Context: an optimization exercise on an open-source flow, tuned for small area, a short achievable clock period and few clock cycles. The choices shown serve that exercise and are no tape-out recipe. Only simulation tests tie the RTL to the original design; equivalence was not proved. Not every run is shown, and edits may drop behaviour that the tests do not exercise. Power and IR drop assume default switching activity.

run_1/ff_map.png
Bar = 100 um.
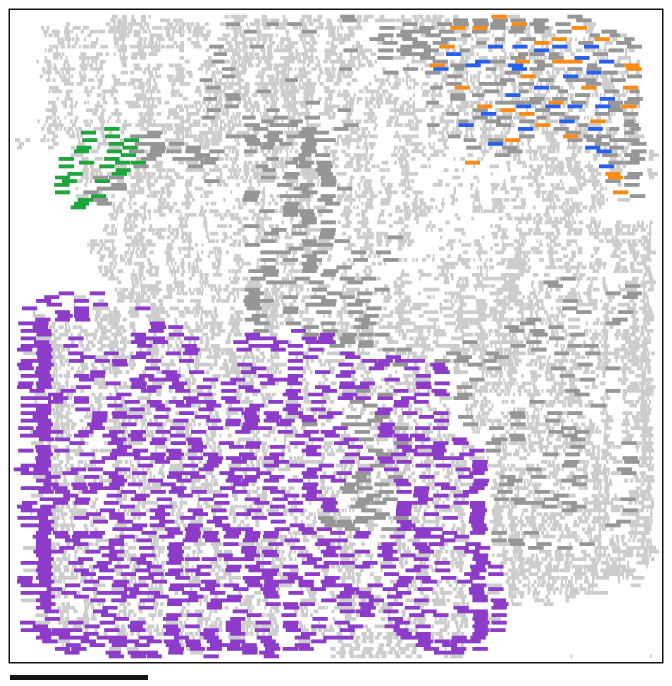
run_1/route_heat.png
The die is cut into 24 by 24 equal tiles; dark blue is low, red is high, scaled to the fullest tile. Values are wire area over tile area, all layers added.
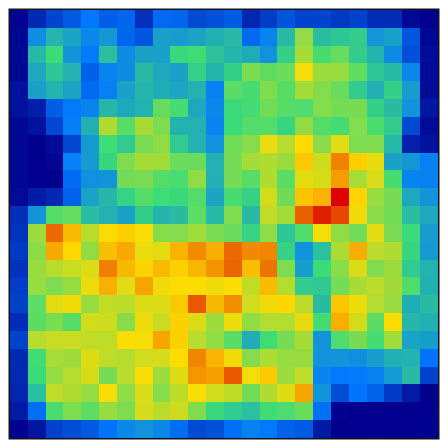
run_1/congestion_map.png
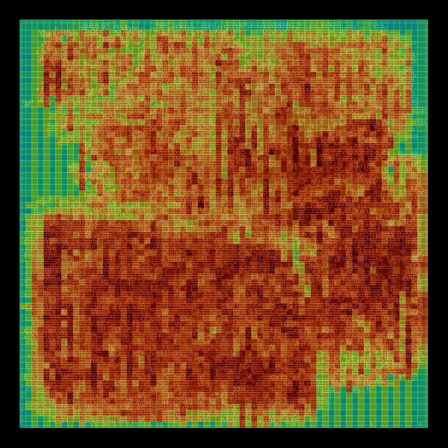
==> design.v <==
package brv32p_pkg;
  typedef enum logic [6:0] {
    OP_LUI      = 7'b0110111,
    OP_AUIPC    = 7'b0010111,
    OP_JAL      = 7'b1101111,
    OP_JALR     = 7'b1100111,
    OP_BRANCH   = 7'b1100011,
    OP_LOAD     = 7'b0000011,
    OP_STORE    = 7'b0100011,
    OP_IMM      = 7'b0010011,
    OP_REG      = 7'b0110011,
    OP_FENCE    = 7'b0001111,
    OP_SYSTEM   = 7'b1110011
  } opcode_e;
  typedef enum logic [3:0] {
    ALU_ADD   = 4'b0000,
    ALU_SUB   = 4'b1000,
    ALU_SLL   = 4'b0001,
    ALU_SLT   = 4'b0010,
    ALU_SLTU  = 4'b0011,
    ALU_XOR   = 4'b0100,
    ALU_SRL   = 4'b0101,
    ALU_SRA   = 4'b1101,
    ALU_OR    = 4'b0110,
    ALU_AND   = 4'b0111,
    ALU_PASS_B = 4'b1111    
  } alu_op_e;
  typedef enum logic [2:0] {
    MD_MUL    = 3'b000,
    MD_MULH   = 3'b001,
    MD_MULHSU = 3'b010,
    MD_MULHU  = 3'b011,
    MD_DIV    = 3'b100,
    MD_DIVU   = 3'b101,
    MD_REM    = 3'b110,
    MD_REMU   = 3'b111
  } md_op_e;
  typedef enum logic [2:0] {
    WB_ALU    = 3'd0,
    WB_MEM    = 3'd1,
    WB_PC4    = 3'd2,   
    WB_CSR    = 3'd3,
    WB_MULDIV = 3'd4
  } wb_sel_e;
  typedef enum logic [1:0] {
    MEM_BYTE = 2'b00,
    MEM_HALF = 2'b01,
    MEM_WORD = 2'b10
  } mem_width_e;
  typedef enum logic [2:0] {
    BR_NONE = 3'b000,
    BR_EQ   = 3'b001,
    BR_NE   = 3'b010,
    BR_LT   = 3'b011,
    BR_GE   = 3'b100,
    BR_LTU  = 3'b101,
    BR_GEU  = 3'b110
  } branch_type_e;
  typedef enum logic [1:0] {
    FWD_NONE  = 2'b00,
    FWD_EX_MEM = 2'b01,
    FWD_MEM_WB = 2'b10
  } fwd_sel_e;
  typedef struct packed {
    alu_op_e      alu_op;
    logic         alu_src;         
    logic         muldiv_en;
    md_op_e       muldiv_op;
    logic         mem_rd;
    logic         mem_wr;
    mem_width_e   mem_width;
    logic         mem_sign_ext;
    logic         reg_wr;
    wb_sel_e      wb_sel;
    branch_type_e branch_type;
    logic         jal;
    logic         jalr;
    logic         auipc;           
    logic         csr_en;
    logic [2:0]   csr_op;
    logic [11:0]  csr_addr;
    logic         ecall;
    logic         ebreak;
    logic         mret;
    logic         fence;
    logic         illegal;
  } ctrl_t;
  localparam logic [11:0] CSR_MSTATUS   = 12'h300;
  localparam logic [11:0] CSR_MIE       = 12'h304;
  localparam logic [11:0] CSR_MTVEC     = 12'h305;
  localparam logic [11:0] CSR_MSCRATCH  = 12'h340;
  localparam logic [11:0] CSR_MEPC      = 12'h341;
  localparam logic [11:0] CSR_MCAUSE    = 12'h342;
  localparam logic [11:0] CSR_MTVAL     = 12'h343;
  localparam logic [11:0] CSR_MIP       = 12'h344;
  localparam logic [11:0] CSR_MCYCLE    = 12'hB00;
  localparam logic [11:0] CSR_MINSTRET  = 12'hB02;
  localparam logic [11:0] CSR_MHARTID   = 12'hF14;
  localparam logic [31:0] RESET_VECTOR  = 32'h0000_0000;
  localparam logic [31:0] IMEM_BASE     = 32'h0000_0000;
  localparam logic [31:0] DMEM_BASE     = 32'h1000_0000;
  localparam logic [31:0] PERIPH_BASE   = 32'h2000_0000;
  localparam logic [31:0] GPIO_BASE     = 32'h2000_0000;
  localparam logic [31:0] UART_BASE     = 32'h2000_0100;
  localparam logic [31:0] TIMER_BASE    = 32'h2000_0200;
  localparam int ICACHE_SETS     = 64;    
  localparam int ICACHE_WAYS     = 2;     
  localparam int ICACHE_LINE_W   = 128;   
  localparam int DCACHE_SETS     = 64;
  localparam int DCACHE_WAYS     = 2;
  localparam int DCACHE_LINE_W   = 128;
  localparam int AXI_ADDR_W = 32;
  localparam int AXI_DATA_W = 32;
  localparam int AXI_STRB_W = AXI_DATA_W / 8;
endpackage
module compressed_decoder (
  input  logic [31:0] instr_in,      
  output logic [31:0] instr_out,     
  output logic        is_compressed,  
  output logic        illegal_c      
);
  logic [15:0] ci;   
  assign ci = instr_in[15:0];
  assign is_compressed = (ci[1:0] != 2'b11);
  function automatic logic [4:0] cr(input logic [2:0] r);
    cr = {2'b01, r};
  endfunction
  always_comb begin
    instr_out = instr_in;   
    illegal_c = 1'b0;
    if (is_compressed) begin
      instr_out = 32'h0000_0013;   
      illegal_c = 1'b0;
      case (ci[1:0])
        2'b00: begin
          case (ci[15:13])
            3'b000: begin  
              if (ci[12:5] == 8'b0) begin
                illegal_c = 1'b1;
              end else begin
                logic [9:0] nzuimm;
                nzuimm = {ci[10:7], ci[12:11], ci[5], ci[6], 2'b00};
                instr_out = {2'b0, nzuimm, 5'd2, 3'b000, cr(ci[4:2]), 7'b0010011};
              end
            end
            3'b010: begin  
              logic [6:0] off;
              off = {ci[5], ci[12:10], ci[6], 2'b00};
              instr_out = {5'b0, off, cr(ci[9:7]), 3'b010, cr(ci[4:2]), 7'b0000011};
            end
            3'b110: begin  
              logic [6:0] off;
              off = {ci[5], ci[12:10], ci[6], 2'b00};
              instr_out = {5'b0, off[6:5], cr(ci[4:2]), cr(ci[9:7]), 3'b010, off[4:0], 7'b0100011};
            end
            default: illegal_c = 1'b1;
          endcase
        end
        2'b01: begin
          case (ci[15:13])
            3'b000: begin  
              logic [5:0] imm;
              imm = {ci[12], ci[6:2]};
              instr_out = {{6{imm[5]}}, imm, ci[11:7], 3'b000, ci[11:7], 7'b0010011};
            end
            3'b001: begin  
              logic [20:0] jimm;
              jimm = {{10{ci[12]}}, ci[8], ci[10:9], ci[6], ci[7], ci[2], ci[11], ci[5:3], 1'b0};
              instr_out = {jimm[20], jimm[10:1], jimm[11], jimm[19:12], 5'd1, 7'b1101111};
            end
            3'b010: begin  
              logic [5:0] imm;
              imm = {ci[12], ci[6:2]};
              instr_out = {{6{imm[5]}}, imm, 5'd0, 3'b000, ci[11:7], 7'b0010011};
            end
            3'b011: begin
              if (ci[11:7] == 5'd2) begin  
                logic [9:0] nzimm;
                nzimm = {ci[12], ci[4:3], ci[5], ci[2], ci[6], 4'b0000};
                instr_out = {{2{nzimm[9]}}, nzimm, 5'd2, 3'b000, 5'd2, 7'b0010011};
              end else begin  
                logic [17:0] nzuimm;
                nzuimm = {ci[12], ci[6:2], 12'b0};
                instr_out = {{14{ci[12]}}, ci[12], ci[6:2], ci[11:7], 7'b0110111};
              end
            end
            3'b100: begin  
              case (ci[11:10])
                2'b00: begin  
                  instr_out = {7'b0000000, ci[6:2], cr(ci[9:7]), 3'b101, cr(ci[9:7]), 7'b0010011};
                end
                2'b01: begin  
                  instr_out = {7'b0100000, ci[6:2], cr(ci[9:7]), 3'b101, cr(ci[9:7]), 7'b0010011};
                end
                2'b10: begin  
                  logic [5:0] imm;
                  imm = {ci[12], ci[6:2]};
                  instr_out = {{6{imm[5]}}, imm, cr(ci[9:7]), 3'b111, cr(ci[9:7]), 7'b0010011};
                end
                2'b11: begin
                  case ({ci[12], ci[6:5]})
                    3'b000: instr_out = {7'b0100000, cr(ci[4:2]), cr(ci[9:7]), 3'b000, cr(ci[9:7]), 7'b0110011};  
                    3'b001: instr_out = {7'b0000000, cr(ci[4:2]), cr(ci[9:7]), 3'b100, cr(ci[9:7]), 7'b0110011};  
                    3'b010: instr_out = {7'b0000000, cr(ci[4:2]), cr(ci[9:7]), 3'b110, cr(ci[9:7]), 7'b0110011};  
                    3'b011: instr_out = {7'b0000000, cr(ci[4:2]), cr(ci[9:7]), 3'b111, cr(ci[9:7]), 7'b0110011};  
                    default: illegal_c = 1'b1;
                  endcase
                end
              endcase
            end
            3'b101: begin  
              logic [20:0] jimm;
              jimm = {{10{ci[12]}}, ci[8], ci[10:9], ci[6], ci[7], ci[2], ci[11], ci[5:3], 1'b0};
              instr_out = {jimm[20], jimm[10:1], jimm[11], jimm[19:12], 5'd0, 7'b1101111};
            end
            3'b110: begin  
              logic [8:0] boff;
              boff = {ci[12], ci[6:5], ci[2], ci[11:10], ci[4:3], 1'b0};
              instr_out = {boff[8], {3{boff[8]}}, boff[7:5], 5'd0, cr(ci[9:7]), 3'b000, boff[4:1], boff[8], 7'b1100011};
            end
            3'b111: begin  
              logic [8:0] boff;
              boff = {ci[12], ci[6:5], ci[2], ci[11:10], ci[4:3], 1'b0};
              instr_out = {boff[8], {3{boff[8]}}, boff[7:5], 5'd0, cr(ci[9:7]), 3'b001, boff[4:1], boff[8], 7'b1100011};
            end
            default: illegal_c = 1'b1;
          endcase
        end
        2'b10: begin
          case (ci[15:13])
            3'b000: begin  
              instr_out = {7'b0000000, ci[6:2], ci[11:7], 3'b001, ci[11:7], 7'b0010011};
            end
            3'b010: begin  
              logic [7:0] off;
              off = {ci[3:2], ci[12], ci[6:4], 2'b00};
              instr_out = {4'b0, off, 5'd2, 3'b010, ci[11:7], 7'b0000011};
            end
            3'b100: begin
              if (ci[12] == 1'b0) begin
                if (ci[6:2] == 5'b0) begin  
                  instr_out = {12'b0, ci[11:7], 3'b000, 5'd0, 7'b1100111};
                end else begin  
                  instr_out = {7'b0, ci[6:2], 5'd0, 3'b000, ci[11:7], 7'b0110011};
                end
              end else begin
                if (ci[6:2] == 5'b0) begin
                  if (ci[11:7] == 5'b0) begin  
                    instr_out = 32'h0010_0073;
                  end else begin  
                    instr_out = {12'b0, ci[11:7], 3'b000, 5'd1, 7'b1100111};
                  end
                end else begin  
                  instr_out = {7'b0, ci[6:2], ci[11:7], 3'b000, ci[11:7], 7'b0110011};
                end
              end
            end
            3'b110: begin  
              logic [7:0] off;
              off = {ci[8:7], ci[12:9], 2'b00};
              instr_out = {4'b0, off[7:5], ci[6:2], 5'd2, 3'b010, off[4:0], 7'b0100011};
            end
            default: illegal_c = 1'b1;
          endcase
        end
        default: begin
        end
      endcase
    end
  end
endmodule
module muldiv (
  input  logic        clk,
  input  logic        rst_n,
  input  logic        en,       
  input  logic        req,      
  input  logic [2:0]  op,
  input  logic [31:0] a,
  input  logic [31:0] b,
  input  logic [4:0]  ra,       
  input  logic [4:0]  rb,
  input  logic        wb_we,    
  input  logic [4:0]  wb_wa,
  output logic        hold,     
  output logic [31:0] result    
);
  localparam logic [3:0] PH_IDLE = 4'd0, PH_NEGA = 4'd1, PH_NEGB = 4'd2,
                         PH_DIV  = 4'd3, PH_NEGR = 4'd4, PH_MUL  = 4'd5,
                         PH_MULH = 4'd6, PH_OUT  = 4'd7;
  logic [3:0]  ph;
  logic [31:0] H, L, D;
  logic [5:0]  cnt;
  logic        lp;         
  logic        lead;       
  logic        negb_pend;  
  logic        neg_res;    
  logic        rem;        
  logic        msa;        
  logic        mhf;        
  logic        fixb;       
  logic        dsgn_q;     
  logic        out_l;      
  logic [35:0] hx, dx;
  assign hx = mhf ? {{4{H[31]}}, H} : {4'b0, H};
  assign dx = msa ? {{4{D[31]}}, D} : {4'b0, D};
  logic one0, two0, neg0, one1, two1, neg1;
  assign one0 = L[0] ^ lp;
  assign two0 = (L[1] & !L[0] & !lp) | (!L[1] & L[0] & lp);
  assign neg0 = L[1];
  assign one1 = L[2] ^ L[1];
  assign two1 = (L[3] & !L[2] & !L[1]) | (!L[3] & L[2] & L[1]);
  assign neg1 = L[3];
  logic [35:0] mag0, mag1, pp0, pp1;
  assign mag0 = one0 ? dx : two0 ? {dx[34:0], 1'b0} : 36'b0;
  assign mag1 = one1 ? dx : two1 ? {dx[34:0], 1'b0} : 36'b0;
  assign pp0  = mag0 ^ {36{neg0}};
  assign pp1  = {mag1[33:0] ^ {34{neg1}}, neg1, neg1};    
  logic [35:0] cs_s, cs_c, prod;
  assign cs_s = hx ^ pp0 ^ pp1;
  assign cs_c = {(hx[34:0] & pp0[34:0]) | (hx[34:0] & pp1[34:0]) | (pp0[34:0] & pp1[34:0]), neg1};
  assign prod = cs_s + cs_c + {35'b0, neg0};
  logic mul_last;
  assign mul_last = (L[31:3] == {29{L[3]}});
  logic [32:0] x_sub;
  logic [31:0] y_sub;
  logic [33:0] dsum;
  always_comb begin
    x_sub = (ph == PH_DIV) ? {H, L[31]} : 33'b0;
    case (ph)
      PH_NEGA: y_sub = L;
      PH_NEGR: y_sub = rem ? H : L;
      default: y_sub = D;
    endcase
  end
  assign dsum = {1'b0, x_sub} - {2'b0, y_sub};
  logic        q;
  logic [31:0] h_step, l_step;
  assign q      = ~dsum[33];
  assign h_step = q ? dsum[31:0] : {H[30:0], L[31]};
  assign l_step = {L[30:0], q};
  logic       rem_n;
  logic       fz;         
  logic [4:0] fra, frb;
  logic       hit;
  assign rem_n = op[1];
  assign hit   = fz && op[2] && op[0] && ra == fra && rb == frb &&
                 !(wb_we && (wb_wa == ra || wb_wa == rb));
  logic fin;
  assign fin  = (ph == PH_OUT) || (ph == PH_IDLE && hit);
  assign hold = req && !fin;
  assign result = ((ph == PH_IDLE) ? !rem_n : out_l) ? L : H;
  logic is_div, dsgn, a_neg, b_neg, b_zero;
  assign is_div = op[2];
  assign dsgn   = ~op[0];
  assign a_neg  = dsgn & a[31];
  assign b_neg  = dsgn & b[31];
  assign b_zero = (b == 32'b0);
  always_ff @(posedge clk or negedge rst_n) begin
    if (!rst_n)
      fz <= 1'b0;
    else if (en && ph == PH_IDLE && req && !hit)
      fz <= 1'b0;
    else if (en && ph == PH_DIV && cnt == 6'd1 && !dsgn_q)
      fz <= 1'b1;
    else if (wb_we && (wb_wa == fra || wb_wa == frb))
      fz <= 1'b0;
  end
  always_ff @(posedge clk or negedge rst_n) begin
    if (!rst_n) begin
      ph <= PH_IDLE;
    end else if (en) begin
      case (ph)
        PH_IDLE: if (req && !hit) begin
          if (!is_div)
            ph <= (op[1:0] == 2'b00) ? PH_MUL : PH_MULH;
          else if (b_zero)
            ph <= PH_DIV;
          else
            ph <= a_neg ? PH_NEGA : (b_neg ? PH_NEGB : PH_DIV);
        end
        PH_NEGA: ph <= negb_pend ? PH_NEGB : PH_DIV;
        PH_NEGB: ph <= PH_DIV;
        PH_DIV:  if (cnt == 6'd1) ph <= neg_res ? PH_NEGR : PH_OUT;
        PH_NEGR: ph <= PH_OUT;
        PH_MUL:  if (mul_last) ph <= PH_OUT;
        PH_MULH: if (cnt == 6'd0) ph <= fixb ? PH_MUL : PH_OUT;
        default: ph <= PH_IDLE;
      endcase
    end
  end
  always_ff @(posedge clk) begin
    if (en) begin
      case (ph)
        PH_IDLE: if (req && !hit) begin
          fra    <= ra;
          frb    <= rb;
          dsgn_q <= !op[2] || dsgn;
          D      <= is_div ? b : a;
          rem    <= op[1];
          out_l  <= op[2] && !op[1];
          msa    <= !op[2] && ((op[1:0] == 2'b01) || (op[1:0] == 2'b10));
          mhf    <= !op[2] && (op[1:0] != 2'b00);
          fixb   <= !op[2] && op[1] && b[31];
          lp     <= 1'b0;
          lead   <= 1'b1;
          negb_pend <= b_neg;
          if (!is_div) begin
            H   <= 32'b0;
            L   <= b;
            cnt <= 6'd7;
            neg_res <= 1'b0;
          end else if (b_zero) begin
            H   <= {1'b0, a[31:1]};
            L   <= {a[0], 31'h7FFF_FFFF};
            cnt <= 6'd1;
            lead <= 1'b0;
            neg_res <= 1'b0;
          end else begin
            H   <= 32'b0;
            L   <= a;
            cnt <= 6'd32;
            neg_res <= op[1] ? a_neg : (a_neg ^ b_neg);
          end
        end
        PH_NEGA: L <= dsum[31:0];
        PH_NEGB: D <= dsum[31:0];
        PH_NEGR: begin
          H     <= dsum[31:0];
          out_l <= 1'b0;
        end
        PH_DIV: begin
          if (lead && cnt > 6'd8 && L[31:24] == 8'b0) begin
            L   <= {L[23:0], 8'b0};
            cnt <= cnt - 6'd8;
          end else if (lead && cnt > 6'd4 && L[31:28] == 4'b0) begin
            L   <= {L[27:0], 4'b0};
            cnt <= cnt - 6'd4;
          end else begin
            lead <= 1'b0;
            H    <= h_step;
            L    <= l_step;
            cnt  <= cnt - 6'd1;
          end
        end
        PH_MUL: begin
          H  <= prod[31:0];
          D  <= {D[27:0], 4'b0};
          L  <= {{4{L[31]}}, L[31:4]};
          lp <= L[3];
        end
        PH_MULH: begin
          H   <= prod[35:4];
          L   <= (cnt == 6'd0) ? 32'd1 : {prod[3:0], L[31:4]};
          lp  <= (cnt == 6'd0) ? 1'b0 : L[3];
          cnt <= cnt - 6'd1;
        end
        default: ;
      endcase
    end
  end
endmodule
module brv32p_core (
  input  logic        clk,
  input  logic        rst_n,
  output logic [31:0] imem_addr,
  output logic        imem_rd,
  input  logic [31:0] imem_rdata,
  input  logic        imem_ready,
  output logic [31:0] dmem_addr,
  output logic        dmem_rd,
  output logic        dmem_wr,
  output logic [1:0]  dmem_width,
  output logic        dmem_sign_ext,
  output logic [31:0] dmem_wdata,
  input  logic [31:0] dmem_rdata,
  input  logic        dmem_ready
);
  logic m_rdq, m_wrq;
  logic adv;
  assign adv = imem_ready & ~((m_rdq | m_wrq) & ~dmem_ready);
  logic redirect;
  logic [31:0] redir_pc;
  logic md_hold, load_use, id_hold;
  assign id_hold = md_hold | load_use;
  logic [31:1] pc_if;
  assign imem_addr = {pc_if, 1'b0};
  assign imem_rd   = 1'b1;
  logic [31:0] raw;
  assign raw = imem_rdata;
  logic is_c_if;
  logic [31:0] instr_exp;
  logic        illegal_c_unused;
  compressed_decoder u_cdec (
    .instr_in      (raw),
    .instr_out     (instr_exp),
    .is_compressed (is_c_if),
    .illegal_c     (illegal_c_unused)
  );
  logic        pred_if;
  logic [31:1] pc_other, pc_d;
  assign pc_other = redirect ? redir_pc[31:1] : pc_if;
  fetch_next u_fnext (
    .raw      (raw),
    .pc       (pc_if),
    .pc_other (pc_other),
    .go       (!redirect & !id_hold),
    .pred     (pred_if),
    .pc_d     (pc_d)
  );
  always_ff @(posedge clk or negedge rst_n) begin
    if (!rst_n)
      pc_if <= 31'b0;
    else if (adv)
      pc_if <= pc_d;
  end
  logic [6:0] fo;
  logic [2:0] ff3;
  logic       f_br, f_store, f_reg, f_sys, f_trap;
  logic       pf_rb, pf_auipc, pf_use1, pf_use2, pf_jal;
  assign fo      = instr_exp[6:0];
  assign ff3     = instr_exp[14:12];
  assign f_br    = (fo == 7'b1100011);
  assign f_store = (fo == 7'b0100011);
  assign f_reg   = (fo == 7'b0110011);
  assign f_sys   = (fo == 7'b1110011);
  assign pf_rb    = f_reg | f_br;
  assign pf_auipc = (fo == 7'b0010111);
  assign pf_use1  = (fo == 7'b1100111) | f_br | (fo == 7'b0000011) | f_store |
                    (fo == 7'b0010011) | f_reg | (f_sys & (ff3 != 3'b000) & !ff3[2]);
  assign pf_use2  = f_br | f_store | f_reg;
  assign pf_jal   = (fo == 7'b1101111);
  assign f_trap   = (f_sys & (ff3 == 3'b000) & (instr_exp[31:20] != 12'h302)) |
                    (f_br & (ff3[2:1] == 2'b01)) |
                    !((fo == 7'b0110111) | pf_auipc | (fo == 7'b1101111) | (fo == 7'b1100111) |
                      f_br | (fo == 7'b0000011) | f_store | (fo == 7'b0010011) | f_reg |
                      (fo == 7'b0001111) | f_sys);
  logic        id_valid;
  logic        id_rb, id_auipc, id_store, id_br, id_use1, id_use2, id_trap, id_jal;
  logic [31:2] id_instr;
  logic [31:1] id_pc;
  logic        id_c, id_pred;
  always_ff @(posedge clk or negedge rst_n) begin
    if (!rst_n)
      id_valid <= 1'b0;
    else if (adv && !id_hold)
      id_valid <= !redirect;
  end
  always_ff @(posedge clk) begin
    if (adv && !id_hold) begin
      id_instr <= instr_exp[31:2];
      id_pc    <= pc_if;
      id_c     <= is_c_if;
      id_pred  <= pred_if;
      id_rb    <= pf_rb;
      id_auipc <= pf_auipc;
      id_store <= f_store;
      id_br    <= f_br;
      id_use1  <= pf_use1;
      id_use2  <= pf_use2;
      id_trap  <= f_trap;
      id_jal   <= pf_jal;
    end
  end
  logic [31:0] ins;
  assign ins = {id_instr, 2'b11};
  logic [6:0] opc;
  logic [2:0] f3;
  logic [4:0] rs1, rs2, rd;
  assign opc = ins[6:0];
  assign f3  = ins[14:12];
  assign rs1 = ins[19:15];
  assign rs2 = ins[24:20];
  assign rd  = ins[11:7];
  logic o_lui, o_auipc, o_jal, o_jalr, o_br, o_load, o_store, o_imm, o_reg, o_fence, o_sys;
  assign o_lui   = (opc == 7'b0110111);
  assign o_auipc = (opc == 7'b0010111);
  assign o_jal   = (opc == 7'b1101111);
  assign o_jalr  = (opc == 7'b1100111);
  assign o_br    = (opc == 7'b1100011);
  assign o_load  = (opc == 7'b0000011);
  assign o_store = (opc == 7'b0100011);
  assign o_imm   = (opc == 7'b0010011);
  assign o_reg   = (opc == 7'b0110011);
  assign o_fence = (opc == 7'b0001111);
  assign o_sys   = (opc == 7'b1110011);
  logic d_md, d_csr, d_ecall, d_ebreak, d_mret, d_ill, d_brok;
  assign d_md     = o_reg & (ins[31:25] == 7'b0000001);
  assign d_csr    = o_sys & (f3 != 3'b000);
  assign d_ecall  = o_sys & (f3 == 3'b000) & (ins[31:20] == 12'h000);
  assign d_ebreak = o_sys & (f3 == 3'b000) & (ins[31:20] == 12'h001);
  assign d_mret   = o_sys & (f3 == 3'b000) & (ins[31:20] == 12'h302);
  assign d_brok   = o_br & (f3[2:1] != 2'b01);
  assign d_ill    = (o_sys & (f3 == 3'b000) & !d_ecall & !d_ebreak & !d_mret) |
                    (o_br & !d_brok) |
                    !(o_lui | o_auipc | o_jal | o_jalr | o_br | o_load | o_store |
                      o_imm | o_reg | o_fence | o_sys);
  logic d_regwr, use1, use2;
  assign d_regwr = o_lui | o_auipc | o_jal | o_jalr | o_load | o_imm | o_reg | d_csr;
  assign use1    = id_use1;
  assign use2    = id_use2;
  logic d_alu, d_sub, d_slt, d_sltu, d_log, d_sh, d_sleft, d_sarith;
  logic [1:0] d_lop;
  assign d_alu    = (o_imm | o_reg) & !d_md;
  assign d_sub    = (o_reg & (f3 == 3'b000) & ins[30]) | o_br |
                    (d_alu & (f3 == 3'b010 || f3 == 3'b011));
  assign d_slt    = d_alu & (f3 == 3'b010);
  assign d_sltu   = d_alu & (f3 == 3'b011);
  assign d_log    = d_alu & f3[2] & (f3[1:0] != 2'b01);
  assign d_lop    = f3[1:0];
  assign d_sh     = d_alu & (f3[1:0] == 2'b01);
  assign d_sleft  = !f3[2];
  assign d_sarith = ins[30];
  logic d_radd;
  assign d_radd   = (d_alu & (f3 == 3'b000)) | o_load | o_store;
  logic [31:0] d_immv;
  always_comb begin
    if (o_store)
      d_immv = {{20{ins[31]}}, ins[31:25], ins[11:7]};
    else if (o_br)
      d_immv = {{19{ins[31]}}, ins[31], ins[7], ins[30:25], ins[11:8], 1'b0};
    else if (o_lui | o_auipc)
      d_immv = {ins[31:12], 12'b0};
    else if (o_jal)
      d_immv = {{11{ins[31]}}, ins[31], ins[19:12], ins[20], ins[30:21], 1'b0};
    else if (o_sys)
      d_immv = {27'b0, ins[19:15]};
    else
      d_immv = {{20{ins[31]}}, ins[31:20]};
  end
  logic d_trap;
  logic [31:1] pc_inc_id, pc_imm_id;
  assign d_trap    = id_trap;    
  assign pc_inc_id = id_pc + {29'b0, ~id_c, id_c};
  assign pc_imm_id = id_pc + (ins[3] ? {{12{ins[31]}}, ins[19:12], ins[20], ins[30:21]}      
                             : ins[2] ? {ins[31:12], 11'b0}                                   
                                      : {{20{ins[31]}}, ins[7], ins[30:25], ins[11:8]});     
  logic [6:0] d_csel;
  always_comb begin
    d_csel = 7'b0;
    case (ins[31:20])
      12'h300: d_csel[0] = 1'b1;   
      12'h304: d_csel[1] = 1'b1;   
      12'h305: d_csel[2] = 1'b1;   
      12'h340: d_csel[3] = 1'b1;   
      12'h341: d_csel[4] = 1'b1;   
      12'h342: d_csel[5] = 1'b1;   
      12'h343: d_csel[6] = 1'b1;   
      default: ;
    endcase
  end
  logic        rf_we;
  logic [4:0]  rf_wa;
  logic [31:0] rf_wd;
  logic [31:1][31:0] regs;
  always_ff @(posedge clk) begin
    for (int i = 1; i < 32; i++)
      if (rf_we && rf_wa == 5'(i))
        regs[i] <= rf_wd;
  end
  logic [31:0] rs1_r, rs2_r, rs1_v, rs2_v;
  always_comb begin
    rs1_r = 32'b0;
    rs2_r = 32'b0;
    for (int i = 1; i < 32; i++) begin
      rs1_r = rs1_r | (regs[i] & {32{rs1 == 5'(i)}});
      rs2_r = rs2_r | (regs[i] & {32{rs2 == 5'(i)}});
    end
  end
  assign rs1_v = (rf_we && rf_wa == rs1) ? rf_wd : rs1_r;
  assign rs2_v = (rf_we && rf_wa == rs2) ? rf_wd : rs2_r;
  logic e_rfwe, e_load;
  logic [4:0] e_rd, e_ra, e_rb;
  assign load_use = e_load & id_valid &
                    (((e_rd == rs1) & use1) | ((e_rd == rs2) & use2));
  logic id_go;
  assign id_go = id_valid & !redirect & !load_use;
  logic        fwd1_n, fwd2_n;
  logic [31:0] ex_res, rs2_f;
  assign fwd1_n = e_rfwe & (e_rd == rs1) & use1;
  assign fwd2_n = e_rfwe & (e_rd == rs2) & use2;
  assign rs2_f  = fwd2_n ? ex_res : rs2_v;
  logic e_store, e_md, e_csr, e_trap, e_mret, e_br, e_jalr, e_jalf;
  logic [31:0] e_rs1v, e_b, e_x;
  logic        e_pred;
  logic        e_sub, e_slt, e_sltu, e_log, e_sh, e_sleft, e_sarith;
  logic        e_radd, e_rimm, e_rlink, e_rcsr, e_rmd;
  logic [1:0]  e_lop;
  logic [2:0]  e_f3;
  logic [1:0]  e_width;
  logic        e_sext;
  logic [3:0]  e_cause;
  logic [6:0]  e_csel;
  always_ff @(posedge clk or negedge rst_n) begin
    if (!rst_n) begin
      e_rfwe <= 1'b0; e_load <= 1'b0; e_store <= 1'b0; e_md <= 1'b0;
      e_csr  <= 1'b0; e_trap <= 1'b0; e_mret  <= 1'b0; e_br <= 1'b0;
      e_jalr <= 1'b0; e_jalf <= 1'b0;
    end else if (adv && !md_hold) begin
      e_rfwe  <= id_go & d_regwr & (rd != 5'd0);
      e_load  <= id_go & o_load;
      e_store <= id_go & o_store;
      e_md    <= id_go & d_md;
      e_csr   <= id_go & d_csr;
      e_trap  <= id_go & d_trap;
      e_mret  <= id_go & d_mret;
      e_br    <= id_go & d_brok;
      e_jalr  <= id_go & o_jalr;
      e_jalf  <= id_go & o_jal & !id_pred;    
    end
  end
  always_ff @(posedge clk) begin
    if (adv && !md_hold) begin
      e_rs1v   <= fwd1_n ? ex_res : rs1_v;
      e_b      <= id_rb ? rs2_f : id_auipc ? {pc_imm_id, 1'b0} :
                  id_jal ? {pc_inc_id, 1'b0} : d_immv;
      e_x      <= id_store ? rs2_f :
                  d_trap ? {id_pc, 1'b0} :
                  ((id_br | id_jal) & !id_pred) ? {pc_imm_id, 1'b0} : {pc_inc_id, 1'b0};
      e_pred   <= id_pred;
      e_rd     <= rd;
      e_ra     <= rs1;
      e_rb     <= rs2;
      e_sub    <= d_sub;
      e_slt    <= d_slt;
      e_sltu   <= d_sltu;
      e_log    <= d_log;
      e_lop    <= d_lop;
      e_sh     <= d_sh;
      e_sleft  <= d_sleft;
      e_sarith <= d_sarith;
      e_radd   <= d_radd;
      e_rimm   <= o_lui | o_auipc | o_jal;
      e_rlink  <= o_jalr;
      e_rcsr   <= d_csr;
      e_rmd    <= d_md;
      e_f3     <= f3;
      e_width  <= f3[1:0];
      e_sext   <= !f3[2];
      e_cause  <= d_ill ? 4'd2 : d_ecall ? 4'd11 : 4'd3;
      e_csel   <= d_csel;
    end
  end
  logic [31:0] m_result;
  logic [31:0] opa, alub;
  assign opa  = e_rs1v;
  assign alub = e_b;
  logic [32:0] sum;
  assign sum = {1'b0, opa} + {1'b0, alub ^ {32{e_sub}}} + {32'b0, e_sub};
  logic lt, ltu, eq;
  assign ltu = ~sum[32];
  assign lt  = (opa[31] ^ alub[31]) ? opa[31] : sum[31];
  assign eq  = (opa == alub);
  logic [31:0] logv;
  always_comb begin
    case (e_lop)
      2'b00:   logv = opa ^ alub;
      2'b10:   logv = opa | alub;
      default: logv = opa & alub;
    endcase
  end
  logic [31:0] sh_in, sh_r, shv;
  always_comb begin
    for (int i = 0; i < 32; i++) sh_in[i] = e_sleft ? opa[31 - i] : opa[i];
  end
  assign sh_r = 32'($signed({e_sarith & !e_sleft & opa[31], sh_in}) >>> alub[4:0]);
  always_comb begin
    for (int i = 0; i < 32; i++) shv[i] = e_sleft ? sh_r[31 - i] : sh_r[i];
  end
  logic taken;
  assign taken = (e_f3[2] ? (e_f3[1] ? ltu : lt) : eq) ^ e_f3[0];
  logic        mie_b, mpie_b;
  logic [31:0] csr_mie, csr_mscratch, csr_mcause, csr_mtval;
  logic [31:2] csr_mtvec;
  logic [31:1] csr_mepc;
  logic        v_mie, v_mtvec, v_mscratch, v_mepc, v_mcause, v_mtval;
  logic [31:0] mtvec_q, mepc_q;
  assign mtvec_q = {csr_mtvec & {30{v_mtvec}}, 2'b0};
  assign mepc_q  = {csr_mepc & {31{v_mepc}}, 1'b0};
  logic [31:0] csr_rd;
  assign csr_rd = ({32{e_csel[0]}} & {24'b0, mpie_b, 3'b0, mie_b, 3'b0}) |
                  ({32{e_csel[1] & v_mie}} & csr_mie) |
                  ({32{e_csel[2]}} & mtvec_q) |
                  ({32{e_csel[3] & v_mscratch}} & csr_mscratch) |
                  ({32{e_csel[4]}} & mepc_q) |
                  ({32{e_csel[5] & v_mcause}} & csr_mcause) |
                  ({32{e_csel[6] & v_mtval}} & csr_mtval);
  logic [31:0] csr_wv, csr_nv;
  assign csr_wv = e_f3[2] ? e_b : opa;
  always_comb begin
    case (e_f3[1:0])
      2'b01:   csr_nv = csr_wv;
      2'b10:   csr_nv = csr_rd | csr_wv;
      2'b11:   csr_nv = csr_rd & ~csr_wv;
      default: csr_nv = csr_rd;
    endcase
  end
  logic csr_wr;
  assign csr_wr = adv & e_csr;
  always_ff @(posedge clk or negedge rst_n) begin
    if (!rst_n) begin
      mie_b <= 1'b0; mpie_b <= 1'b0;
      v_mie <= 1'b0; v_mtvec <= 1'b0; v_mscratch <= 1'b0; v_mepc <= 1'b0;
      v_mcause <= 1'b0; v_mtval <= 1'b0;
    end else if (adv) begin
      if (e_trap) begin
        v_mepc   <= 1'b1;
        v_mcause <= 1'b1;
        v_mtval  <= 1'b0;    
        mpie_b   <= mie_b;
        mie_b    <= 1'b0;
      end else if (e_mret) begin
        mie_b  <= mpie_b;
        mpie_b <= 1'b1;
      end else if (e_csr) begin
        if (e_csel[0]) begin mie_b <= csr_nv[3]; mpie_b <= csr_nv[7]; end
        if (e_csel[1]) v_mie      <= 1'b1;
        if (e_csel[2]) v_mtvec    <= 1'b1;
        if (e_csel[3]) v_mscratch <= 1'b1;
        if (e_csel[4]) v_mepc     <= 1'b1;
        if (e_csel[5]) v_mcause   <= 1'b1;
        if (e_csel[6]) v_mtval    <= 1'b1;
      end
    end
  end
  always_ff @(posedge clk) begin
    if (adv & e_trap) begin
      csr_mepc   <= e_x[31:1];
      csr_mcause <= {28'b0, e_cause};
    end else begin
      if (csr_wr & e_csel[4]) csr_mepc   <= csr_nv[31:1];
      if (csr_wr & e_csel[5]) csr_mcause <= csr_nv;
    end
    if (csr_wr & e_csel[1]) csr_mie      <= csr_nv;
    if (csr_wr & e_csel[2]) csr_mtvec    <= csr_nv[31:2];
    if (csr_wr & e_csel[3]) csr_mscratch <= csr_nv;
    if (csr_wr & e_csel[6]) csr_mtval    <= csr_nv;
  end
  logic [31:0] md_res;
  muldiv u_md (
    .clk    (clk),
    .rst_n  (rst_n),
    .en     (adv),
    .req    (e_md),
    .op     (e_f3),
    .a      (opa),
    .b      (alub),
    .ra     (e_ra),
    .rb     (e_rb),
    .wb_we  (rf_we),
    .wb_wa  (rf_wa),
    .hold   (md_hold),
    .result (md_res)
  );
  assign redirect = (e_br & (taken ^ e_pred)) | e_jalr | e_jalf | e_trap | e_mret;
  always_comb begin
    if (e_trap)      redir_pc = mtvec_q;
    else if (e_mret) redir_pc = mepc_q;
    else if (e_jalr) redir_pc = {sum[31:1], 1'b0};
    else             redir_pc = e_x;
  end
  assign ex_res = ({32{e_radd}} & sum[31:0]) |
                  ({32{e_log}}  & logv) |
                  ({32{e_sh}}   & shv) |
                  {31'b0, (e_slt & lt) | (e_sltu & ltu)} |
                  ({32{e_rimm}} & e_b) |
                  ({32{e_rlink}} & e_x) |
                  ({32{e_rcsr}} & csr_rd) |
                  ({32{e_rmd}}  & md_res);
  logic        m_rfwe;
  logic [4:0]  m_rd;
  logic [31:0] m_wdata;
  logic [1:0]  m_width;
  logic        m_sext;
  always_ff @(posedge clk or negedge rst_n) begin
    if (!rst_n) begin
      m_rfwe <= 1'b0; m_rdq <= 1'b0; m_wrq <= 1'b0;
    end else if (adv) begin
      m_rfwe <= e_rfwe & !md_hold;
      m_rdq  <= e_load;
      m_wrq  <= e_store;
    end
  end
  always_ff @(posedge clk) begin
    if (adv) begin
      m_rd     <= e_rd;
      m_result <= ex_res;
      m_wdata  <= e_x;
      m_width  <= e_width;
      m_sext   <= e_sext;
    end
  end
  assign dmem_addr     = m_result;
  assign dmem_rd       = m_rdq;
  assign dmem_wr       = m_wrq;
  assign dmem_width    = m_width;
  assign dmem_sign_ext = m_sext;
  assign dmem_wdata    = m_wdata;
  assign rf_we = m_rfwe;
  assign rf_wa = m_rd;
  assign rf_wd = m_rdq ? dmem_rdata : m_result;
endmodule
module fetch_next (
  input  logic [31:0] raw,
  input  logic [31:1] pc,
  input  logic [31:1] pc_other,    
  input  logic        go,          
  output logic        pred,
  output logic [31:1] pc_d
);
  logic is_c, q1, cj, cb, j32, b32, jnear;
  assign is_c  = (raw[1:0] != 2'b11);
  assign q1    = (raw[1:0] == 2'b01);
  assign cj    = q1 & (raw[14:13] == 2'b01);    
  assign cb    = q1 & (raw[15:14] == 2'b11);    
  assign j32   = (raw[6:0] == 7'b1101111);
  assign b32   = (raw[6:0] == 7'b1100011);
  assign jnear = (raw[19:12] == {8{raw[31]}});   
  assign pred  = (j32 & jnear) | cj | (b32 & raw[31]) | (cb & raw[12]);
  logic [12:1] imm32, immc;
  assign imm32 = raw[3] ? {raw[31], raw[20], raw[30:21]}                   
                        : {raw[31], raw[7], raw[30:25], raw[11:8]};         
  assign immc  = raw[14] ? {{5{raw[12]}}, raw[6:5], raw[2], raw[11:10], raw[4:3]}           
                         : {raw[12], raw[12], raw[8], raw[10:9], raw[6], raw[7], raw[2], raw[11], raw[5:3]};  
  logic [31:13] ph_inc, ph_dec;
  logic [12:1]  pl_1, pl_2;
  logic         pl_1c, pl_2c;
  incr #(19) u_hinc (.a(pc[31:13]), .s(ph_inc));
  decr #(19) u_hdec (.a(pc[31:13]), .s(ph_dec));
  incr #(13) u_l1   (.a({1'b0, pc[12:1]}), .s({pl_1c, pl_1}));
  incr #(12) u_l2   (.a({1'b0, pc[12:2]}), .s({pl_2c, pl_2[12:2]}));
  assign pl_2[1] = pc[1];
  logic [31:13] hj1, hj0, hc1, hc0;
  assign hj1 = raw[31] ? pc[31:13] : ph_inc;
  assign hj0 = raw[31] ? ph_dec    : pc[31:13];
  assign hc1 = raw[12] ? pc[31:13] : ph_inc;
  assign hc0 = raw[12] ? ph_dec    : pc[31:13];
  logic [12:1] c_lo, j_lo, s_lo;
  logic        c_co, j_co, s_co;
  addc #(12) u_tc (.a(pc[12:1]), .b(immc),  .s(c_lo), .co(c_co));
  addc #(12) u_tj (.a(pc[12:1]), .b(imm32), .s(j_lo), .co(j_co));
  assign s_lo = is_c ? pl_1  : pl_2;
  assign s_co = is_c ? pl_1c : pl_2c;
  logic [31:1] pc_seq;
  assign pc_seq = {s_co ? ph_inc : pc[31:13], s_lo};
  pc_pick u_pick (
    .psel  (go & pred),
    .is_c  (is_c),
    .j_co  (j_co), .j_lo (j_lo), .hj1 (hj1), .hj0 (hj0),
    .c_co  (c_co), .c_lo (c_lo), .hc1 (hc1), .hc0 (hc0),
    .other (go ? pc_seq : pc_other),
    .pc_d  (pc_d)
  );
endmodule
module pc_pick (
  input  logic         psel,
  input  logic         is_c,
  input  logic         j_co,
  input  logic [12:1]  j_lo,
  input  logic [31:13] hj1, hj0,
  input  logic         c_co,
  input  logic [12:1]  c_lo,
  input  logic [31:13] hc1, hc0,
  input  logic [31:1]  other,
  output logic [31:1]  pc_d
);
  logic [31:1] tgt32, tgtc;
  assign tgt32 = {j_co ? hj1 : hj0, j_lo};
  assign tgtc  = {c_co ? hc1 : hc0, c_lo};
  assign pc_d  = !psel ? other : is_c ? tgtc : tgt32;
endmodule
module addc #(parameter int W = 8) (
  input  logic [W-1:0] a,
  input  logic [W-1:0] b,
  output logic [W-1:0] s,
  output logic         co
);
  assign {co, s} = {1'b0, a} + {1'b0, b};
endmodule
module incr #(parameter int W = 8) (
  input  logic [W-1:0] a,
  output logic [W-1:0] s
);
  assign s = a + 1'b1;
endmodule
module decr #(parameter int W = 8) (
  input  logic [W-1:0] a,
  output logic [W-1:0] s
);
  assign s = a - 1'b1;
endmodule
==> flow/run.sh <==
#!/bin/bash
set -euo pipefail
MARGIN=${MARGIN:-10}
bash standard.sh synth > synth.log 2>&1
bash standard.sh SETUP_SLACK_MARGIN=$MARGIN finish > layout.log 2>&1
==> standard.sh <==
#!/bin/bash
# synth_recipe.tcl (not shown) runs the flow's synth.tcl, then flattens the netlist and writes it again
# the make line also repeats each setting of config.mk as NAME=value (left out here)
make -C /OpenROAD-flow-scripts/flow DESIGN_CONFIG=/design/flow/config.mk WORK_HOME=/design/flow/orfs CLKGATE_MAP_FILE= SYNTH_SCRIPT=/design/flow/synth_recipe.tcl "${@:-finish}"
==> config.mk <==
export PLATFORM = sky130hd
export DESIGN_NAME = brv32p_core
export DESIGN_NICKNAME = brv32p_core
export VERILOG_FILES = /design/flow/design.v
export SDC_FILE = /design/flow/constraint.sdc
export NUM_CORES = 8
export LEC_CHECK = 0
export CAP_MARGIN = 20
export CORE_MARGIN = 2
export CORE_UTILIZATION = 45
export PLACE_DENSITY = 0.6
export SLEW_MARGIN = 20
export SYNTH_HIERARCHICAL = 1
==> constraint.sdc <==
create_clock -name core_clock -period 15.0 [get_ports {clk}]
set_input_delay 3.0000 -clock core_clock [delete_from_list [all_inputs] [get_ports {clk}]]
set_output_delay 3.0000 -clock core_clock [all_outputs]
set_load 0.01 [all_outputs]
==> summary.md, run 1 <==
| Metric | Value |
|---|---|
| Routed Antenna Nets | 0 |
| Num rows | 172 |
| Commonest non-fill, non-tap cell in the layout | edfxtp_1 |
| Non-Filler Instances | 12.6k |
| Critical path class | reg2reg |
| H-tree depth | 4 |
| Outcome | timing/DRC/antenna clean |
| Clock Latency Late Sink | 0.92 ns |
| I/O Buffers | 167 |
| First-pass GRT wire length | 708 mm |
| Most frequent cells in the layout | 1554 x edfxtp_1, 946 x a22oi_1, 865 x nand2_1 |
| Endpoints failing hold | 0 |
| Dpl hpwl | 326 mm |
| Sequential share of power | 26.4% |
| Remaining DRCs | 0 |
| Crit-path leading delay family | simple AND/OR/NAND/NOR gates |
| Power Total | 24700 uW |
| Worst Setup End Kind | register |
| Total grt overflow | 0 |
| Yosys warns | 9 |
| WP depth | 10 |
| Leakage | 0.0406 uW |
| CTS root buf | clkbuf_16 |
| Worst slew pin tran | 1.30 ns |
| Worst setup path startpoint | id_instr[19] |
| Rel. slew slack | 12.5% |
| Hold Buf Count CTS | 0 |
| CP Launch Type | register |
| Die height | 474 um |
| Synth-to-Final Area Change | 15.1% |
| Crit-path max cell delay | 0.92 ns |
| Fill cells | 19.4k |
| Gpl congestion | 1.04 |
| Post-Route Setup TNS | 0 ns |
| Initial core utilization | 45.2% |
| RSZ-0062 raised after global routing | true |
| Worst reg2reg path startpoint | id_instr[19] |
| Maxcap violations | 0 |
| Worst R2R End | e_rs1v[2] |
| Clock transition at path regs | 0.06 ns |
| Die area | 225000 um2 |
| CTS Buffer Depth | 3 |
| Mapped cell area | 99400 um2 |
| Worst Hold Slack | 0.464 ns |
| Fraction of layout instances using a drive strength above 1 | 14.8% |
| CP cell instances | nand2_1 -> nor2_4 -> buf_4 -> a22oi_1 -> nand2_1 -> nor4_1 -> and3_1 -> a31oi_1 -> nor2_1 -> a21oi_1 |
| Int Power | 13200 uW |
| Bufs and invs on worst path | 1 |
| Maximum vdd ir drop | 0.327 mV |
| Initial antenna violation count | 35 |
| Area of the core | 220000 um2 |
| Crit path required time | 15.64 ns |
| Crit path to | e_rs1v[2] |
| Die X | 474 um |
| IO Pins | 170 |
| Nets | 9840 |
| Clock power share | 18.8% |
| DRT Pass-1 Iters | 15 |
| Routed WL | 530 mm |
| Switching power | 11500 uW |
| Clock skew | 0.0766 ns |
| Most used cell, CP | nand2_1 |
| Setup Viol. Count Final | 0 |
Testbench counts for the RTL of run 1, summed over its fixed seeds: cycles 513,230.
Back to the opening pictures, ff_map.png:
| signal | color | flops |
|---|---|---|
| csr_mscratch | orange | 32 |
| csr_mepc | blue | 31 |
| id_instr | green | 30 |
| regs | purple | 992 |
Seq. cell area: 48700 um2
Seq power: 6500 uW
sequential share of cell area: 42.6%
final core occ: 52.1%

Back to the opening pictures, route_heat.png:
tiles over half the peak: 52%
fullest tile: 0.94
mean over tiles: 0.44
emptiest ninth of the die: upper left
nearly empty tiles: 5.2%
GRT Util Overall: 45.1%
Vias: 94.9k

Back to the opening pictures, congestion_map.png:
M1 GR Usage: 56.1%
met2 Track Usage GR: 63.4%
busiest metal layer after global routing: met2
M3 GR Usage: 17.2%

run 1: registers in the layout, indices dropped and copies added (netlist names), 7 cells and up:
register / count
e_rs1v: 32
e_csel: 7
m_result: 32
regs: 992
csr_mie: 32
m_wdata: 32
csr_mscratch: 32
id_pc: 31
e_b: 32
e_x: 32
u_md.H: 32
pc_if: 31
u_md.L: 32
u_md.D: 32
id_instr: 30
csr_mtval: 32
csr_mtvec: 30
csr_mepc: 31
csr_mcause: 32
run 1: per-stage QoR:
stage / setup WS [ns] / instance area, um2
final: 9.89 / 114000
after global routing: 9.93 / 114000
after CTS: 10.00 / 113000
after detailed placement: 7.67 / 105000
after global placement: 7.72 / 105000
after floorplan: 8.99 / 99600
run 1: power by group through the flow:
stage | clock network, uW | logic (uW) | registers, uW
6_report | 4620 | 13500 | 6500
5_1_grt | 4770 | 14100 | 6490
4_1_cts | 4590 | 12000 | 6440
3_5_place_dp | 0 | 11300 | 6670
3_3_place_gp | 0 | 11200 | 6670
2_1_floorplan | 0 | 7350 | 6250
run 1: cell type report:
cell class | instances | area [um2] | share of cell area (%)
Tap cell | 2958 | 3700 | 3.23
Clock inverter | 116 | 1430 | 1.25
Multi-Input combinational cell | 6852 | 49000 | 42.8
Inverter | 211 | 860 | 0.751
Antenna cell | 19 | 47.5 | 0.0415
Sequential cell | 1639 | 48700 | 42.6
Timing Repair Buffer | 617 | 6010 | 5.25
Clock buffer | 214 | 4640 | 4.05
run 1: worst min-delay path by stage:
| stage | from | to | depth (start not counted) |
|---|---|---|---|
| global route | v_mie | v_mie | 1 |
| global placement | v_mscratch | v_mscratch | 1 |
| floorplan | v_mie | v_mie | 1 |
| CTS | v_mie | v_mie | 1 |
| finish | v_mie | v_mie | 1 |
| detailed placement | v_mie | v_mie | 1 |
run 1: routing by layer:
metal | vias to the layer above | wire [um] | GRT usage [%]
met4 | 22 | 52500 | 33.8
li1 | 37000 | - | -
met1 | 45900 | 181000 | 56.1
met5 | - | 253 | 0.498
met3 | 2543 | 83400 | 17.2
met2 | 9372 | 213000 | 63.4
run 1: repair_timing:
action                                  in CTS  in global routing
endpoints found under the setup margin     581                243
pin swaps                                   15                 34
buffers inserted                            67                 53
gates cloned                                10                 15
gates resized for setup                    237                244
==> inputs of run 2 (changes only) <==
==> flow/run.sh (replaced) <==
#!/bin/bash
set -euo pipefail
MARGIN=${MARGIN:-10}
bash standard.sh synth > synth.log 2>&1
bash standard.sh SETUP_SLACK_MARGIN=$MARGIN "BUFFER_PORTS_ARGS=-buffer_cell sky130_fd_sc_hd__buf_4" finish > layout.log 2>&1
--- a/config.mk
+++ b/config.mk
@@ -9,4 +9,5 @@
 export CORE_MARGIN = 2
 export CORE_UTILIZATION = 45
+export CTS_BUF_LIST = sky130_fd_sc_hd__clkbuf_8
 export PLACE_DENSITY = 0.6
 export SLEW_MARGIN = 20
run_2/congestion_map.png
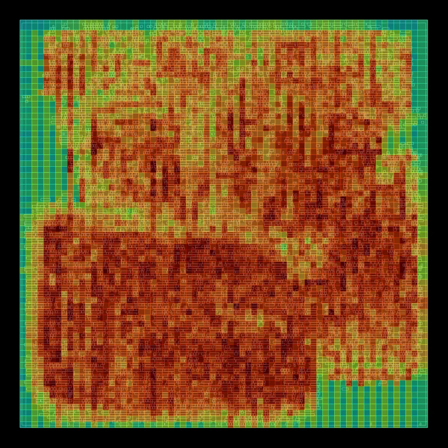
final core occ: 51.1%
met2 Track Usage GR: 63.6%
M1 GR Usage: 55.8%
M3 GR Usage: 18.4%

run_2/route_heat.png
The die is cut into 24 by 24 equal tiles; dark blue is low, red is high, scaled to the fullest tile. Values are wire area over tile area, all layers added.
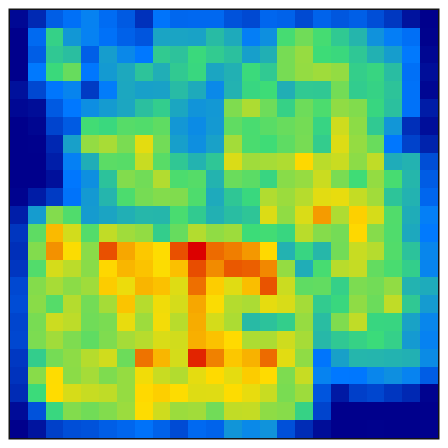
fullest tile: 0.97
mean over tiles: 0.44
tiles over half the peak: 48%
emptiest ninth of the die: upper left
Vias: 96.1k
GRT Util Overall: 45.3%

==> summary.md, run 2 <==
| Metric | Value |
|---|---|
| Outcome | timing/DRC/antenna clean |
| Syn avg cell area | 10.5 um2 |
| Hold Buf Count CTS | 0 |
| Cts repair resizes | 157 |
| Post-CTS Setup Bufs | 14 |
| Maximum vdd ir drop | 0.274 mV |
| Final period utilization | 35.6% |
| Reg2Reg Depth | 10 |
| Gpl congestion | 1.01 |
| CP Launch Type | register |
| Area of the core | 220000 um2 |
| Leakage | 0.0404 uW |
| Nets | 9903 |
| Most frequent cells in the layout | 1554 x edfxtp_1, 946 x a22oi_1, 867 x nand2_1 |
| Clock transition at path regs | 0.06 ns |
| Worst Setup End Kind | register |
| Yosys warns | 9 |
| Maxcap violations | 0 |
| First-pass GRT wire length | 711 mm |
| DR iter-0 viols | 20.6k |
| CTS root buf | clkbuf_8 |
| Endpoints failing hold | 0 |
| Commonest non-fill, non-tap cell in the layout | edfxtp_1 |
| Power Dens Cells | 212 nW/um2 |
| Die height | 474 um |
| Worst hold path class | reg2reg |
| Initial core utilization | 45.2% |
| Total grt overflow | 0 |
| Rel. slew slack | 9.36% |
| Total CTS buffers | 298 |
| Post-Route Setup TNS | 0 ns |
| Die X | 474 um |
| Worst EP arrival | 6.07 ns |
| Fraction of layout instances using a drive strength above 1 | 16.4% |
| Crit path required time | 15.73 ns |
| Cells after Synth | 9446 |
| Num rows | 172 |
| Via density | 7.54 |
| Critical path class | reg2reg |
| Worst Hold Depth | 1 |
| Vias in the first global route | 88.0k |
| Dpl hpwl | 329 mm |
| Die area | 225000 um2 |
| Fill cells | 19.6k |
| Fin. max-slew vios | 0 |
| Mapped cell area | 99400 um2 |
| Setup Viol. Count Final | 0 |
| I/O Buffers | 167 |
| Largest net degree at the start of global routing | 155 |
| Clock Latency Late Sink | 1.13 ns |
| Largest reg by FF count | regs |
| Crit path max fanout | 35 |
| Worst slew pin tran | 1.35 ns |
| Remaining DRCs | 0 |
| Clock skew | 0.113 ns |
| IO Pins | 170 |
| CTS tree | yes |
| H-tree depth | 5 |
| Num Clock Sinks | 1639 |
| Routed Antenna Nets | 0 |
| Max reg flops | 992 |
| Tmin final | 5.34 ns |
| Busiest metal layer after global routing | met2 |
| Power Total | 23800 uW |
| CTS Buffer Depth | 4 |
| Initial antenna violation count | 51 |
| RSZ-0062 raised after global routing | true |
| DRT Pass-1 Iters | 22 |
| Achievable Freq | 0.187 GHz |
| Synth-to-Final Area Change | 13.0% |
run_2/ff_map.png
Bar = 100 um.
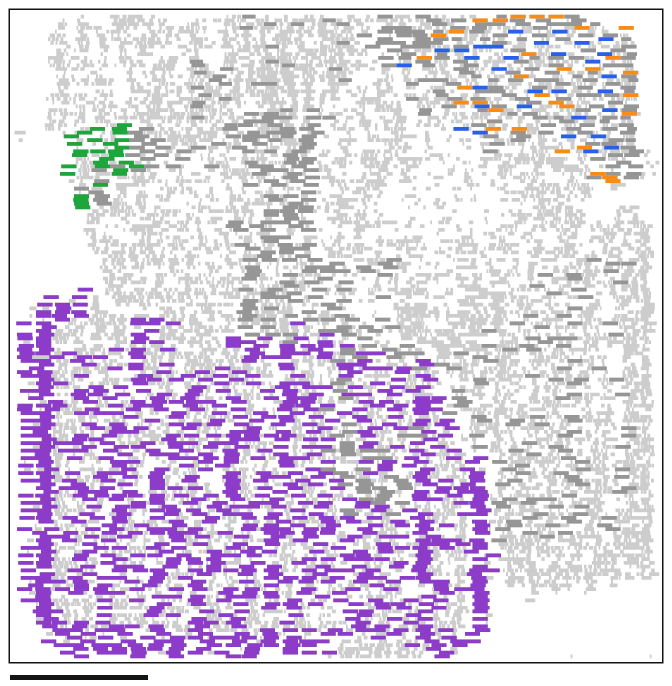
| signal | color | flops |
|---|---|---|
| csr_mepc | blue | 31 |
| csr_mscratch | orange | 32 |
| regs | purple | 992 |
| id_instr | green | 30 |
not colored: 554
Seq. cell area: 48700 um2
Seq power: 6650 uW
sequential share of cell area: 43.4%

run_2/layers.png
Bar = 100 um. Two of the layers only.
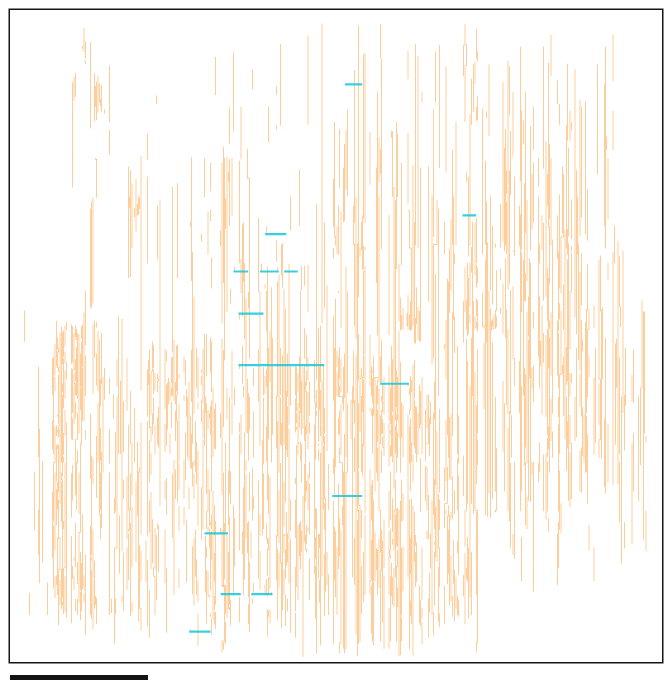
| layer | color | wire length |
|---|---|---|
| M5 | cyan | 236 um |
| M4 | orange | 52.0 mm |
Routed WL: 531 mm
routed len/inst: 41.6 um

run 2: cell types whose count changed in the layout (fill, tap and decap cells not counted), moves of 12 or more:
cell,delta
clkbuf_1,-31
clkdlybuf4s50_1,-145
clkinv_2,+12
dfrtp_4,-17
clkbuf_16,-180
clkbuf_8,+305
dfrtp_2,+16
buf_12,-13
clkinv_1,+27
buf_4,+139
inv_1,+75
run 2: cell type report:
| cell class | count | area, um2 | area share (%) |
|---|---|---|---|
| Sequential cell | 1639 | 48700 | 43.4 |
| Timing Repair Buffer | 561 | 4890 | 4.35 |
| Tap cell | 2958 | 3700 | 3.30 |
| Clock buffer | 311 | 4280 | 3.81 |
| Clock inverter | 188 | 1060 | 0.946 |
| Inverter | 211 | 845 | 0.752 |
| Antenna cell | 28 | 70.1 | 0.0624 |
| Multi-Input combinational cell | 6851 | 48800 | 43.4 |
run 2: routing by layer:
| layer | up-vias | wire length, um |
|---|---|---|
| met5 | - | 235 |
| met4 | 28 | 52000 |
| met3 | 2689 | 84800 |
| met2 | 9816 | 213000 |
| met1 | 46300 | 181000 |
| li1 | 37200 | - |
run 2: metrics by stage:
stage	hold slack (ns)	instances	instance area (um2)	util [%]	setup slack, ns
floorplan	0.420	9448	99600	-	8.99
global placement	0.431	12100	104000	47.5	7.80
detailed placement	0.437	12100	105000	47.6	7.61
CTS	0.450	12600	111000	50.4	9.95
global route	0.477	12700	112000	51.1	9.87
finish	0.455	12700	112000	51.1	9.66
run 2: power breakdown:
part | internal [uW] | switching [uW]
registers | 5790 | 857
clock network | 2080 | 2000
logic | 4560 | 8520
run 2: path summary, 6_finish.rpt:
path / start / endpoint / slack [ns]
max: u_md.ph[2] / e_b[3] / 9.66
min: v_mie / v_mie / 0.46
max reg2reg: u_md.ph[2] / e_b[3] / 9.66
min reg2reg: v_mie / v_mie / 0.46
max in group asynchronous: rst_n / u_md.ph[2] / 12.09
min in group asynchronous: rst_n / v_mcause / 2.07
run 2: critical path: stages, from the launching register on:
cell and delay, ns:
dfrtp_4 0.56, or3_4 0.53, o21ai_2 0.16, buf_6 0.36, o21ai_0 0.46, a222oi_1 0.42, o21ai_0 0.27, a221oi_1 0.47
o211ai_1 0.46, mux2i_1 0.97, a21oi_1 0.28
==> inputs of run 3 (changes only) <==
--- a/design.v
+++ b/design.v
@@ -304,11 +304,15 @@
   assign hx = mhf ? {{4{H[31]}}, H} : {4'b0, H};
   assign dx = msa ? {{4{D[31]}}, D} : {4'b0, D};
+  function automatic logic [5:0] booth2(input logic [3:0] m, input logic below);
+    booth2 = {m[3],                                           
+              (m[3] & !m[2] & !m[1]) | (!m[3] & m[2] & m[1]),   
+              m[2] ^ m[1],                                    
+              m[1],                                           
+              (m[1] & !m[0] & !below) | (!m[1] & m[0] & below),  
+              m[0] ^ below};                                  
+  endfunction
+  logic [5:0] bd;
   logic one0, two0, neg0, one1, two1, neg1;
-  assign one0 = L[0] ^ lp;
-  assign two0 = (L[1] & !L[0] & !lp) | (!L[1] & L[0] & lp);
-  assign neg0 = L[1];
-  assign one1 = L[2] ^ L[1];
-  assign two1 = (L[3] & !L[2] & !L[1]) | (!L[3] & L[2] & L[1]);
-  assign neg1 = L[3];
+  assign {neg1, two1, one1, neg0, two0, one0} = bd;
   logic [35:0] mag0, mag1, pp0, pp1;
   assign mag0 = one0 ? dx : two0 ? {dx[34:0], 1'b0} : 36'b0;
@@ -403,4 +407,5 @@
           fixb   <= !op[2] && op[1] && b[31];
           lp     <= 1'b0;
+          bd     <= booth2(b[3:0], 1'b0);
           lead   <= 1'b1;
           negb_pend <= b_neg;
@@ -448,4 +453,5 @@
           L  <= {{4{L[31]}}, L[31:4]};
           lp <= L[3];
+          bd <= booth2(L[7:4], L[3]);
         end
         PH_MULH: begin
@@ -453,4 +459,5 @@
           L   <= (cnt == 6'd0) ? 32'd1 : {prod[3:0], L[31:4]};
           lp  <= (cnt == 6'd0) ? 1'b0 : L[3];
+          bd  <= (cnt == 6'd0) ? booth2(4'd1, 1'b0) : booth2(L[7:4], L[3]);
           cnt <= cnt - 6'd1;
         end
@@ -632,7 +639,7 @@
   assign d_trap    = id_trap;    
   assign pc_inc_id = id_pc + {29'b0, ~id_c, id_c};
-  assign pc_imm_id = id_pc + (ins[3] ? {{12{ins[31]}}, ins[19:12], ins[20], ins[30:21]}      
-                             : ins[2] ? {ins[31:12], 11'b0}                                   
-                                      : {{20{ins[31]}}, ins[7], ins[30:25], ins[11:8]});     
+  assign pc_imm_id = id_pc + (id_jal   ? {{12{ins[31]}}, ins[19:12], ins[20], ins[30:21]}    
+                             : id_auipc ? {ins[31:12], 11'b0}                                 
+                                        : {{20{ins[31]}}, ins[7], ins[30:25], ins[11:8]});   
   logic [6:0] d_csel;
   always_comb begin
@@ -917,7 +924,7 @@
   assign jnear = (raw[19:12] == {8{raw[31]}});   
   assign pred  = (j32 & jnear) | cj | (b32 & raw[31]) | (cb & raw[12]);
-  logic [12:1] imm32, immc;
-  assign imm32 = raw[3] ? {raw[31], raw[20], raw[30:21]}                   
-                        : {raw[31], raw[7], raw[30:25], raw[11:8]};         
+  logic [12:1] immj, immb, immc;
+  assign immj  = {raw[31], raw[20], raw[30:21]};                           
+  assign immb  = {raw[31], raw[7], raw[30:25], raw[11:8]};                 
   assign immc  = raw[14] ? {{5{raw[12]}}, raw[6:5], raw[2], raw[11:10], raw[4:3]}           
                          : {raw[12], raw[12], raw[8], raw[10:9], raw[6], raw[7], raw[2], raw[11], raw[5:3]};  
@@ -935,8 +942,11 @@
   assign hc1 = raw[12] ? pc[31:13] : ph_inc;
   assign hc0 = raw[12] ? ph_dec    : pc[31:13];
-  logic [12:1] c_lo, j_lo, s_lo;
-  logic        c_co, j_co, s_co;
-  addc #(12) u_tc (.a(pc[12:1]), .b(immc),  .s(c_lo), .co(c_co));
-  addc #(12) u_tj (.a(pc[12:1]), .b(imm32), .s(j_lo), .co(j_co));
+  logic [12:1] c_lo, jj_lo, jb_lo, j_lo, s_lo;
+  logic        c_co, jj_co, jb_co, j_co, s_co;
+  addc #(12) u_tc (.a(pc[12:1]), .b(immc), .s(c_lo),  .co(c_co));
+  addc #(12) u_tj (.a(pc[12:1]), .b(immj), .s(jj_lo), .co(jj_co));
+  addc #(12) u_tb (.a(pc[12:1]), .b(immb), .s(jb_lo), .co(jb_co));
+  assign j_lo = raw[3] ? jj_lo : jb_lo;
+  assign j_co = raw[3] ? jj_co : jb_co;
   assign s_lo = is_c ? pl_1  : pl_2;
   assign s_co = is_c ? pl_1c : pl_2c;
run_3/route_heat.png
The die is cut into 24 by 24 equal tiles; dark blue is low, red is high, scaled to the fullest tile. Values are wire area over tile area, all layers added.
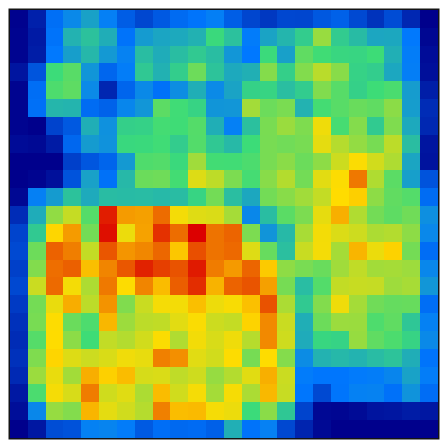
fullest tile: 0.89
emptiest ninth of the die: upper left
mean over tiles: 0.43
tiles over half the peak: 53%
routed len/inst: 41.3 um
Routed WL: 520 mm
Vias: 94.1k
GRT Util Overall: 44.5%

run_3/congestion_map.png
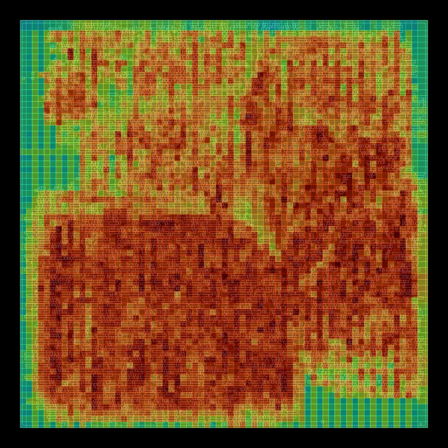
M1 GR Usage: 55.2%
met2 Track Usage GR: 63.1%
M3 GR Usage: 16.4%
final core occ: 50.7%

==> summary.md, run 3 <==
| Metric | Value |
|---|---|
| Leakage | 0.0401 uW |
| Synth-to-Final Area Change | 12.1% |
| CTS Buffer Depth | 4 |
| Commonest non-fill, non-tap cell in the layout | edfxtp_1 |
| Total grt overflow | 0 |
| I/O Buffers | 167 |
| Rel. slew slack | 10.2% |
| Cells after Synth | 9350 |
| Critical path class | reg2reg |
| Tmin final | 5.17 ns |
| Worst hold path class | reg2reg |
| Switching power | 11500 uW |
| Area of the core | 220000 um2 |
| Dpl hpwl | 325 mm |
| DR iter-0 viols | 20.1k |
| Largest net degree at the start of global routing | 88 |
| Max reg flops | 992 |
| WL met2 | 212 mm |
| CTS root buf | clkbuf_8 |
| Worst Hold Depth | 1 |
| RSZ-0062 raised after global routing | true |
| Final period utilization | 34.5% |
| Worst EP arrival | 5.86 ns |
| Initial core utilization | 45.3% |
| Mapped cell area | 99300 um2 |
| Worst slew pin tran | 1.35 ns |
| Crit path max fanout | 24 |
| Setup Viol. Count Final | 0 |
| Die area | 225000 um2 |
| Clock power share | 17.4% |
| Gpl congestion | 1.03 |
| Outcome | timing/DRC/antenna clean |
| Die height | 474 um |
| Total CTS buffers | 300 |
| Int Power | 12500 uW |
| Hold Buf Count CTS | 0 |
| Worst Setup End Kind | register |
| Nets | 9834 |
| Reg2Reg Depth | 12 |
| Fin. max-slew vios | 0 |
| Fraction of layout instances using a drive strength above 1 | 15.4% |
| Num Clock Sinks | 1644 |
| Combinational fraction of design power | 54.1% |
| IO Pins | 170 |
| Sequential share of power | 28.6% |
| Initial antenna violation count | 35 |
| Remaining DRCs | 0 |
| Achievable Freq | 0.194 GHz |
| Routed Antenna Nets | 0 |
| Via density | 7.48 |
Testbench counts for the RTL of run 3, summed over its fixed seeds: cycles 513,230.
run_3/layers.png
Bar = 100 um. Two of the layers only.
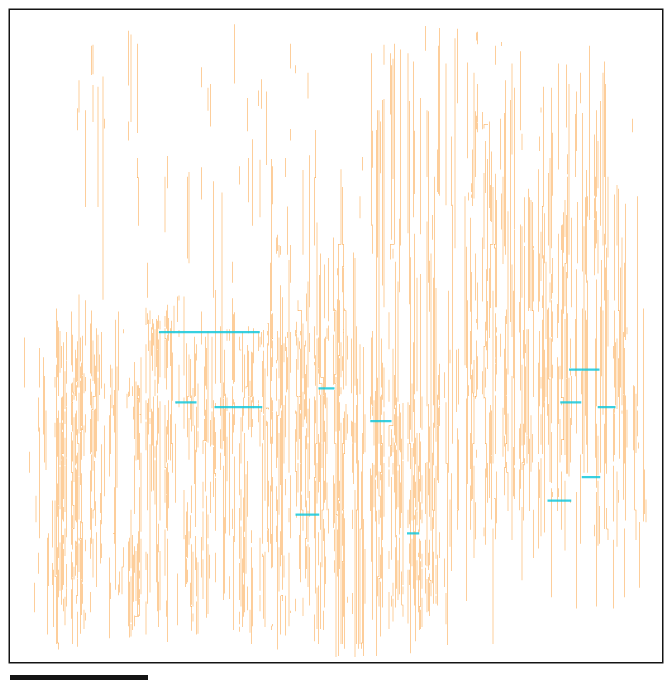
| layer | color | wire length |
|---|---|---|
| M5 | cyan | 239 um |
| M4 | orange | 49.5 mm |

run_3/ff_map.png
Bar = 100 um.
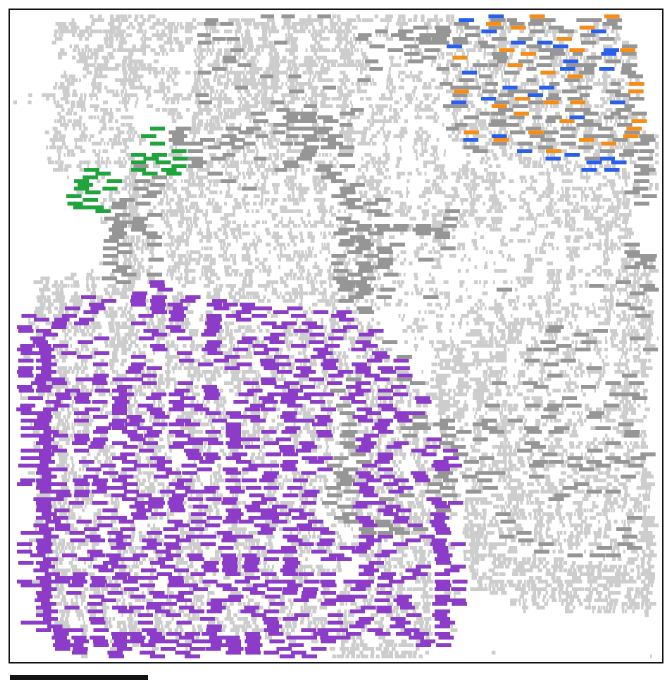
| signal | color | flops |
|---|---|---|
| regs | purple | 992 |
| id_instr | green | 30 |
| csr_mscratch | orange | 32 |
| csr_mepc | blue | 31 |
Seq power: 6860 uW
sequential share of cell area: 43.9%

run 3: worst max-delay path, cell delays in order, from the launching register on:
cell	delay [ns]
edfxtp_1	0.37
buf_4	0.40
buf_6	0.53
buf_6	0.43
nor3_2	0.11
buf_4	0.37
a22oi_1	0.30
and3_1	0.21
nand4_1	0.12
nor3_1	1.01
nor2_1	0.39
a21oi_1	0.30
o21ai_0	0.24
run 3: stage by stage:
step	instance area, um2	instances	total power (uW)	setup WS, ns
global route	111000	12600	24800	9.95
floorplan	99600	9352	14300	9.17
finish	111000	12600	24000	9.83
detailed placement	105000	12000	19000	8.42
CTS	110000	12500	23200	9.97
global placement	105000	12000	18900	8.52
run 3: final timing paths:
kind                              startpoint       to  slack (ns)
worst min register to register         v_mie    v_mie        0.46
worst max register to register  id_instr[24]  e_b[11]        9.83
min in group asynchronous              rst_n    m_wrq        1.91
worst max-delay path            id_instr[24]  e_b[11]        9.83
worst min-delay path                   v_mie    v_mie        0.46
max in group asynchronous              rst_n   e_rfwe       12.41
run 3: layout make-up:
class	instances	area (um2)
multi-input combinational	6817	48300
clock inverter	199	1170
timing repair buffer	521	4300
clock buffer	314	4320
tap	2871	3590
antenna	26	65.1
fill	19700	108000
inverter	196	768
sequential	1644	48800
run 3: per-layer routing:
metal  track usage, %  vias to the layer above
met5            0.281                        -
met4             33.0                       24
met3             16.4                     2594
met2             63.1                     9095
met1             55.2                    45600
li1                 -                    36800
run 3: what timing repair did:
| item | in CTS | in global routing |
|---|---|---|
| resized for setup | 89 | 87 |
| pin swaps | 7 | 24 |
| hold endpoints to repair | 0 | 0 |
| cloned | 1 | 7 |
| buffers inserted | 12 | 34 |
| setup endpoints to repair | 226 | 160 |
run 3: power by group through the flow:
stage	clock network [uW]	registers, uW	logic, uW
floorplan	0	6400	7920
global placement	0	6890	12000
detailed placement	0	6900	12100
CTS	4150	6800	12300
global route	4350	6840	13600
finish	4170	6860	13000
==> inputs of run 4 (changes only) <==
--- a/design.v
+++ b/design.v
@@ -544,4 +544,5 @@
   logic        id_valid;
   logic        id_rb, id_auipc, id_store, id_br, id_use1, id_use2, id_trap, id_jal;
+  logic [31:1] id_s1, id_s2;    
   logic [31:2] id_instr;
   logic [31:1] id_pc;
@@ -567,4 +568,8 @@
       id_trap  <= f_trap;
       id_jal   <= pf_jal;
+      for (int i = 1; i < 32; i++) begin
+        id_s1[i] <= (instr_exp[19:15] == 5'(i));
+        id_s2[i] <= (instr_exp[24:20] == 5'(i));
+      end
     end
   end
@@ -670,6 +675,6 @@
     rs2_r = 32'b0;
     for (int i = 1; i < 32; i++) begin
-      rs1_r = rs1_r | (regs[i] & {32{rs1 == 5'(i)}});
-      rs2_r = rs2_r | (regs[i] & {32{rs2 == 5'(i)}});
+      rs1_r = rs1_r | (regs[i] & {32{id_s1[i]}});
+      rs2_r = rs2_r | (regs[i] & {32{id_s2[i]}});
     end
   end
run_4/ff_map.png
Bar = 100 um.
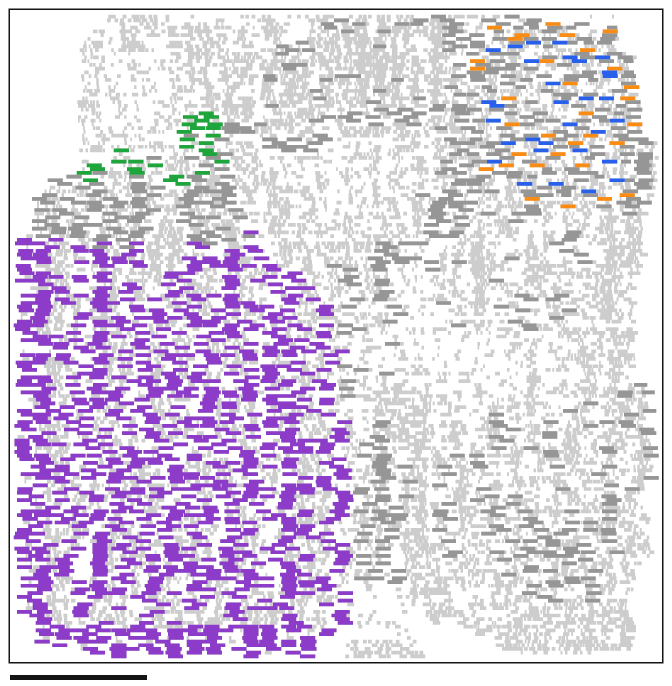
| signal | color | flops |
|---|---|---|
| regs | purple | 992 |
| csr_mscratch | orange | 32 |
| csr_mepc | blue | 31 |
| id_instr | green | 30 |
Seq power: 6730 uW
final core occ: 51.5%
Seq. cell area: 50700 um2

run_4/congestion_map.png
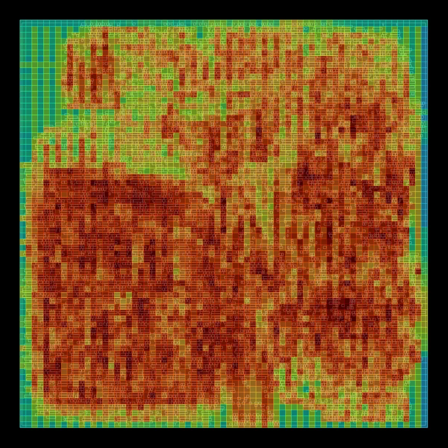
GRT Util Overall: 44.0%
met2 Track Usage GR: 63.0%
routed len/inst: 41.2 um

==> summary.md, run 4 <==
| Metric | Value |
|---|---|
| Outcome | timing/DRC/antenna clean |
| Final period utilization | 36.1% |
| Placed Cells | 11.9k |
| DRT Pass-1 Iters | 14 |
| Non-Filler Instances | 12.6k |
| H-tree depth | 5 |
| Die X | 477 um |
| Setup Viol. Count Final | 0 |
| Switching share of power | 45.2% |
| Largest reg by FF count | regs |
| Commonest non-fill, non-tap cell in the layout | edfxtp_1 |
| Clock power share | 19.8% |
| Hold Buf Count CTS | 0 |
| Worst reg2reg path startpoint | e_sub |
| Worst EP arrival | 6.37 ns |
| Area of the core | 222000 um2 |
| I/O Buffers | 167 |
| Maxcap violations | 0 |
| Crit path to | pc_if[10] |
| Design Area, Final | 114000 um2 |
| Fraction of layout instances using a drive strength above 1 | 17.0% |
| Crit path max fanout | 8 |
| Worst setup path startpoint | e_sub |
| CTS root buf | clkbuf_8 |
| CTS tree | yes |
| Power Total | 21500 uW |
| Worst slew pin tran | 1.41 ns |
| First-pass GRT wire length | 706 mm |
| CP Launch Type | register |
| Switching power | 9720 uW |
| Largest net degree at the start of global routing | 89 |
| Num rows | 173 |
| Yosys warns | 9 |
| RSZ-0062 raised after global routing | true |
| Remaining DRCs | 0 |
| Gpl congestion | 1.07 |
| Worst R2R End | pc_if[10] |
| Die height | 477 um |
| Achievable Freq | 0.185 GHz |
| Critical path class | reg2reg |
| Post-Route Setup TNS | 0 ns |
| Total grt overflow | 0 |
| Cells after Synth | 9167 |
| Clock transition at path regs | 0.07 ns |
| Dpl hpwl | 328 mm |
| Worst Hold Slack | 0.454 ns |
| Die area | 227000 um2 |
| Leakage | 0.0405 uW |
| Rel. slew slack | 5.08% |
| Vias in the first global route | 87.6k |
| Clock Latency Late Sink | 1.13 ns |
| Routed Antenna Nets | 0 |
| Combinational fraction of design power | 48.9% |
| Fin. max-slew vios | 0 |
| Most frequent cells in the layout | 1621 x edfxtp_1, 792 x nand2_1, 572 x nor2_1 |
| CTS Buffer Depth | 4 |
| Initial antenna violation count | 33 |
| Mapped cell area | 101000 um2 |
| DR iter-0 viols | 19.7k |
| Power Dens Cells | 188 nW/um2 |
| Int Power | 11800 uW |
| Endpoints failing hold | 0 |
| Syn avg cell area | 11.0 um2 |
| Worst hold path class | reg2reg |
| Worst Setup End Kind | register |
| Initial core utilization | 45.3% |
| Reg-to-reg slack, setup | 9.58 ns |
| Hold Startpoint | e_csel[1] |
| IO Pins | 170 |
| Maximum vdd ir drop | 0.278 mV |
| Synth-to-Final Area Change | 13.7% |
| Max reg flops | 992 |
| Sequential share of power | 31.3% |
| Reg2Reg Depth | 26 |
| Via density | 7.42 |
| Total CTS buffers | 309 |
| Num Clock Sinks | 1706 |
| Clock skew | 0.158 ns |
| DP Area | 106000 um2 |
| Tmin final | 5.42 ns |
| Crit path required time | 15.96 ns |
| Nets | 9776 |
Testbench counts for the RTL of run 4, summed over its fixed seeds: cycles 513,230.
run_4/route_heat.png
The die is cut into 24 by 24 equal tiles; dark blue is low, red is high, scaled to the fullest tile. Values are wire area over tile area, all layers added.
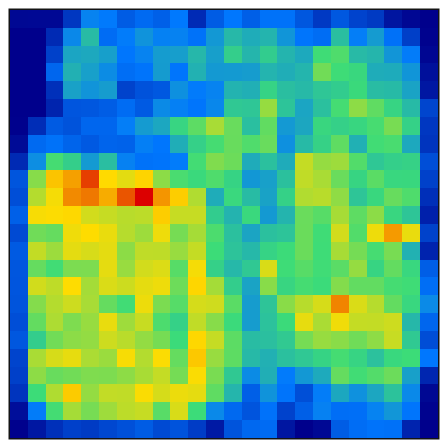
fullest tile: 0.99
densest ninth of the die: middle left
mean over tiles: 0.42
tiles over half the peak: 42%
nearly empty tiles: 4.2%
Routed WL: 521 mm
Vias: 93.8k

run_4/layers.png
Bar = 100 um. Two of the layers only.
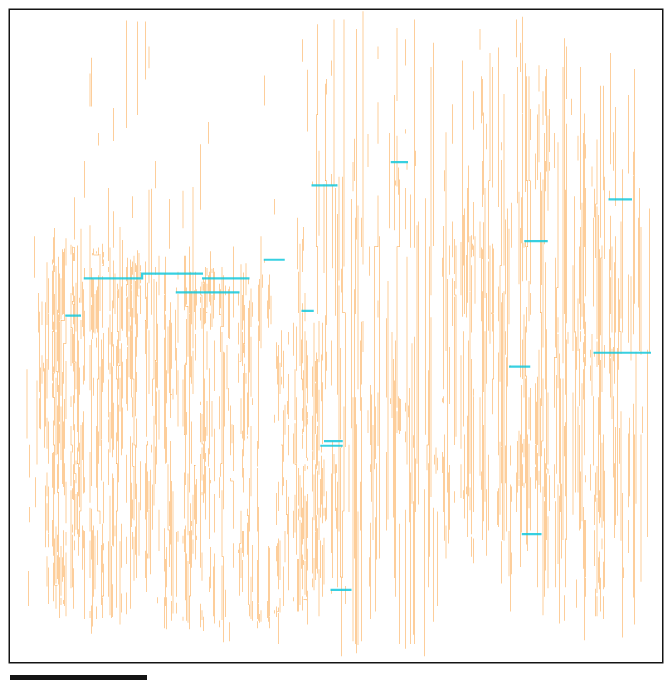
| layer | color | wire length |
|---|---|---|
| M4 | orange | 49.9 mm |
| M5 | cyan | 366 um |

## run 4: per-layer routing
layer  vias to the layer above  wire [um]  share of wire [%]  global-route usage (%)
met2                      8657     215000                 41                    63.0
li1                      36800          -                  -                       -
met3                      2466      75600                 15                    15.9
met1                     45800     180000                 35                    53.9
met5                         -        365              0.070                   0.714
met4                        32      49900                9.6                    33.4
## run 4: what timing repair did
item,in CTS,in global routing
pin swaps,70,69
buffers inserted,85,26
resized for setup,228,106
cloned,22,3
endpoints found under the setup margin,394,275
## run 4: metrics by stage
stage / setup WS [ns] / util, %
floorplan: 8.54 / -
global placement: 8.14 / 47.6
detailed placement: 8.02 / 47.6
CTS: 9.84 / 51.1
global route: 9.59 / 51.5
finish: 9.58 / 51.5
## run 4: worst min path at each step
stage | endpoint | slack [ns] | cells after the start
floorplan | v_mie | 0.42 | 1
global placement | v_mscratch | 0.43 | 1
detailed placement | v_mscratch | 0.44 | 1
CTS | v_mscratch | 0.45 | 1
global route | v_mie | 0.47 | 1
finish | v_mie | 0.45 | 1
## run 4: area by class of cell
cell class	count	area, um2
Inverter	206	802
Clock buffer	320	4400
Fill cell	19800	108000
Tap cell	2975	3720
Sequential cell	1706	50700
Clock inverter	215	1270
Timing Repair Buffer	623	5440
Antenna cell	22	55.1
Multi-Input combinational cell	6576	48000
## run 4: power by group through the flow
stage                     clock network (uW)  logic, uW  registers, uW
after floorplan                            0       6300           6350
after global placement                     0       9540           6780
after detailed placement                   0       9590           6770
after CTS                               4250       9960           6670
after global routing                    4460      11000           6720
final                                   4270      10500           6730
## run 4: critical path, stage by stage, from the launching register on
cell	delay [ns]
edfxtp_1	0.52
buf_6	0.20
buf_16	0.15
xor2_1	0.14
ha_2	0.36
buf_4	0.13
nand4_1	0.14
nor3_2	0.21
nand2_1	0.14
a2bb2oi_4	0.17
and3_4	0.18
a311oi_4	0.34
xnor2_1	0.12
a311o_1	0.34
a2111o_2	0.53
buf_12	0.14
nor3_4	0.21
buf_12	0.16
nor3b_4	0.24
buf_6	0.14
buf_4	0.11
buf_8	0.12
clkbuf_16	0.15
nor2_1	0.04
a21oi_1	0.13
nand2_1	0.10
nand2_1	0.09
==> inputs of run 5 (changes only) <==
--- a/design.v
+++ b/design.v
@@ -351,7 +351,8 @@
                  !(wb_we && (wb_wa == ra || wb_wa == rb));
   logic fin;
-  assign fin  = (ph == PH_OUT) || (ph == PH_IDLE && hit);
+  logic in_out;    
+  assign fin  = in_out || (ph == PH_IDLE && hit);
   assign hold = req && !fin;
-  assign result = ((ph == PH_IDLE) ? !rem_n : out_l) ? L : H;
+  assign result = (in_out ? out_l : !rem_n) ? L : H;
   logic is_div, dsgn, a_neg, b_neg, b_zero;
   assign is_div = op[2];
@@ -373,5 +374,7 @@
     if (!rst_n) begin
       ph <= PH_IDLE;
+      in_out <= 1'b0;
     end else if (en) begin
+      in_out <= 1'b0;
       case (ph)
         PH_IDLE: if (req && !hit) begin
@@ -385,8 +388,14 @@
         PH_NEGA: ph <= negb_pend ? PH_NEGB : PH_DIV;
         PH_NEGB: ph <= PH_DIV;
-        PH_DIV:  if (cnt == 6'd1) ph <= neg_res ? PH_NEGR : PH_OUT;
-        PH_NEGR: ph <= PH_OUT;
-        PH_MUL:  if (mul_last) ph <= PH_OUT;
-        PH_MULH: if (cnt == 6'd0) ph <= fixb ? PH_MUL : PH_OUT;
+        PH_DIV:  if (cnt == 6'd1) begin
+                   ph <= neg_res ? PH_NEGR : PH_OUT;
+                   in_out <= !neg_res;
+                 end
+        PH_NEGR: begin ph <= PH_OUT; in_out <= 1'b1; end
+        PH_MUL:  if (mul_last) begin ph <= PH_OUT; in_out <= 1'b1; end
+        PH_MULH: if (cnt == 6'd0) begin
+                   ph <= fixb ? PH_MUL : PH_OUT;
+                   in_out <= !fixb;
+                 end
         default: ph <= PH_IDLE;
       endcase
@@ -544,5 +553,4 @@
   logic        id_valid;
   logic        id_rb, id_auipc, id_store, id_br, id_use1, id_use2, id_trap, id_jal;
-  logic [31:1] id_s1, id_s2;    
   logic [31:2] id_instr;
   logic [31:1] id_pc;
@@ -568,8 +576,4 @@
       id_trap  <= f_trap;
       id_jal   <= pf_jal;
-      for (int i = 1; i < 32; i++) begin
-        id_s1[i] <= (instr_exp[19:15] == 5'(i));
-        id_s2[i] <= (instr_exp[24:20] == 5'(i));
-      end
     end
   end
@@ -675,6 +679,6 @@
     rs2_r = 32'b0;
     for (int i = 1; i < 32; i++) begin
-      rs1_r = rs1_r | (regs[i] & {32{id_s1[i]}});
-      rs2_r = rs2_r | (regs[i] & {32{id_s2[i]}});
+      rs1_r = rs1_r | (regs[i] & {32{rs1 == 5'(i)}});
+      rs2_r = rs2_r | (regs[i] & {32{rs2 == 5'(i)}});
     end
   end
run_5/ff_map.png
Bar = 100 um.
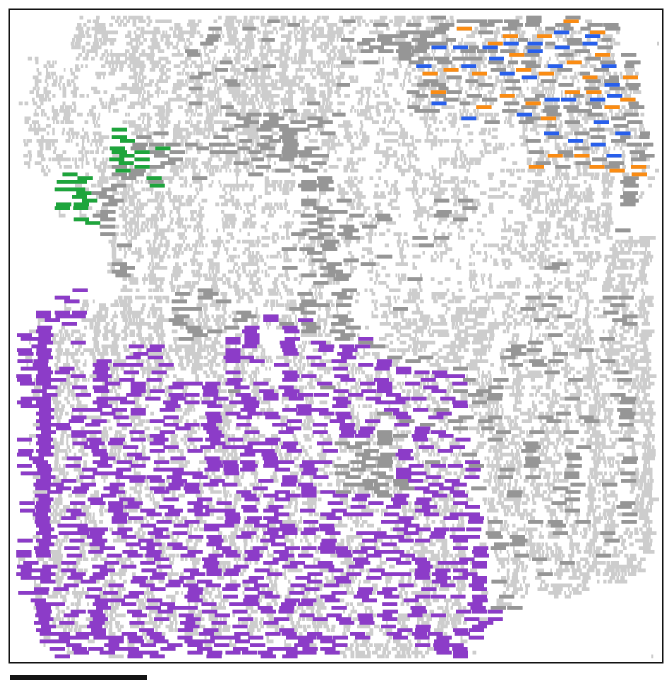
| signal | color | flops |
|---|---|---|
| csr_mscratch | orange | 32 |
| csr_mepc | blue | 31 |
| id_instr | green | 30 |
| regs | purple | 992 |
Seq power: 6790 uW
Seq. cell area: 48900 um2

run_5/layers.png
Bar = 100 um. Two of the layers only.
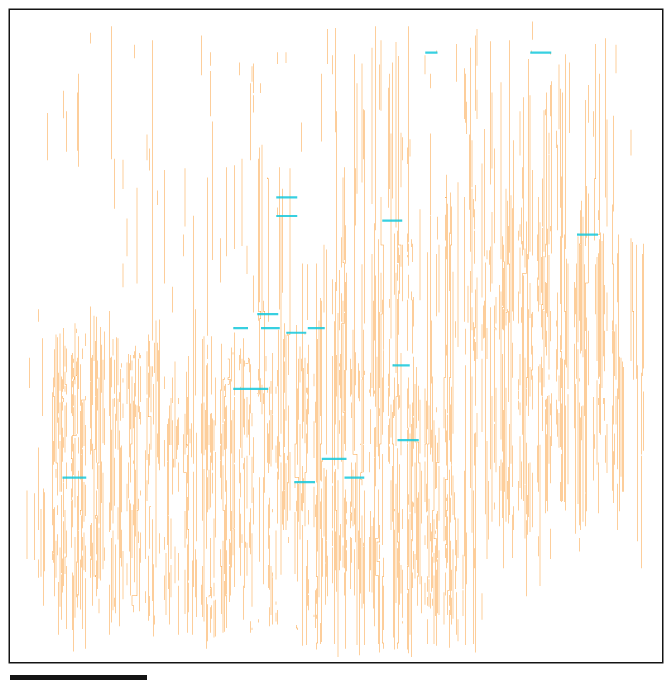
| layer | color | wire length |
|---|---|---|
| M4 | orange | 50.4 mm |
| M5 | cyan | 242 um |
Vias: 95.1k
routed len/inst: 41.1 um

==> summary.md, run 5 <==
| Metric | Value |
|---|---|
| Combinational fraction of design power | 52.9% |
| Worst slew pin tran | 1.35 ns |
| Area of the core | 220000 um2 |
| Dpl hpwl | 330 mm |
| Crit-path max cell delay | 0.96 ns |
| Crit path required time | 15.91 ns |
| Die area | 225000 um2 |
| Crit path max fanout | 20 |
| Leakage | 0.0407 uW |
| CP cell instances | buf_4 -> buf_4 -> nand2b_2 -> nor2_4 -> buf_4 -> buf_4 -> a22oi_1 -> nand4_1 -> nor3_1 -> a211oi_1 -> a21oi_1 -> o22ai_1 |
| CP Launch Type | register |
| Nets | 9961 |
| Clock Latency Late Sink | 1.17 ns |
| Post-Place Worst Slack | 7.78 ns |
| Bufs and invs on worst path | 4 |
| Power Total | 23300 uW |
| Int Power | 12300 uW |
| Maximum vdd ir drop | 0.242 mV |
| Setup ws final | 9.57 ns |
| Via density | 7.43 |
| DR iter-0 viols | 19.6k |
| Setup Viol. Count Final | 0 |
| Switching power | 11100 uW |
| Fill cells | 19.9k |
| Area of the multi-input gates | 48800 um2 |
| Crit-path leading delay family | compound AO/OA/AOI/OAI gates |
| Cts repair resizes | 105 |
| Gpl congestion | 1.05 |
| Achievable Freq | 0.184 GHz |
| Die X | 475 um |
| Switching share of power | 47.4% |
| Worst hold path class | reg2reg |
| Most used cell, CP | buf_4 |
| Die height | 475 um |
| Fraction of layout instances using a drive strength above 1 | 15.9% |
| Yosys warns | 9 |
| Rel. slew slack | 8.98% |
| CTS root buf | clkbuf_8 |
| First-pass GRT wire length | 709 mm |
| Num Clock Sinks | 1645 |
| Outcome | timing/DRC/antenna clean |
| Post-CTS Setup Bufs | 39 |
| Mapped cell area | 99700 um2 |
| Total grt overflow | 0 |
| Worst Setup End Kind | register |
| Power Dens Cells | 207 nW/um2 |
| Vias in the first global route | 87.9k |
| Hold Buf Count CTS | 0 |
| Synth-to-Final Area Change | 12.9% |
| Clock skew | 0.145 ns |
| Largest reg by FF count | regs |
Testbench counts for the RTL of run 5, summed over its fixed seeds: cycles 513,230.
run_5/congestion_map.png
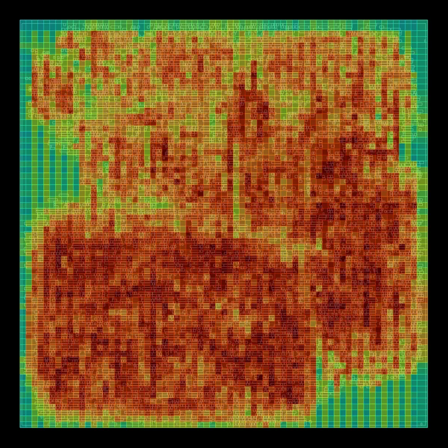
M3 GR Usage: 17.0%
GRT Util Overall: 45.1%
final core occ: 51.2%
M1 GR Usage: 56.2%

run_5/route_heat.png
The die is cut into 24 by 24 equal tiles; dark blue is low, red is high, scaled to the fullest tile. Values are wire area over tile area, all layers added.
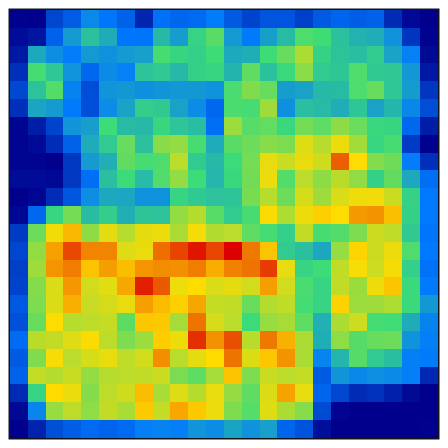
nearly empty tiles: 5.4%
tiles over half the peak: 50%
emptiest ninth of the die: upper left
fullest tile: 0.92
mean over tiles: 0.44
Routed WL: 526 mm

## run 5: changes by cell type in the layout (fill, tap and decap cells not counted), moves of 39 or more
| cell | before | now |
|---|---|---|
| a211oi_1 | 76 | 115 |
| a21oi_1 | 425 | 467 |
| a221oi_1 | 351 | 139 |
| a22o_1 | 320 | 54 |
| a22oi_1 | 443 | 936 |
| edfxtp_1 | 1621 | 1559 |
| mux2i_1 | 196 | 254 |
| nand2_1 | 792 | 886 |
| nand4_1 | 179 | 107 |
| nor2_1 | 572 | 665 |
| nor2_4 | 37 | 91 |
| nor4_1 | 44 | 86 |
## run 5: power by group through the flow
stage | logic [uW] | registers (uW) | clock network [uW]
detailed placement | 11400 | 6850 | 0
global placement | 11300 | 6840 | 0
finish | 12400 | 6790 | 4190
global route | 12900 | 6780 | 4370
floorplan | 7400 | 6380 | 0
CTS | 11600 | 6720 | 4170
## run 5: final timing paths
check | from | end | slack (ns) | depth (start not counted)
max reg2reg | id_instr[24] | e_x[24] | 9.57 | 12
min in group asynchronous | rst_n | v_mie | 2.09 | 1
max in group asynchronous | rst_n | u_md.ph[1] | 12.00 | 1
min reg2reg | e_rb[3] | u_md.frb[3] | 0.39 | 0
max | id_instr[24] | e_x[24] | 9.57 | 12
min | e_rb[3] | u_md.frb[3] | 0.39 | 0
## run 5: layer usage
| layer | routed length (um) | track usage, % |
|---|---|---|
| met4 | 50400 | 33.7 |
| met3 | 81700 | 17.0 |
| met2 | 212000 | 63.2 |
| met5 | 241 | 0 |
| met1 | 182000 | 56.2 |
## run 5: area by class of cell
type                    instances  area share, %
flip-flops and latches       1645           43.4
multi-input cells            6874           43.4
repair buffers                579           4.24
clock buffers                 325           3.97
well taps                    2958           3.29
clock inverters               200          0.978
inverters                     201          0.699
diodes                         26         0.0578
## run 5: worst reg2reg max path: stages, from the launching register on
cell      delay, ns
edfxtp_1       0.71
buf_4          0.28
buf_4          0.50
nand2b_2       0.38
nor2_4         0.48
buf_4          0.45
buf_4          0.51
a22oi_1        0.17
nand4_1        0.14
nor3_1         0.09
a211oi_1       0.96
a21oi_1        0.41
o22ai_1        0.27
## run 5: per-stage QoR
step / instances / instance area [um2]
2_1_floorplan: 9408 / 99900
3_3_place_gp: 12100 / 105000
5_1_grt: 12800 / 113000
3_5_place_dp: 12100 / 105000
4_1_cts: 12700 / 112000
6_report: 12800 / 113000
==> inputs of run 6 (changes only) <==
--- a/design.v
+++ b/design.v
@@ -784,5 +784,8 @@
   end
   logic taken;
-  assign taken = (e_f3[2] ? (e_f3[1] ? ltu : lt) : eq) ^ e_f3[0];
+  logic blt, bltu;
+  assign bltu  = (opa < alub);
+  assign blt   = ($signed(opa) < $signed(alub));
+  assign taken = (e_f3[2] ? (e_f3[1] ? bltu : blt) : eq) ^ e_f3[0];
   logic        mie_b, mpie_b;
   logic [31:0] csr_mie, csr_mscratch, csr_mcause, csr_mtval;
run_6/route_heat.png
The die is cut into 24 by 24 equal tiles; dark blue is low, red is high, scaled to the fullest tile. Values are wire area over tile area, all layers added.
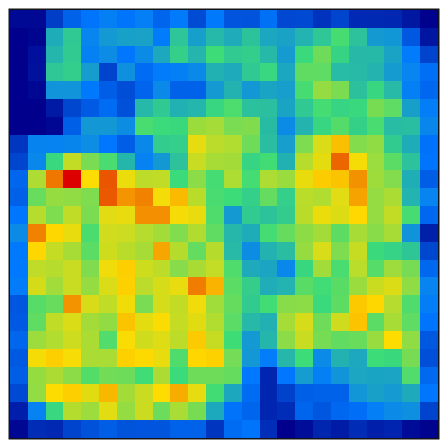
fullest tile: 0.94
tiles over half the peak: 47%
mean over tiles: 0.43
emptiest ninth of the die: upper left
Routed WL: 524 mm
GRT Util Overall: 45.0%

run_6/layers.png
Bar = 100 um. Two of the layers only.
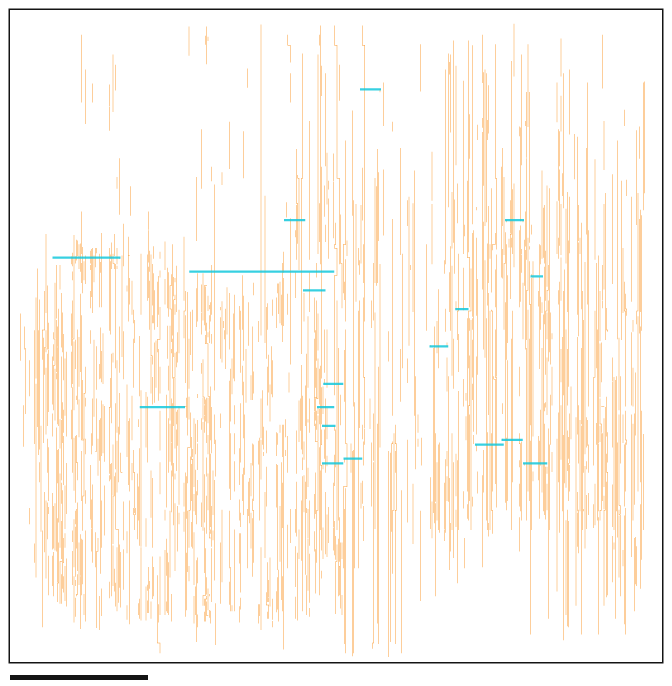
| layer | color | wire length |
|---|---|---|
| M5 | cyan | 372 um |
| M4 | orange | 48.4 mm |
Vias: 94.3k
routed len/inst: 41.3 um

==> summary.md, run 6 <==
| Metric | Value |
|---|---|
| First-pass GRT wire length | 706 mm |
| Worst EP arrival | 6.10 ns |
| Worst Hold End | v_mscratch |
| Initial core utilization | 45.3% |
| Max reg flops | 992 |
| Crit path required time | 15.76 ns |
| Reg2Reg Depth | 12 |
| Die height | 474 um |
| Post-Route Setup TNS | 0 ns |
| Dpl hpwl | 338 mm |
| Via density | 7.43 |
| Commonest non-fill, non-tap cell in the layout | edfxtp_1 |
| Worst slew pin tran | 1.35 ns |
| RSZ-0062 raised after global routing | true |
| CTS tree | yes |
| Worst setup path startpoint | id_instr[23] |
| Num Clock Sinks | 1645 |
| CP Launch Type | register |
| Initial antenna violation count | 44 |
| Worst reg2reg path startpoint | id_instr[23] |
| Worst hold path class | reg2reg |
| Fin. max-slew vios | 0 |
| Power Dens Cells | 211 nW/um2 |
| Clock skew | 0.136 ns |
| Cells after Synth | 9327 |
| Endpoints failing hold | 0 |
| Achievable Freq | 0.187 GHz |
| Routed Antenna Nets | 0 |
| I/O Buffers | 167 |
| Die X | 474 um |
| Setup Viol. Count Final | 0 |
| Total grt overflow | 0 |
| Synth-to-Final Area Change | 12.9% |
| Fraction of layout instances using a drive strength above 1 | 15.8% |
| Hold Buf Count CTS | 0 |
| DR iter-0 viols | 19.3k |
| Reg-to-reg slack, setup | 9.65 ns |
| Maxcap violations | 0 |
| CTS root buf | clkbuf_8 |
| IO Pins | 170 |
| DRT Pass-1 Iters | 12 |
| Crit path max fanout | 25 |
| Hold Startpoint | v_mscratch |
| Total CTS buffers | 304 |
| Remaining DRCs | 0 |
| CTS Buffer Depth | 4 |
| Gpl congestion | 1.06 |
| Mapped cell area | 99500 um2 |
| Worst Setup End Kind | register |
| Largest net degree at the start of global routing | 74 |
| Largest reg by FF count | regs |
| Critical path class | reg2reg |
| Clock Latency Late Sink | 1.11 ns |
| Die area | 225000 um2 |
| Most frequent cells in the layout | 1559 x edfxtp_1, 830 x a22oi_1, 727 x nand2_1 |
| Num rows | 172 |
| Maximum vdd ir drop | 0.350 mV |
| Area of the core | 220000 um2 |
| Worst Hold Slack | 0.447 ns |
| Rel. slew slack | 9.33% |
| Worst Hold Depth | 1 |
| H-tree depth | 5 |
| Tmin final | 5.35 ns |
| Clock transition at path regs | 0.07 ns |
| Outcome | timing/DRC/antenna clean |
| Leakage | 0.0402 uW |
| Worst R2R End | e_b[11] |
| Nets | 9875 |
| Final period utilization | 35.6% |
| Syn avg cell area | 10.7 um2 |
| Yosys warns | 9 |
| Vias in the first global route | 87.1k |
Testbench counts for the RTL of run 6, summed over its fixed seeds: cycles 513,230.
run_6/congestion_map.png
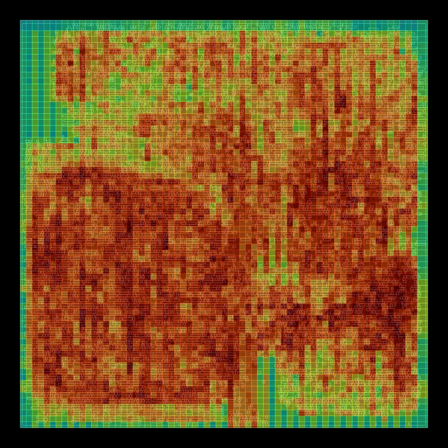
final core occ: 51.1%
M1 GR Usage: 55.3%
M3 GR Usage: 15.7%
met2 Track Usage GR: 65.0%

run_6/ff_map.png
Bar = 100 um.
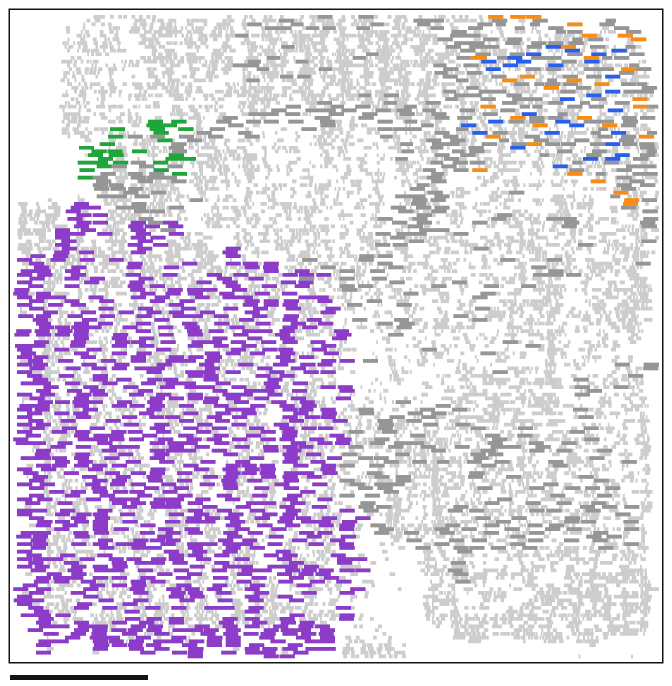
| signal | color | flops |
|---|---|---|
| csr_mscratch | orange | 32 |
| id_instr | green | 30 |
| regs | purple | 992 |
| csr_mepc | blue | 31 |
not colored: 560
Seq. cell area: 48900 um2
Seq power: 6760 uW
sequential share of cell area: 43.5%

[run 6: report_power, final]
part	switching (uW)	leakage, uW	internal (uW)
Sequential	904	0.0152	5860
Combinational	8500	0.0218	4230
Clock	2040	0.00312	2130
[run 6: cell type report]
cell class / count / area [um2]
clock buffer: 318 / 4380
inverter: 215 / 853
timing repair buffer: 546 / 4560
multi-input combinational: 6777 / 48700
antenna: 31 / 77.6
tap: 2958 / 3700
clock inverter: 202 / 1130
fill: 19600 / 107000
sequential: 1645 / 48900
[run 6: worst max-delay path by stage]
stage,to,cells past startpoint
floorplan,e_b[0],5
global placement,pc_if[31],20
detailed placement,pc_if[14],20
CTS,pc_if[14],20
global route,pc_if[18],19
finish,e_b[11],12
[run 6: through the flow]
stage	setup WS [ns]	instance area [um2]	instances	power, uW
after floorplan	9.13	99700	9329	13600
after global placement	7.94	105000	12100	18400
after detailed placement	7.92	105000	12100	18400
after CTS	9.88	111000	12600	22700
after global routing	9.96	112000	12700	24400
final	9.65	112000	12700	23700
[run 6: layer usage]
layer	GRT usage, %	wire, um
met1	55.3	181000
met2	65.0	219000
met3	15.7	75800
met4	33.2	48400
met5	0.519	372
[run 6: critical path, cell delays in order (launching register included)]
cell	delay, ns
edfxtp_1	0.32
buf_4	0.35
nand2_1	0.55
nor2_4	0.82
buf_4	0.77
a22oi_1	0.20
nand2_1	0.13
nand4b_1	0.11
nor4_1	0.05
nand3_1	0.28
o211ai_1	0.35
a21boi_0	0.30
o21ai_0	0.77
[run 6: repair_timing]
item | in CTS | in global routing
endpoints found under the setup margin | 242 | 139
cloned | 2 | 7
resized for setup | 115 | 119
buffers inserted | 16 | 39
pin swaps | 12 | 27
==> inputs of run 7 (changes only) <==
--- a/design.v
+++ b/design.v
@@ -553,4 +553,5 @@
   logic        id_valid;
   logic        id_rb, id_auipc, id_store, id_br, id_use1, id_use2, id_trap, id_jal;
+  logic [31:1] id_s1, id_s2;    
   logic [31:2] id_instr;
   logic [31:1] id_pc;
@@ -576,4 +577,8 @@
       id_trap  <= f_trap;
       id_jal   <= pf_jal;
+      for (int i = 1; i < 32; i++) begin
+        id_s1[i] <= (instr_exp[19:15] == 5'(i));
+        id_s2[i] <= (instr_exp[24:20] == 5'(i));
+      end
     end
   end
@@ -679,6 +684,6 @@
     rs2_r = 32'b0;
     for (int i = 1; i < 32; i++) begin
-      rs1_r = rs1_r | (regs[i] & {32{rs1 == 5'(i)}});
-      rs2_r = rs2_r | (regs[i] & {32{rs2 == 5'(i)}});
+      rs1_r = rs1_r | (regs[i] & {32{id_s1[i]}});
+      rs2_r = rs2_r | (regs[i] & {32{id_s2[i]}});
     end
   end
run_7/congestion_map.png
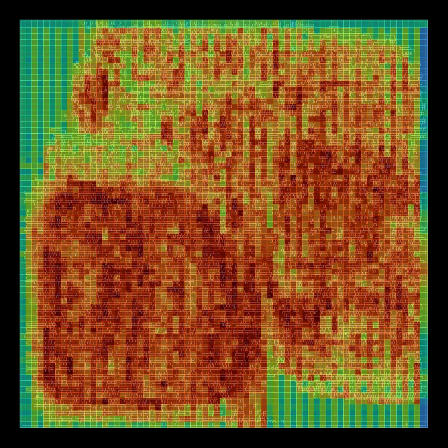
M1 GR Usage: 52.3%
M3 GR Usage: 15.3%
GRT Util Overall: 42.6%

run_7/ff_map.png
Bar = 100 um.
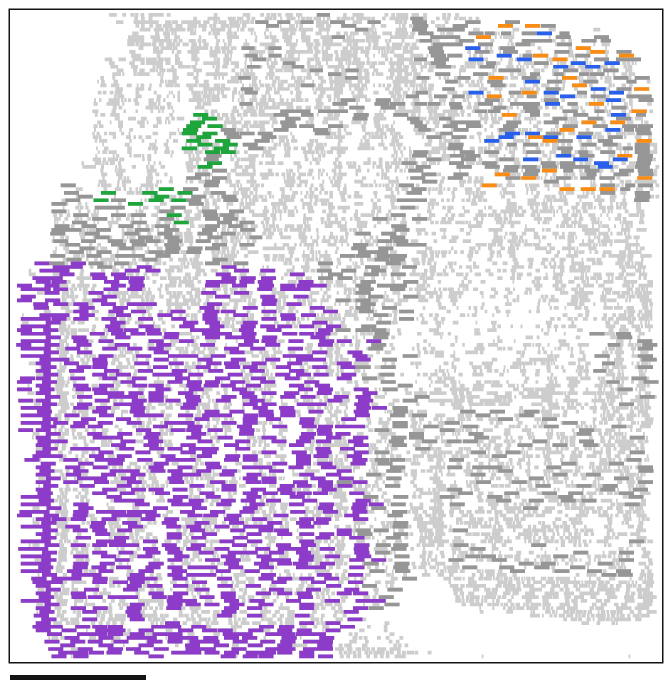
| signal | color | flops |
|---|---|---|
| csr_mepc | blue | 31 |
| csr_mscratch | orange | 32 |
| id_instr | green | 30 |
| regs | purple | 992 |
not colored: 622
sequential share of cell area: 44.7%
Seq. cell area: 50700 um2
final core occ: 50.6%
Seq power: 6780 uW

==> summary.md, run 7 <==
| Metric | Value |
|---|---|
| Outcome | timing/DRC/antenna clean |
| Commonest non-fill, non-tap cell in the layout | edfxtp_1 |
| IO Pins | 170 |
| Power Dens Cells | 190 nW/um2 |
| CTS Buffer Depth | 4 |
| Leakage | 0.0401 uW |
| Die height | 478 um |
| First-pass GRT wire length | 688 mm |
| Crit path required time | 15.77 ns |
| Num Clock Sinks | 1707 |
| Cells after Synth | 9196 |
| Initial antenna violation count | 31 |
| Worst Hold End | v_mie |
| Reg2Reg Depth | 10 |
| Worst hold path class | reg2reg |
| Yosys warns | 9 |
| Nets | 9743 |
| Synth-to-Final Area Change | 12.2% |
| Endpoints failing hold | 0 |
| Fraction of layout instances using a drive strength above 1 | 15.1% |
| Bufs and invs on worst path | 2 |
| Crit-path max cell delay | 1.12 ns |
| Design Area, Final | 113000 um2 |
| Total CTS buffers | 308 |
| Tmin final | 5.06 ns |
| Dpl hpwl | 319 mm |
| Fin. max-slew vios | 0 |
| Via density | 7.39 |
| Die area | 229000 um2 |
| Total grt overflow | 0 |
| Gpl congestion | 1.05 |
| DRT Pass-1 Iters | 14 |
| Die X | 478 um |
| Initial core utilization | 45.1% |
| Clock skew | 0.135 ns |
| CP cell instances | buf_4 -> mux2i_1 -> clkinv_1 -> nor2_1 -> a21oi_1 -> mux2_2 |
| Largest reg by FF count | regs |
| Maximum vdd ir drop | 0.309 mV |
| Largest net degree at the start of global routing | 156 |
| Power Total | 21600 uW |
| Achievable Freq | 0.198 GHz |
| Worst slew pin tran | 1.35 ns |
| Worst R2R End | e_x[22] |
| Crit-path leading delay family | buffers and inverters |
| RSZ-0062 raised after global routing | false |
| H-tree depth | 5 |
| I/O Buffers | 167 |
| Maxcap violations | 0 |
| Worst reg2reg path startpoint | e_sext |
| Most frequent cells in the layout | 1621 x edfxtp_1, 670 x nand2_1, 621 x nor2_1 |
| Rel. slew slack | 9.06% |
| CTS tree | yes |
| Clock Latency Late Sink | 1.14 ns |
| Worst EP arrival | 5.83 ns |
| Vias in the first global route | 86.2k |
| DP Area | 106000 um2 |
| Max reg flops | 992 |
| Hold Startpoint | v_mie |
| Worst Hold Depth | 1 |
| Critical path class | in2reg |
| Reg-to-reg slack, setup | 9.97 ns |
| Num rows | 174 |
| Crit path max fanout | 33 |
| CP Launch Type | input pin |
| Final period utilization | 33.7% |
| Remaining DRCs | 0 |
| Syn avg cell area | 11.0 um2 |
| Area of the core | 224000 um2 |
| Setup Viol. Count Final | 0 |
| CTS root buf | clkbuf_8 |
| Routed Antenna Nets | 0 |
| Clock transition at path regs | 0.06 ns |
| Slowest cell on the critical path | clkinv_1 |
| Worst Hold Slack | 0.450 ns |
| Mapped cell area | 101000 um2 |
| Post-Route Setup TNS | 0 ns |
| Worst Setup End Kind | register |
| DR iter-0 viols | 19.6k |
Testbench counts for the RTL of run 7, summed over its fixed seeds: cycles 513,230.
run_7/route_heat.png
The die is cut into 24 by 24 equal tiles; dark blue is low, red is high, scaled to the fullest tile. Values are wire area over tile area, all layers added.
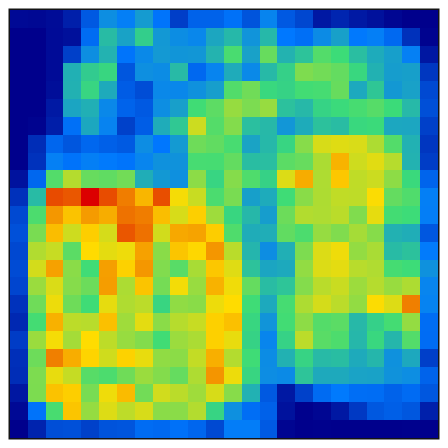
nearly empty tiles: 5.7%
tiles over half the peak: 46%
fullest tile: 0.93
emptiest ninth of the die: upper left
routed len/inst: 40.3 um
Routed WL: 507 mm
Vias: 93.1k

run_7/layers.png
Bar = 100 um. Two of the layers only.
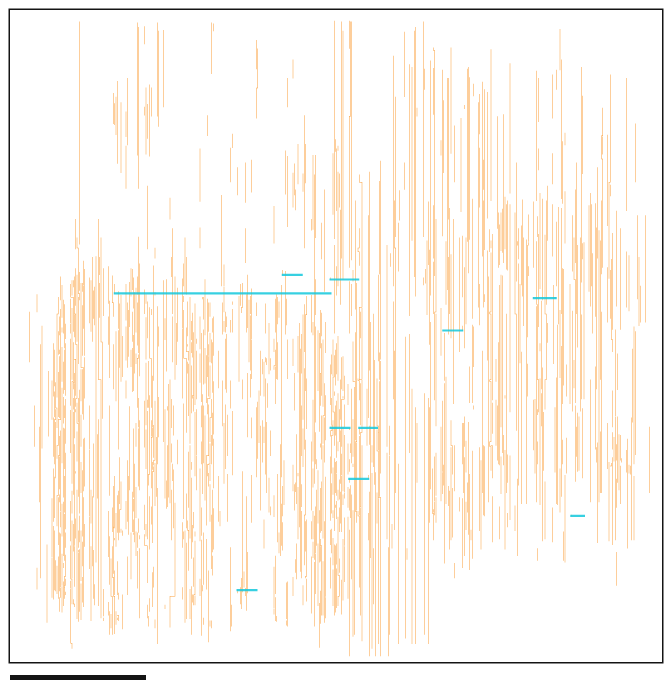
| layer | color | wire length |
|---|---|---|
| M4 | orange | 48.4 mm |
| M5 | cyan | 286 um |

==> run 7: worst max path at each step <==
stage                    from         end  cells past startpoint
2_1_floorplan      dmem_ready      e_b[0]                      5
3_3_place_gp    imem_rdata[0]     id_trap                     13
3_5_place_dp    imem_rdata[0]     id_trap                     13
4_1_cts                e_sext     e_x[22]                     10
5_1_grt            u_md.ph[1]  u_md.H[28]                     20
6_report       dmem_rdata[19]  e_rs1v[19]                      6
==> run 7: per-stage QoR <==
| stage | instances | setup slack, ns |
|---|---|---|
| finish | 12600 | 9.94 |
| global route | 12600 | 9.95 |
| CTS | 12500 | 10.00 |
| floorplan | 9198 | 9.06 |
| global placement | 12000 | 8.12 |
| detailed placement | 12000 | 8.05 |
==> run 7: final cells by class <==
type / instances / area (um2)
inverters: 208 / 812
multi-input cells: 6588 / 47800
well taps: 2992 / 3740
diodes: 32 / 80.1
flip-flops and latches: 1707 / 50700
clock inverters: 206 / 1280
fillers: 20100 / 111000
clock buffers: 320 / 4400
repair buffers: 544 / 4620
==> run 7: per-layer routing <==
layer | routed length (um) | track usage, %
met5 | 285 | 0.273
met4 | 48400 | 31.9
met3 | 73900 | 15.3
met2 | 210000 | 61.2
met1 | 175000 | 52.3
==> run 7: where the power goes <==
part	switching, uW	leakage, uW	internal [uW]
Combinational	6680	0.0212	3790
Sequential	821	0.0157	5960
Clock	2070	0.00320	2240
==> run 7: repair_timing <==
item / in CTS / in global routing
hold buffers: 0 / 0
setup endpoints to repair: 349 / 249
gates resized for setup: 94 / 83
hold endpoints to repair: 0 / 0
pin swaps: 9 / 17
gates cloned: 2 / 6
buffers inserted: 17 / 23

-- what the ideal ports hide --
In the flow no input, the clock included, has a driving cell. The finished layouts below were timed again as built, in two steps. Step 1: set_driving_cell puts a clkbuf_16 on clk and a buf_2 on each other input, an assumption about the parent block. Step 2, shift: input delay + t, output delay - t, t = (earliest + latest rising clock arrival at the registers) / 2. This alone moves slack from input paths to output paths. a / b / c = no drivers / after step 1 / after step 2; a / b = the first two.
run | shift t [ns] | slack for setup (ns) | worst register clock-pin slew, ns
run 1 | 0.957 | 9.886 / 9.886 / 9.004 | 0.07 / 0.07
run 2 | 1.167 | 9.662 / 9.662 / 8.972 | 0.08 / 0.08
run 3 | 1.155 | 9.832 / 9.832 / 8.960 | 0.08 / 0.08
run 4 | 1.150 | 9.583 / 9.583 / 8.922 | 0.07 / 0.07
run 5 | 1.166 | 9.565 / 9.565 / 8.958 | 0.07 / 0.07
run 6 | 1.145 | 9.653 / 9.653 / 9.016 | 0.08 / 0.08
run 7 | 1.156 | 9.938 / 9.968 / 8.854 | 0.07 / 0.07
After both steps setup and hold are still met in every run listed. The setup slack of run 7, which loses most, moves by +0.030 ns with the drivers and by -1.084 ns with both steps.
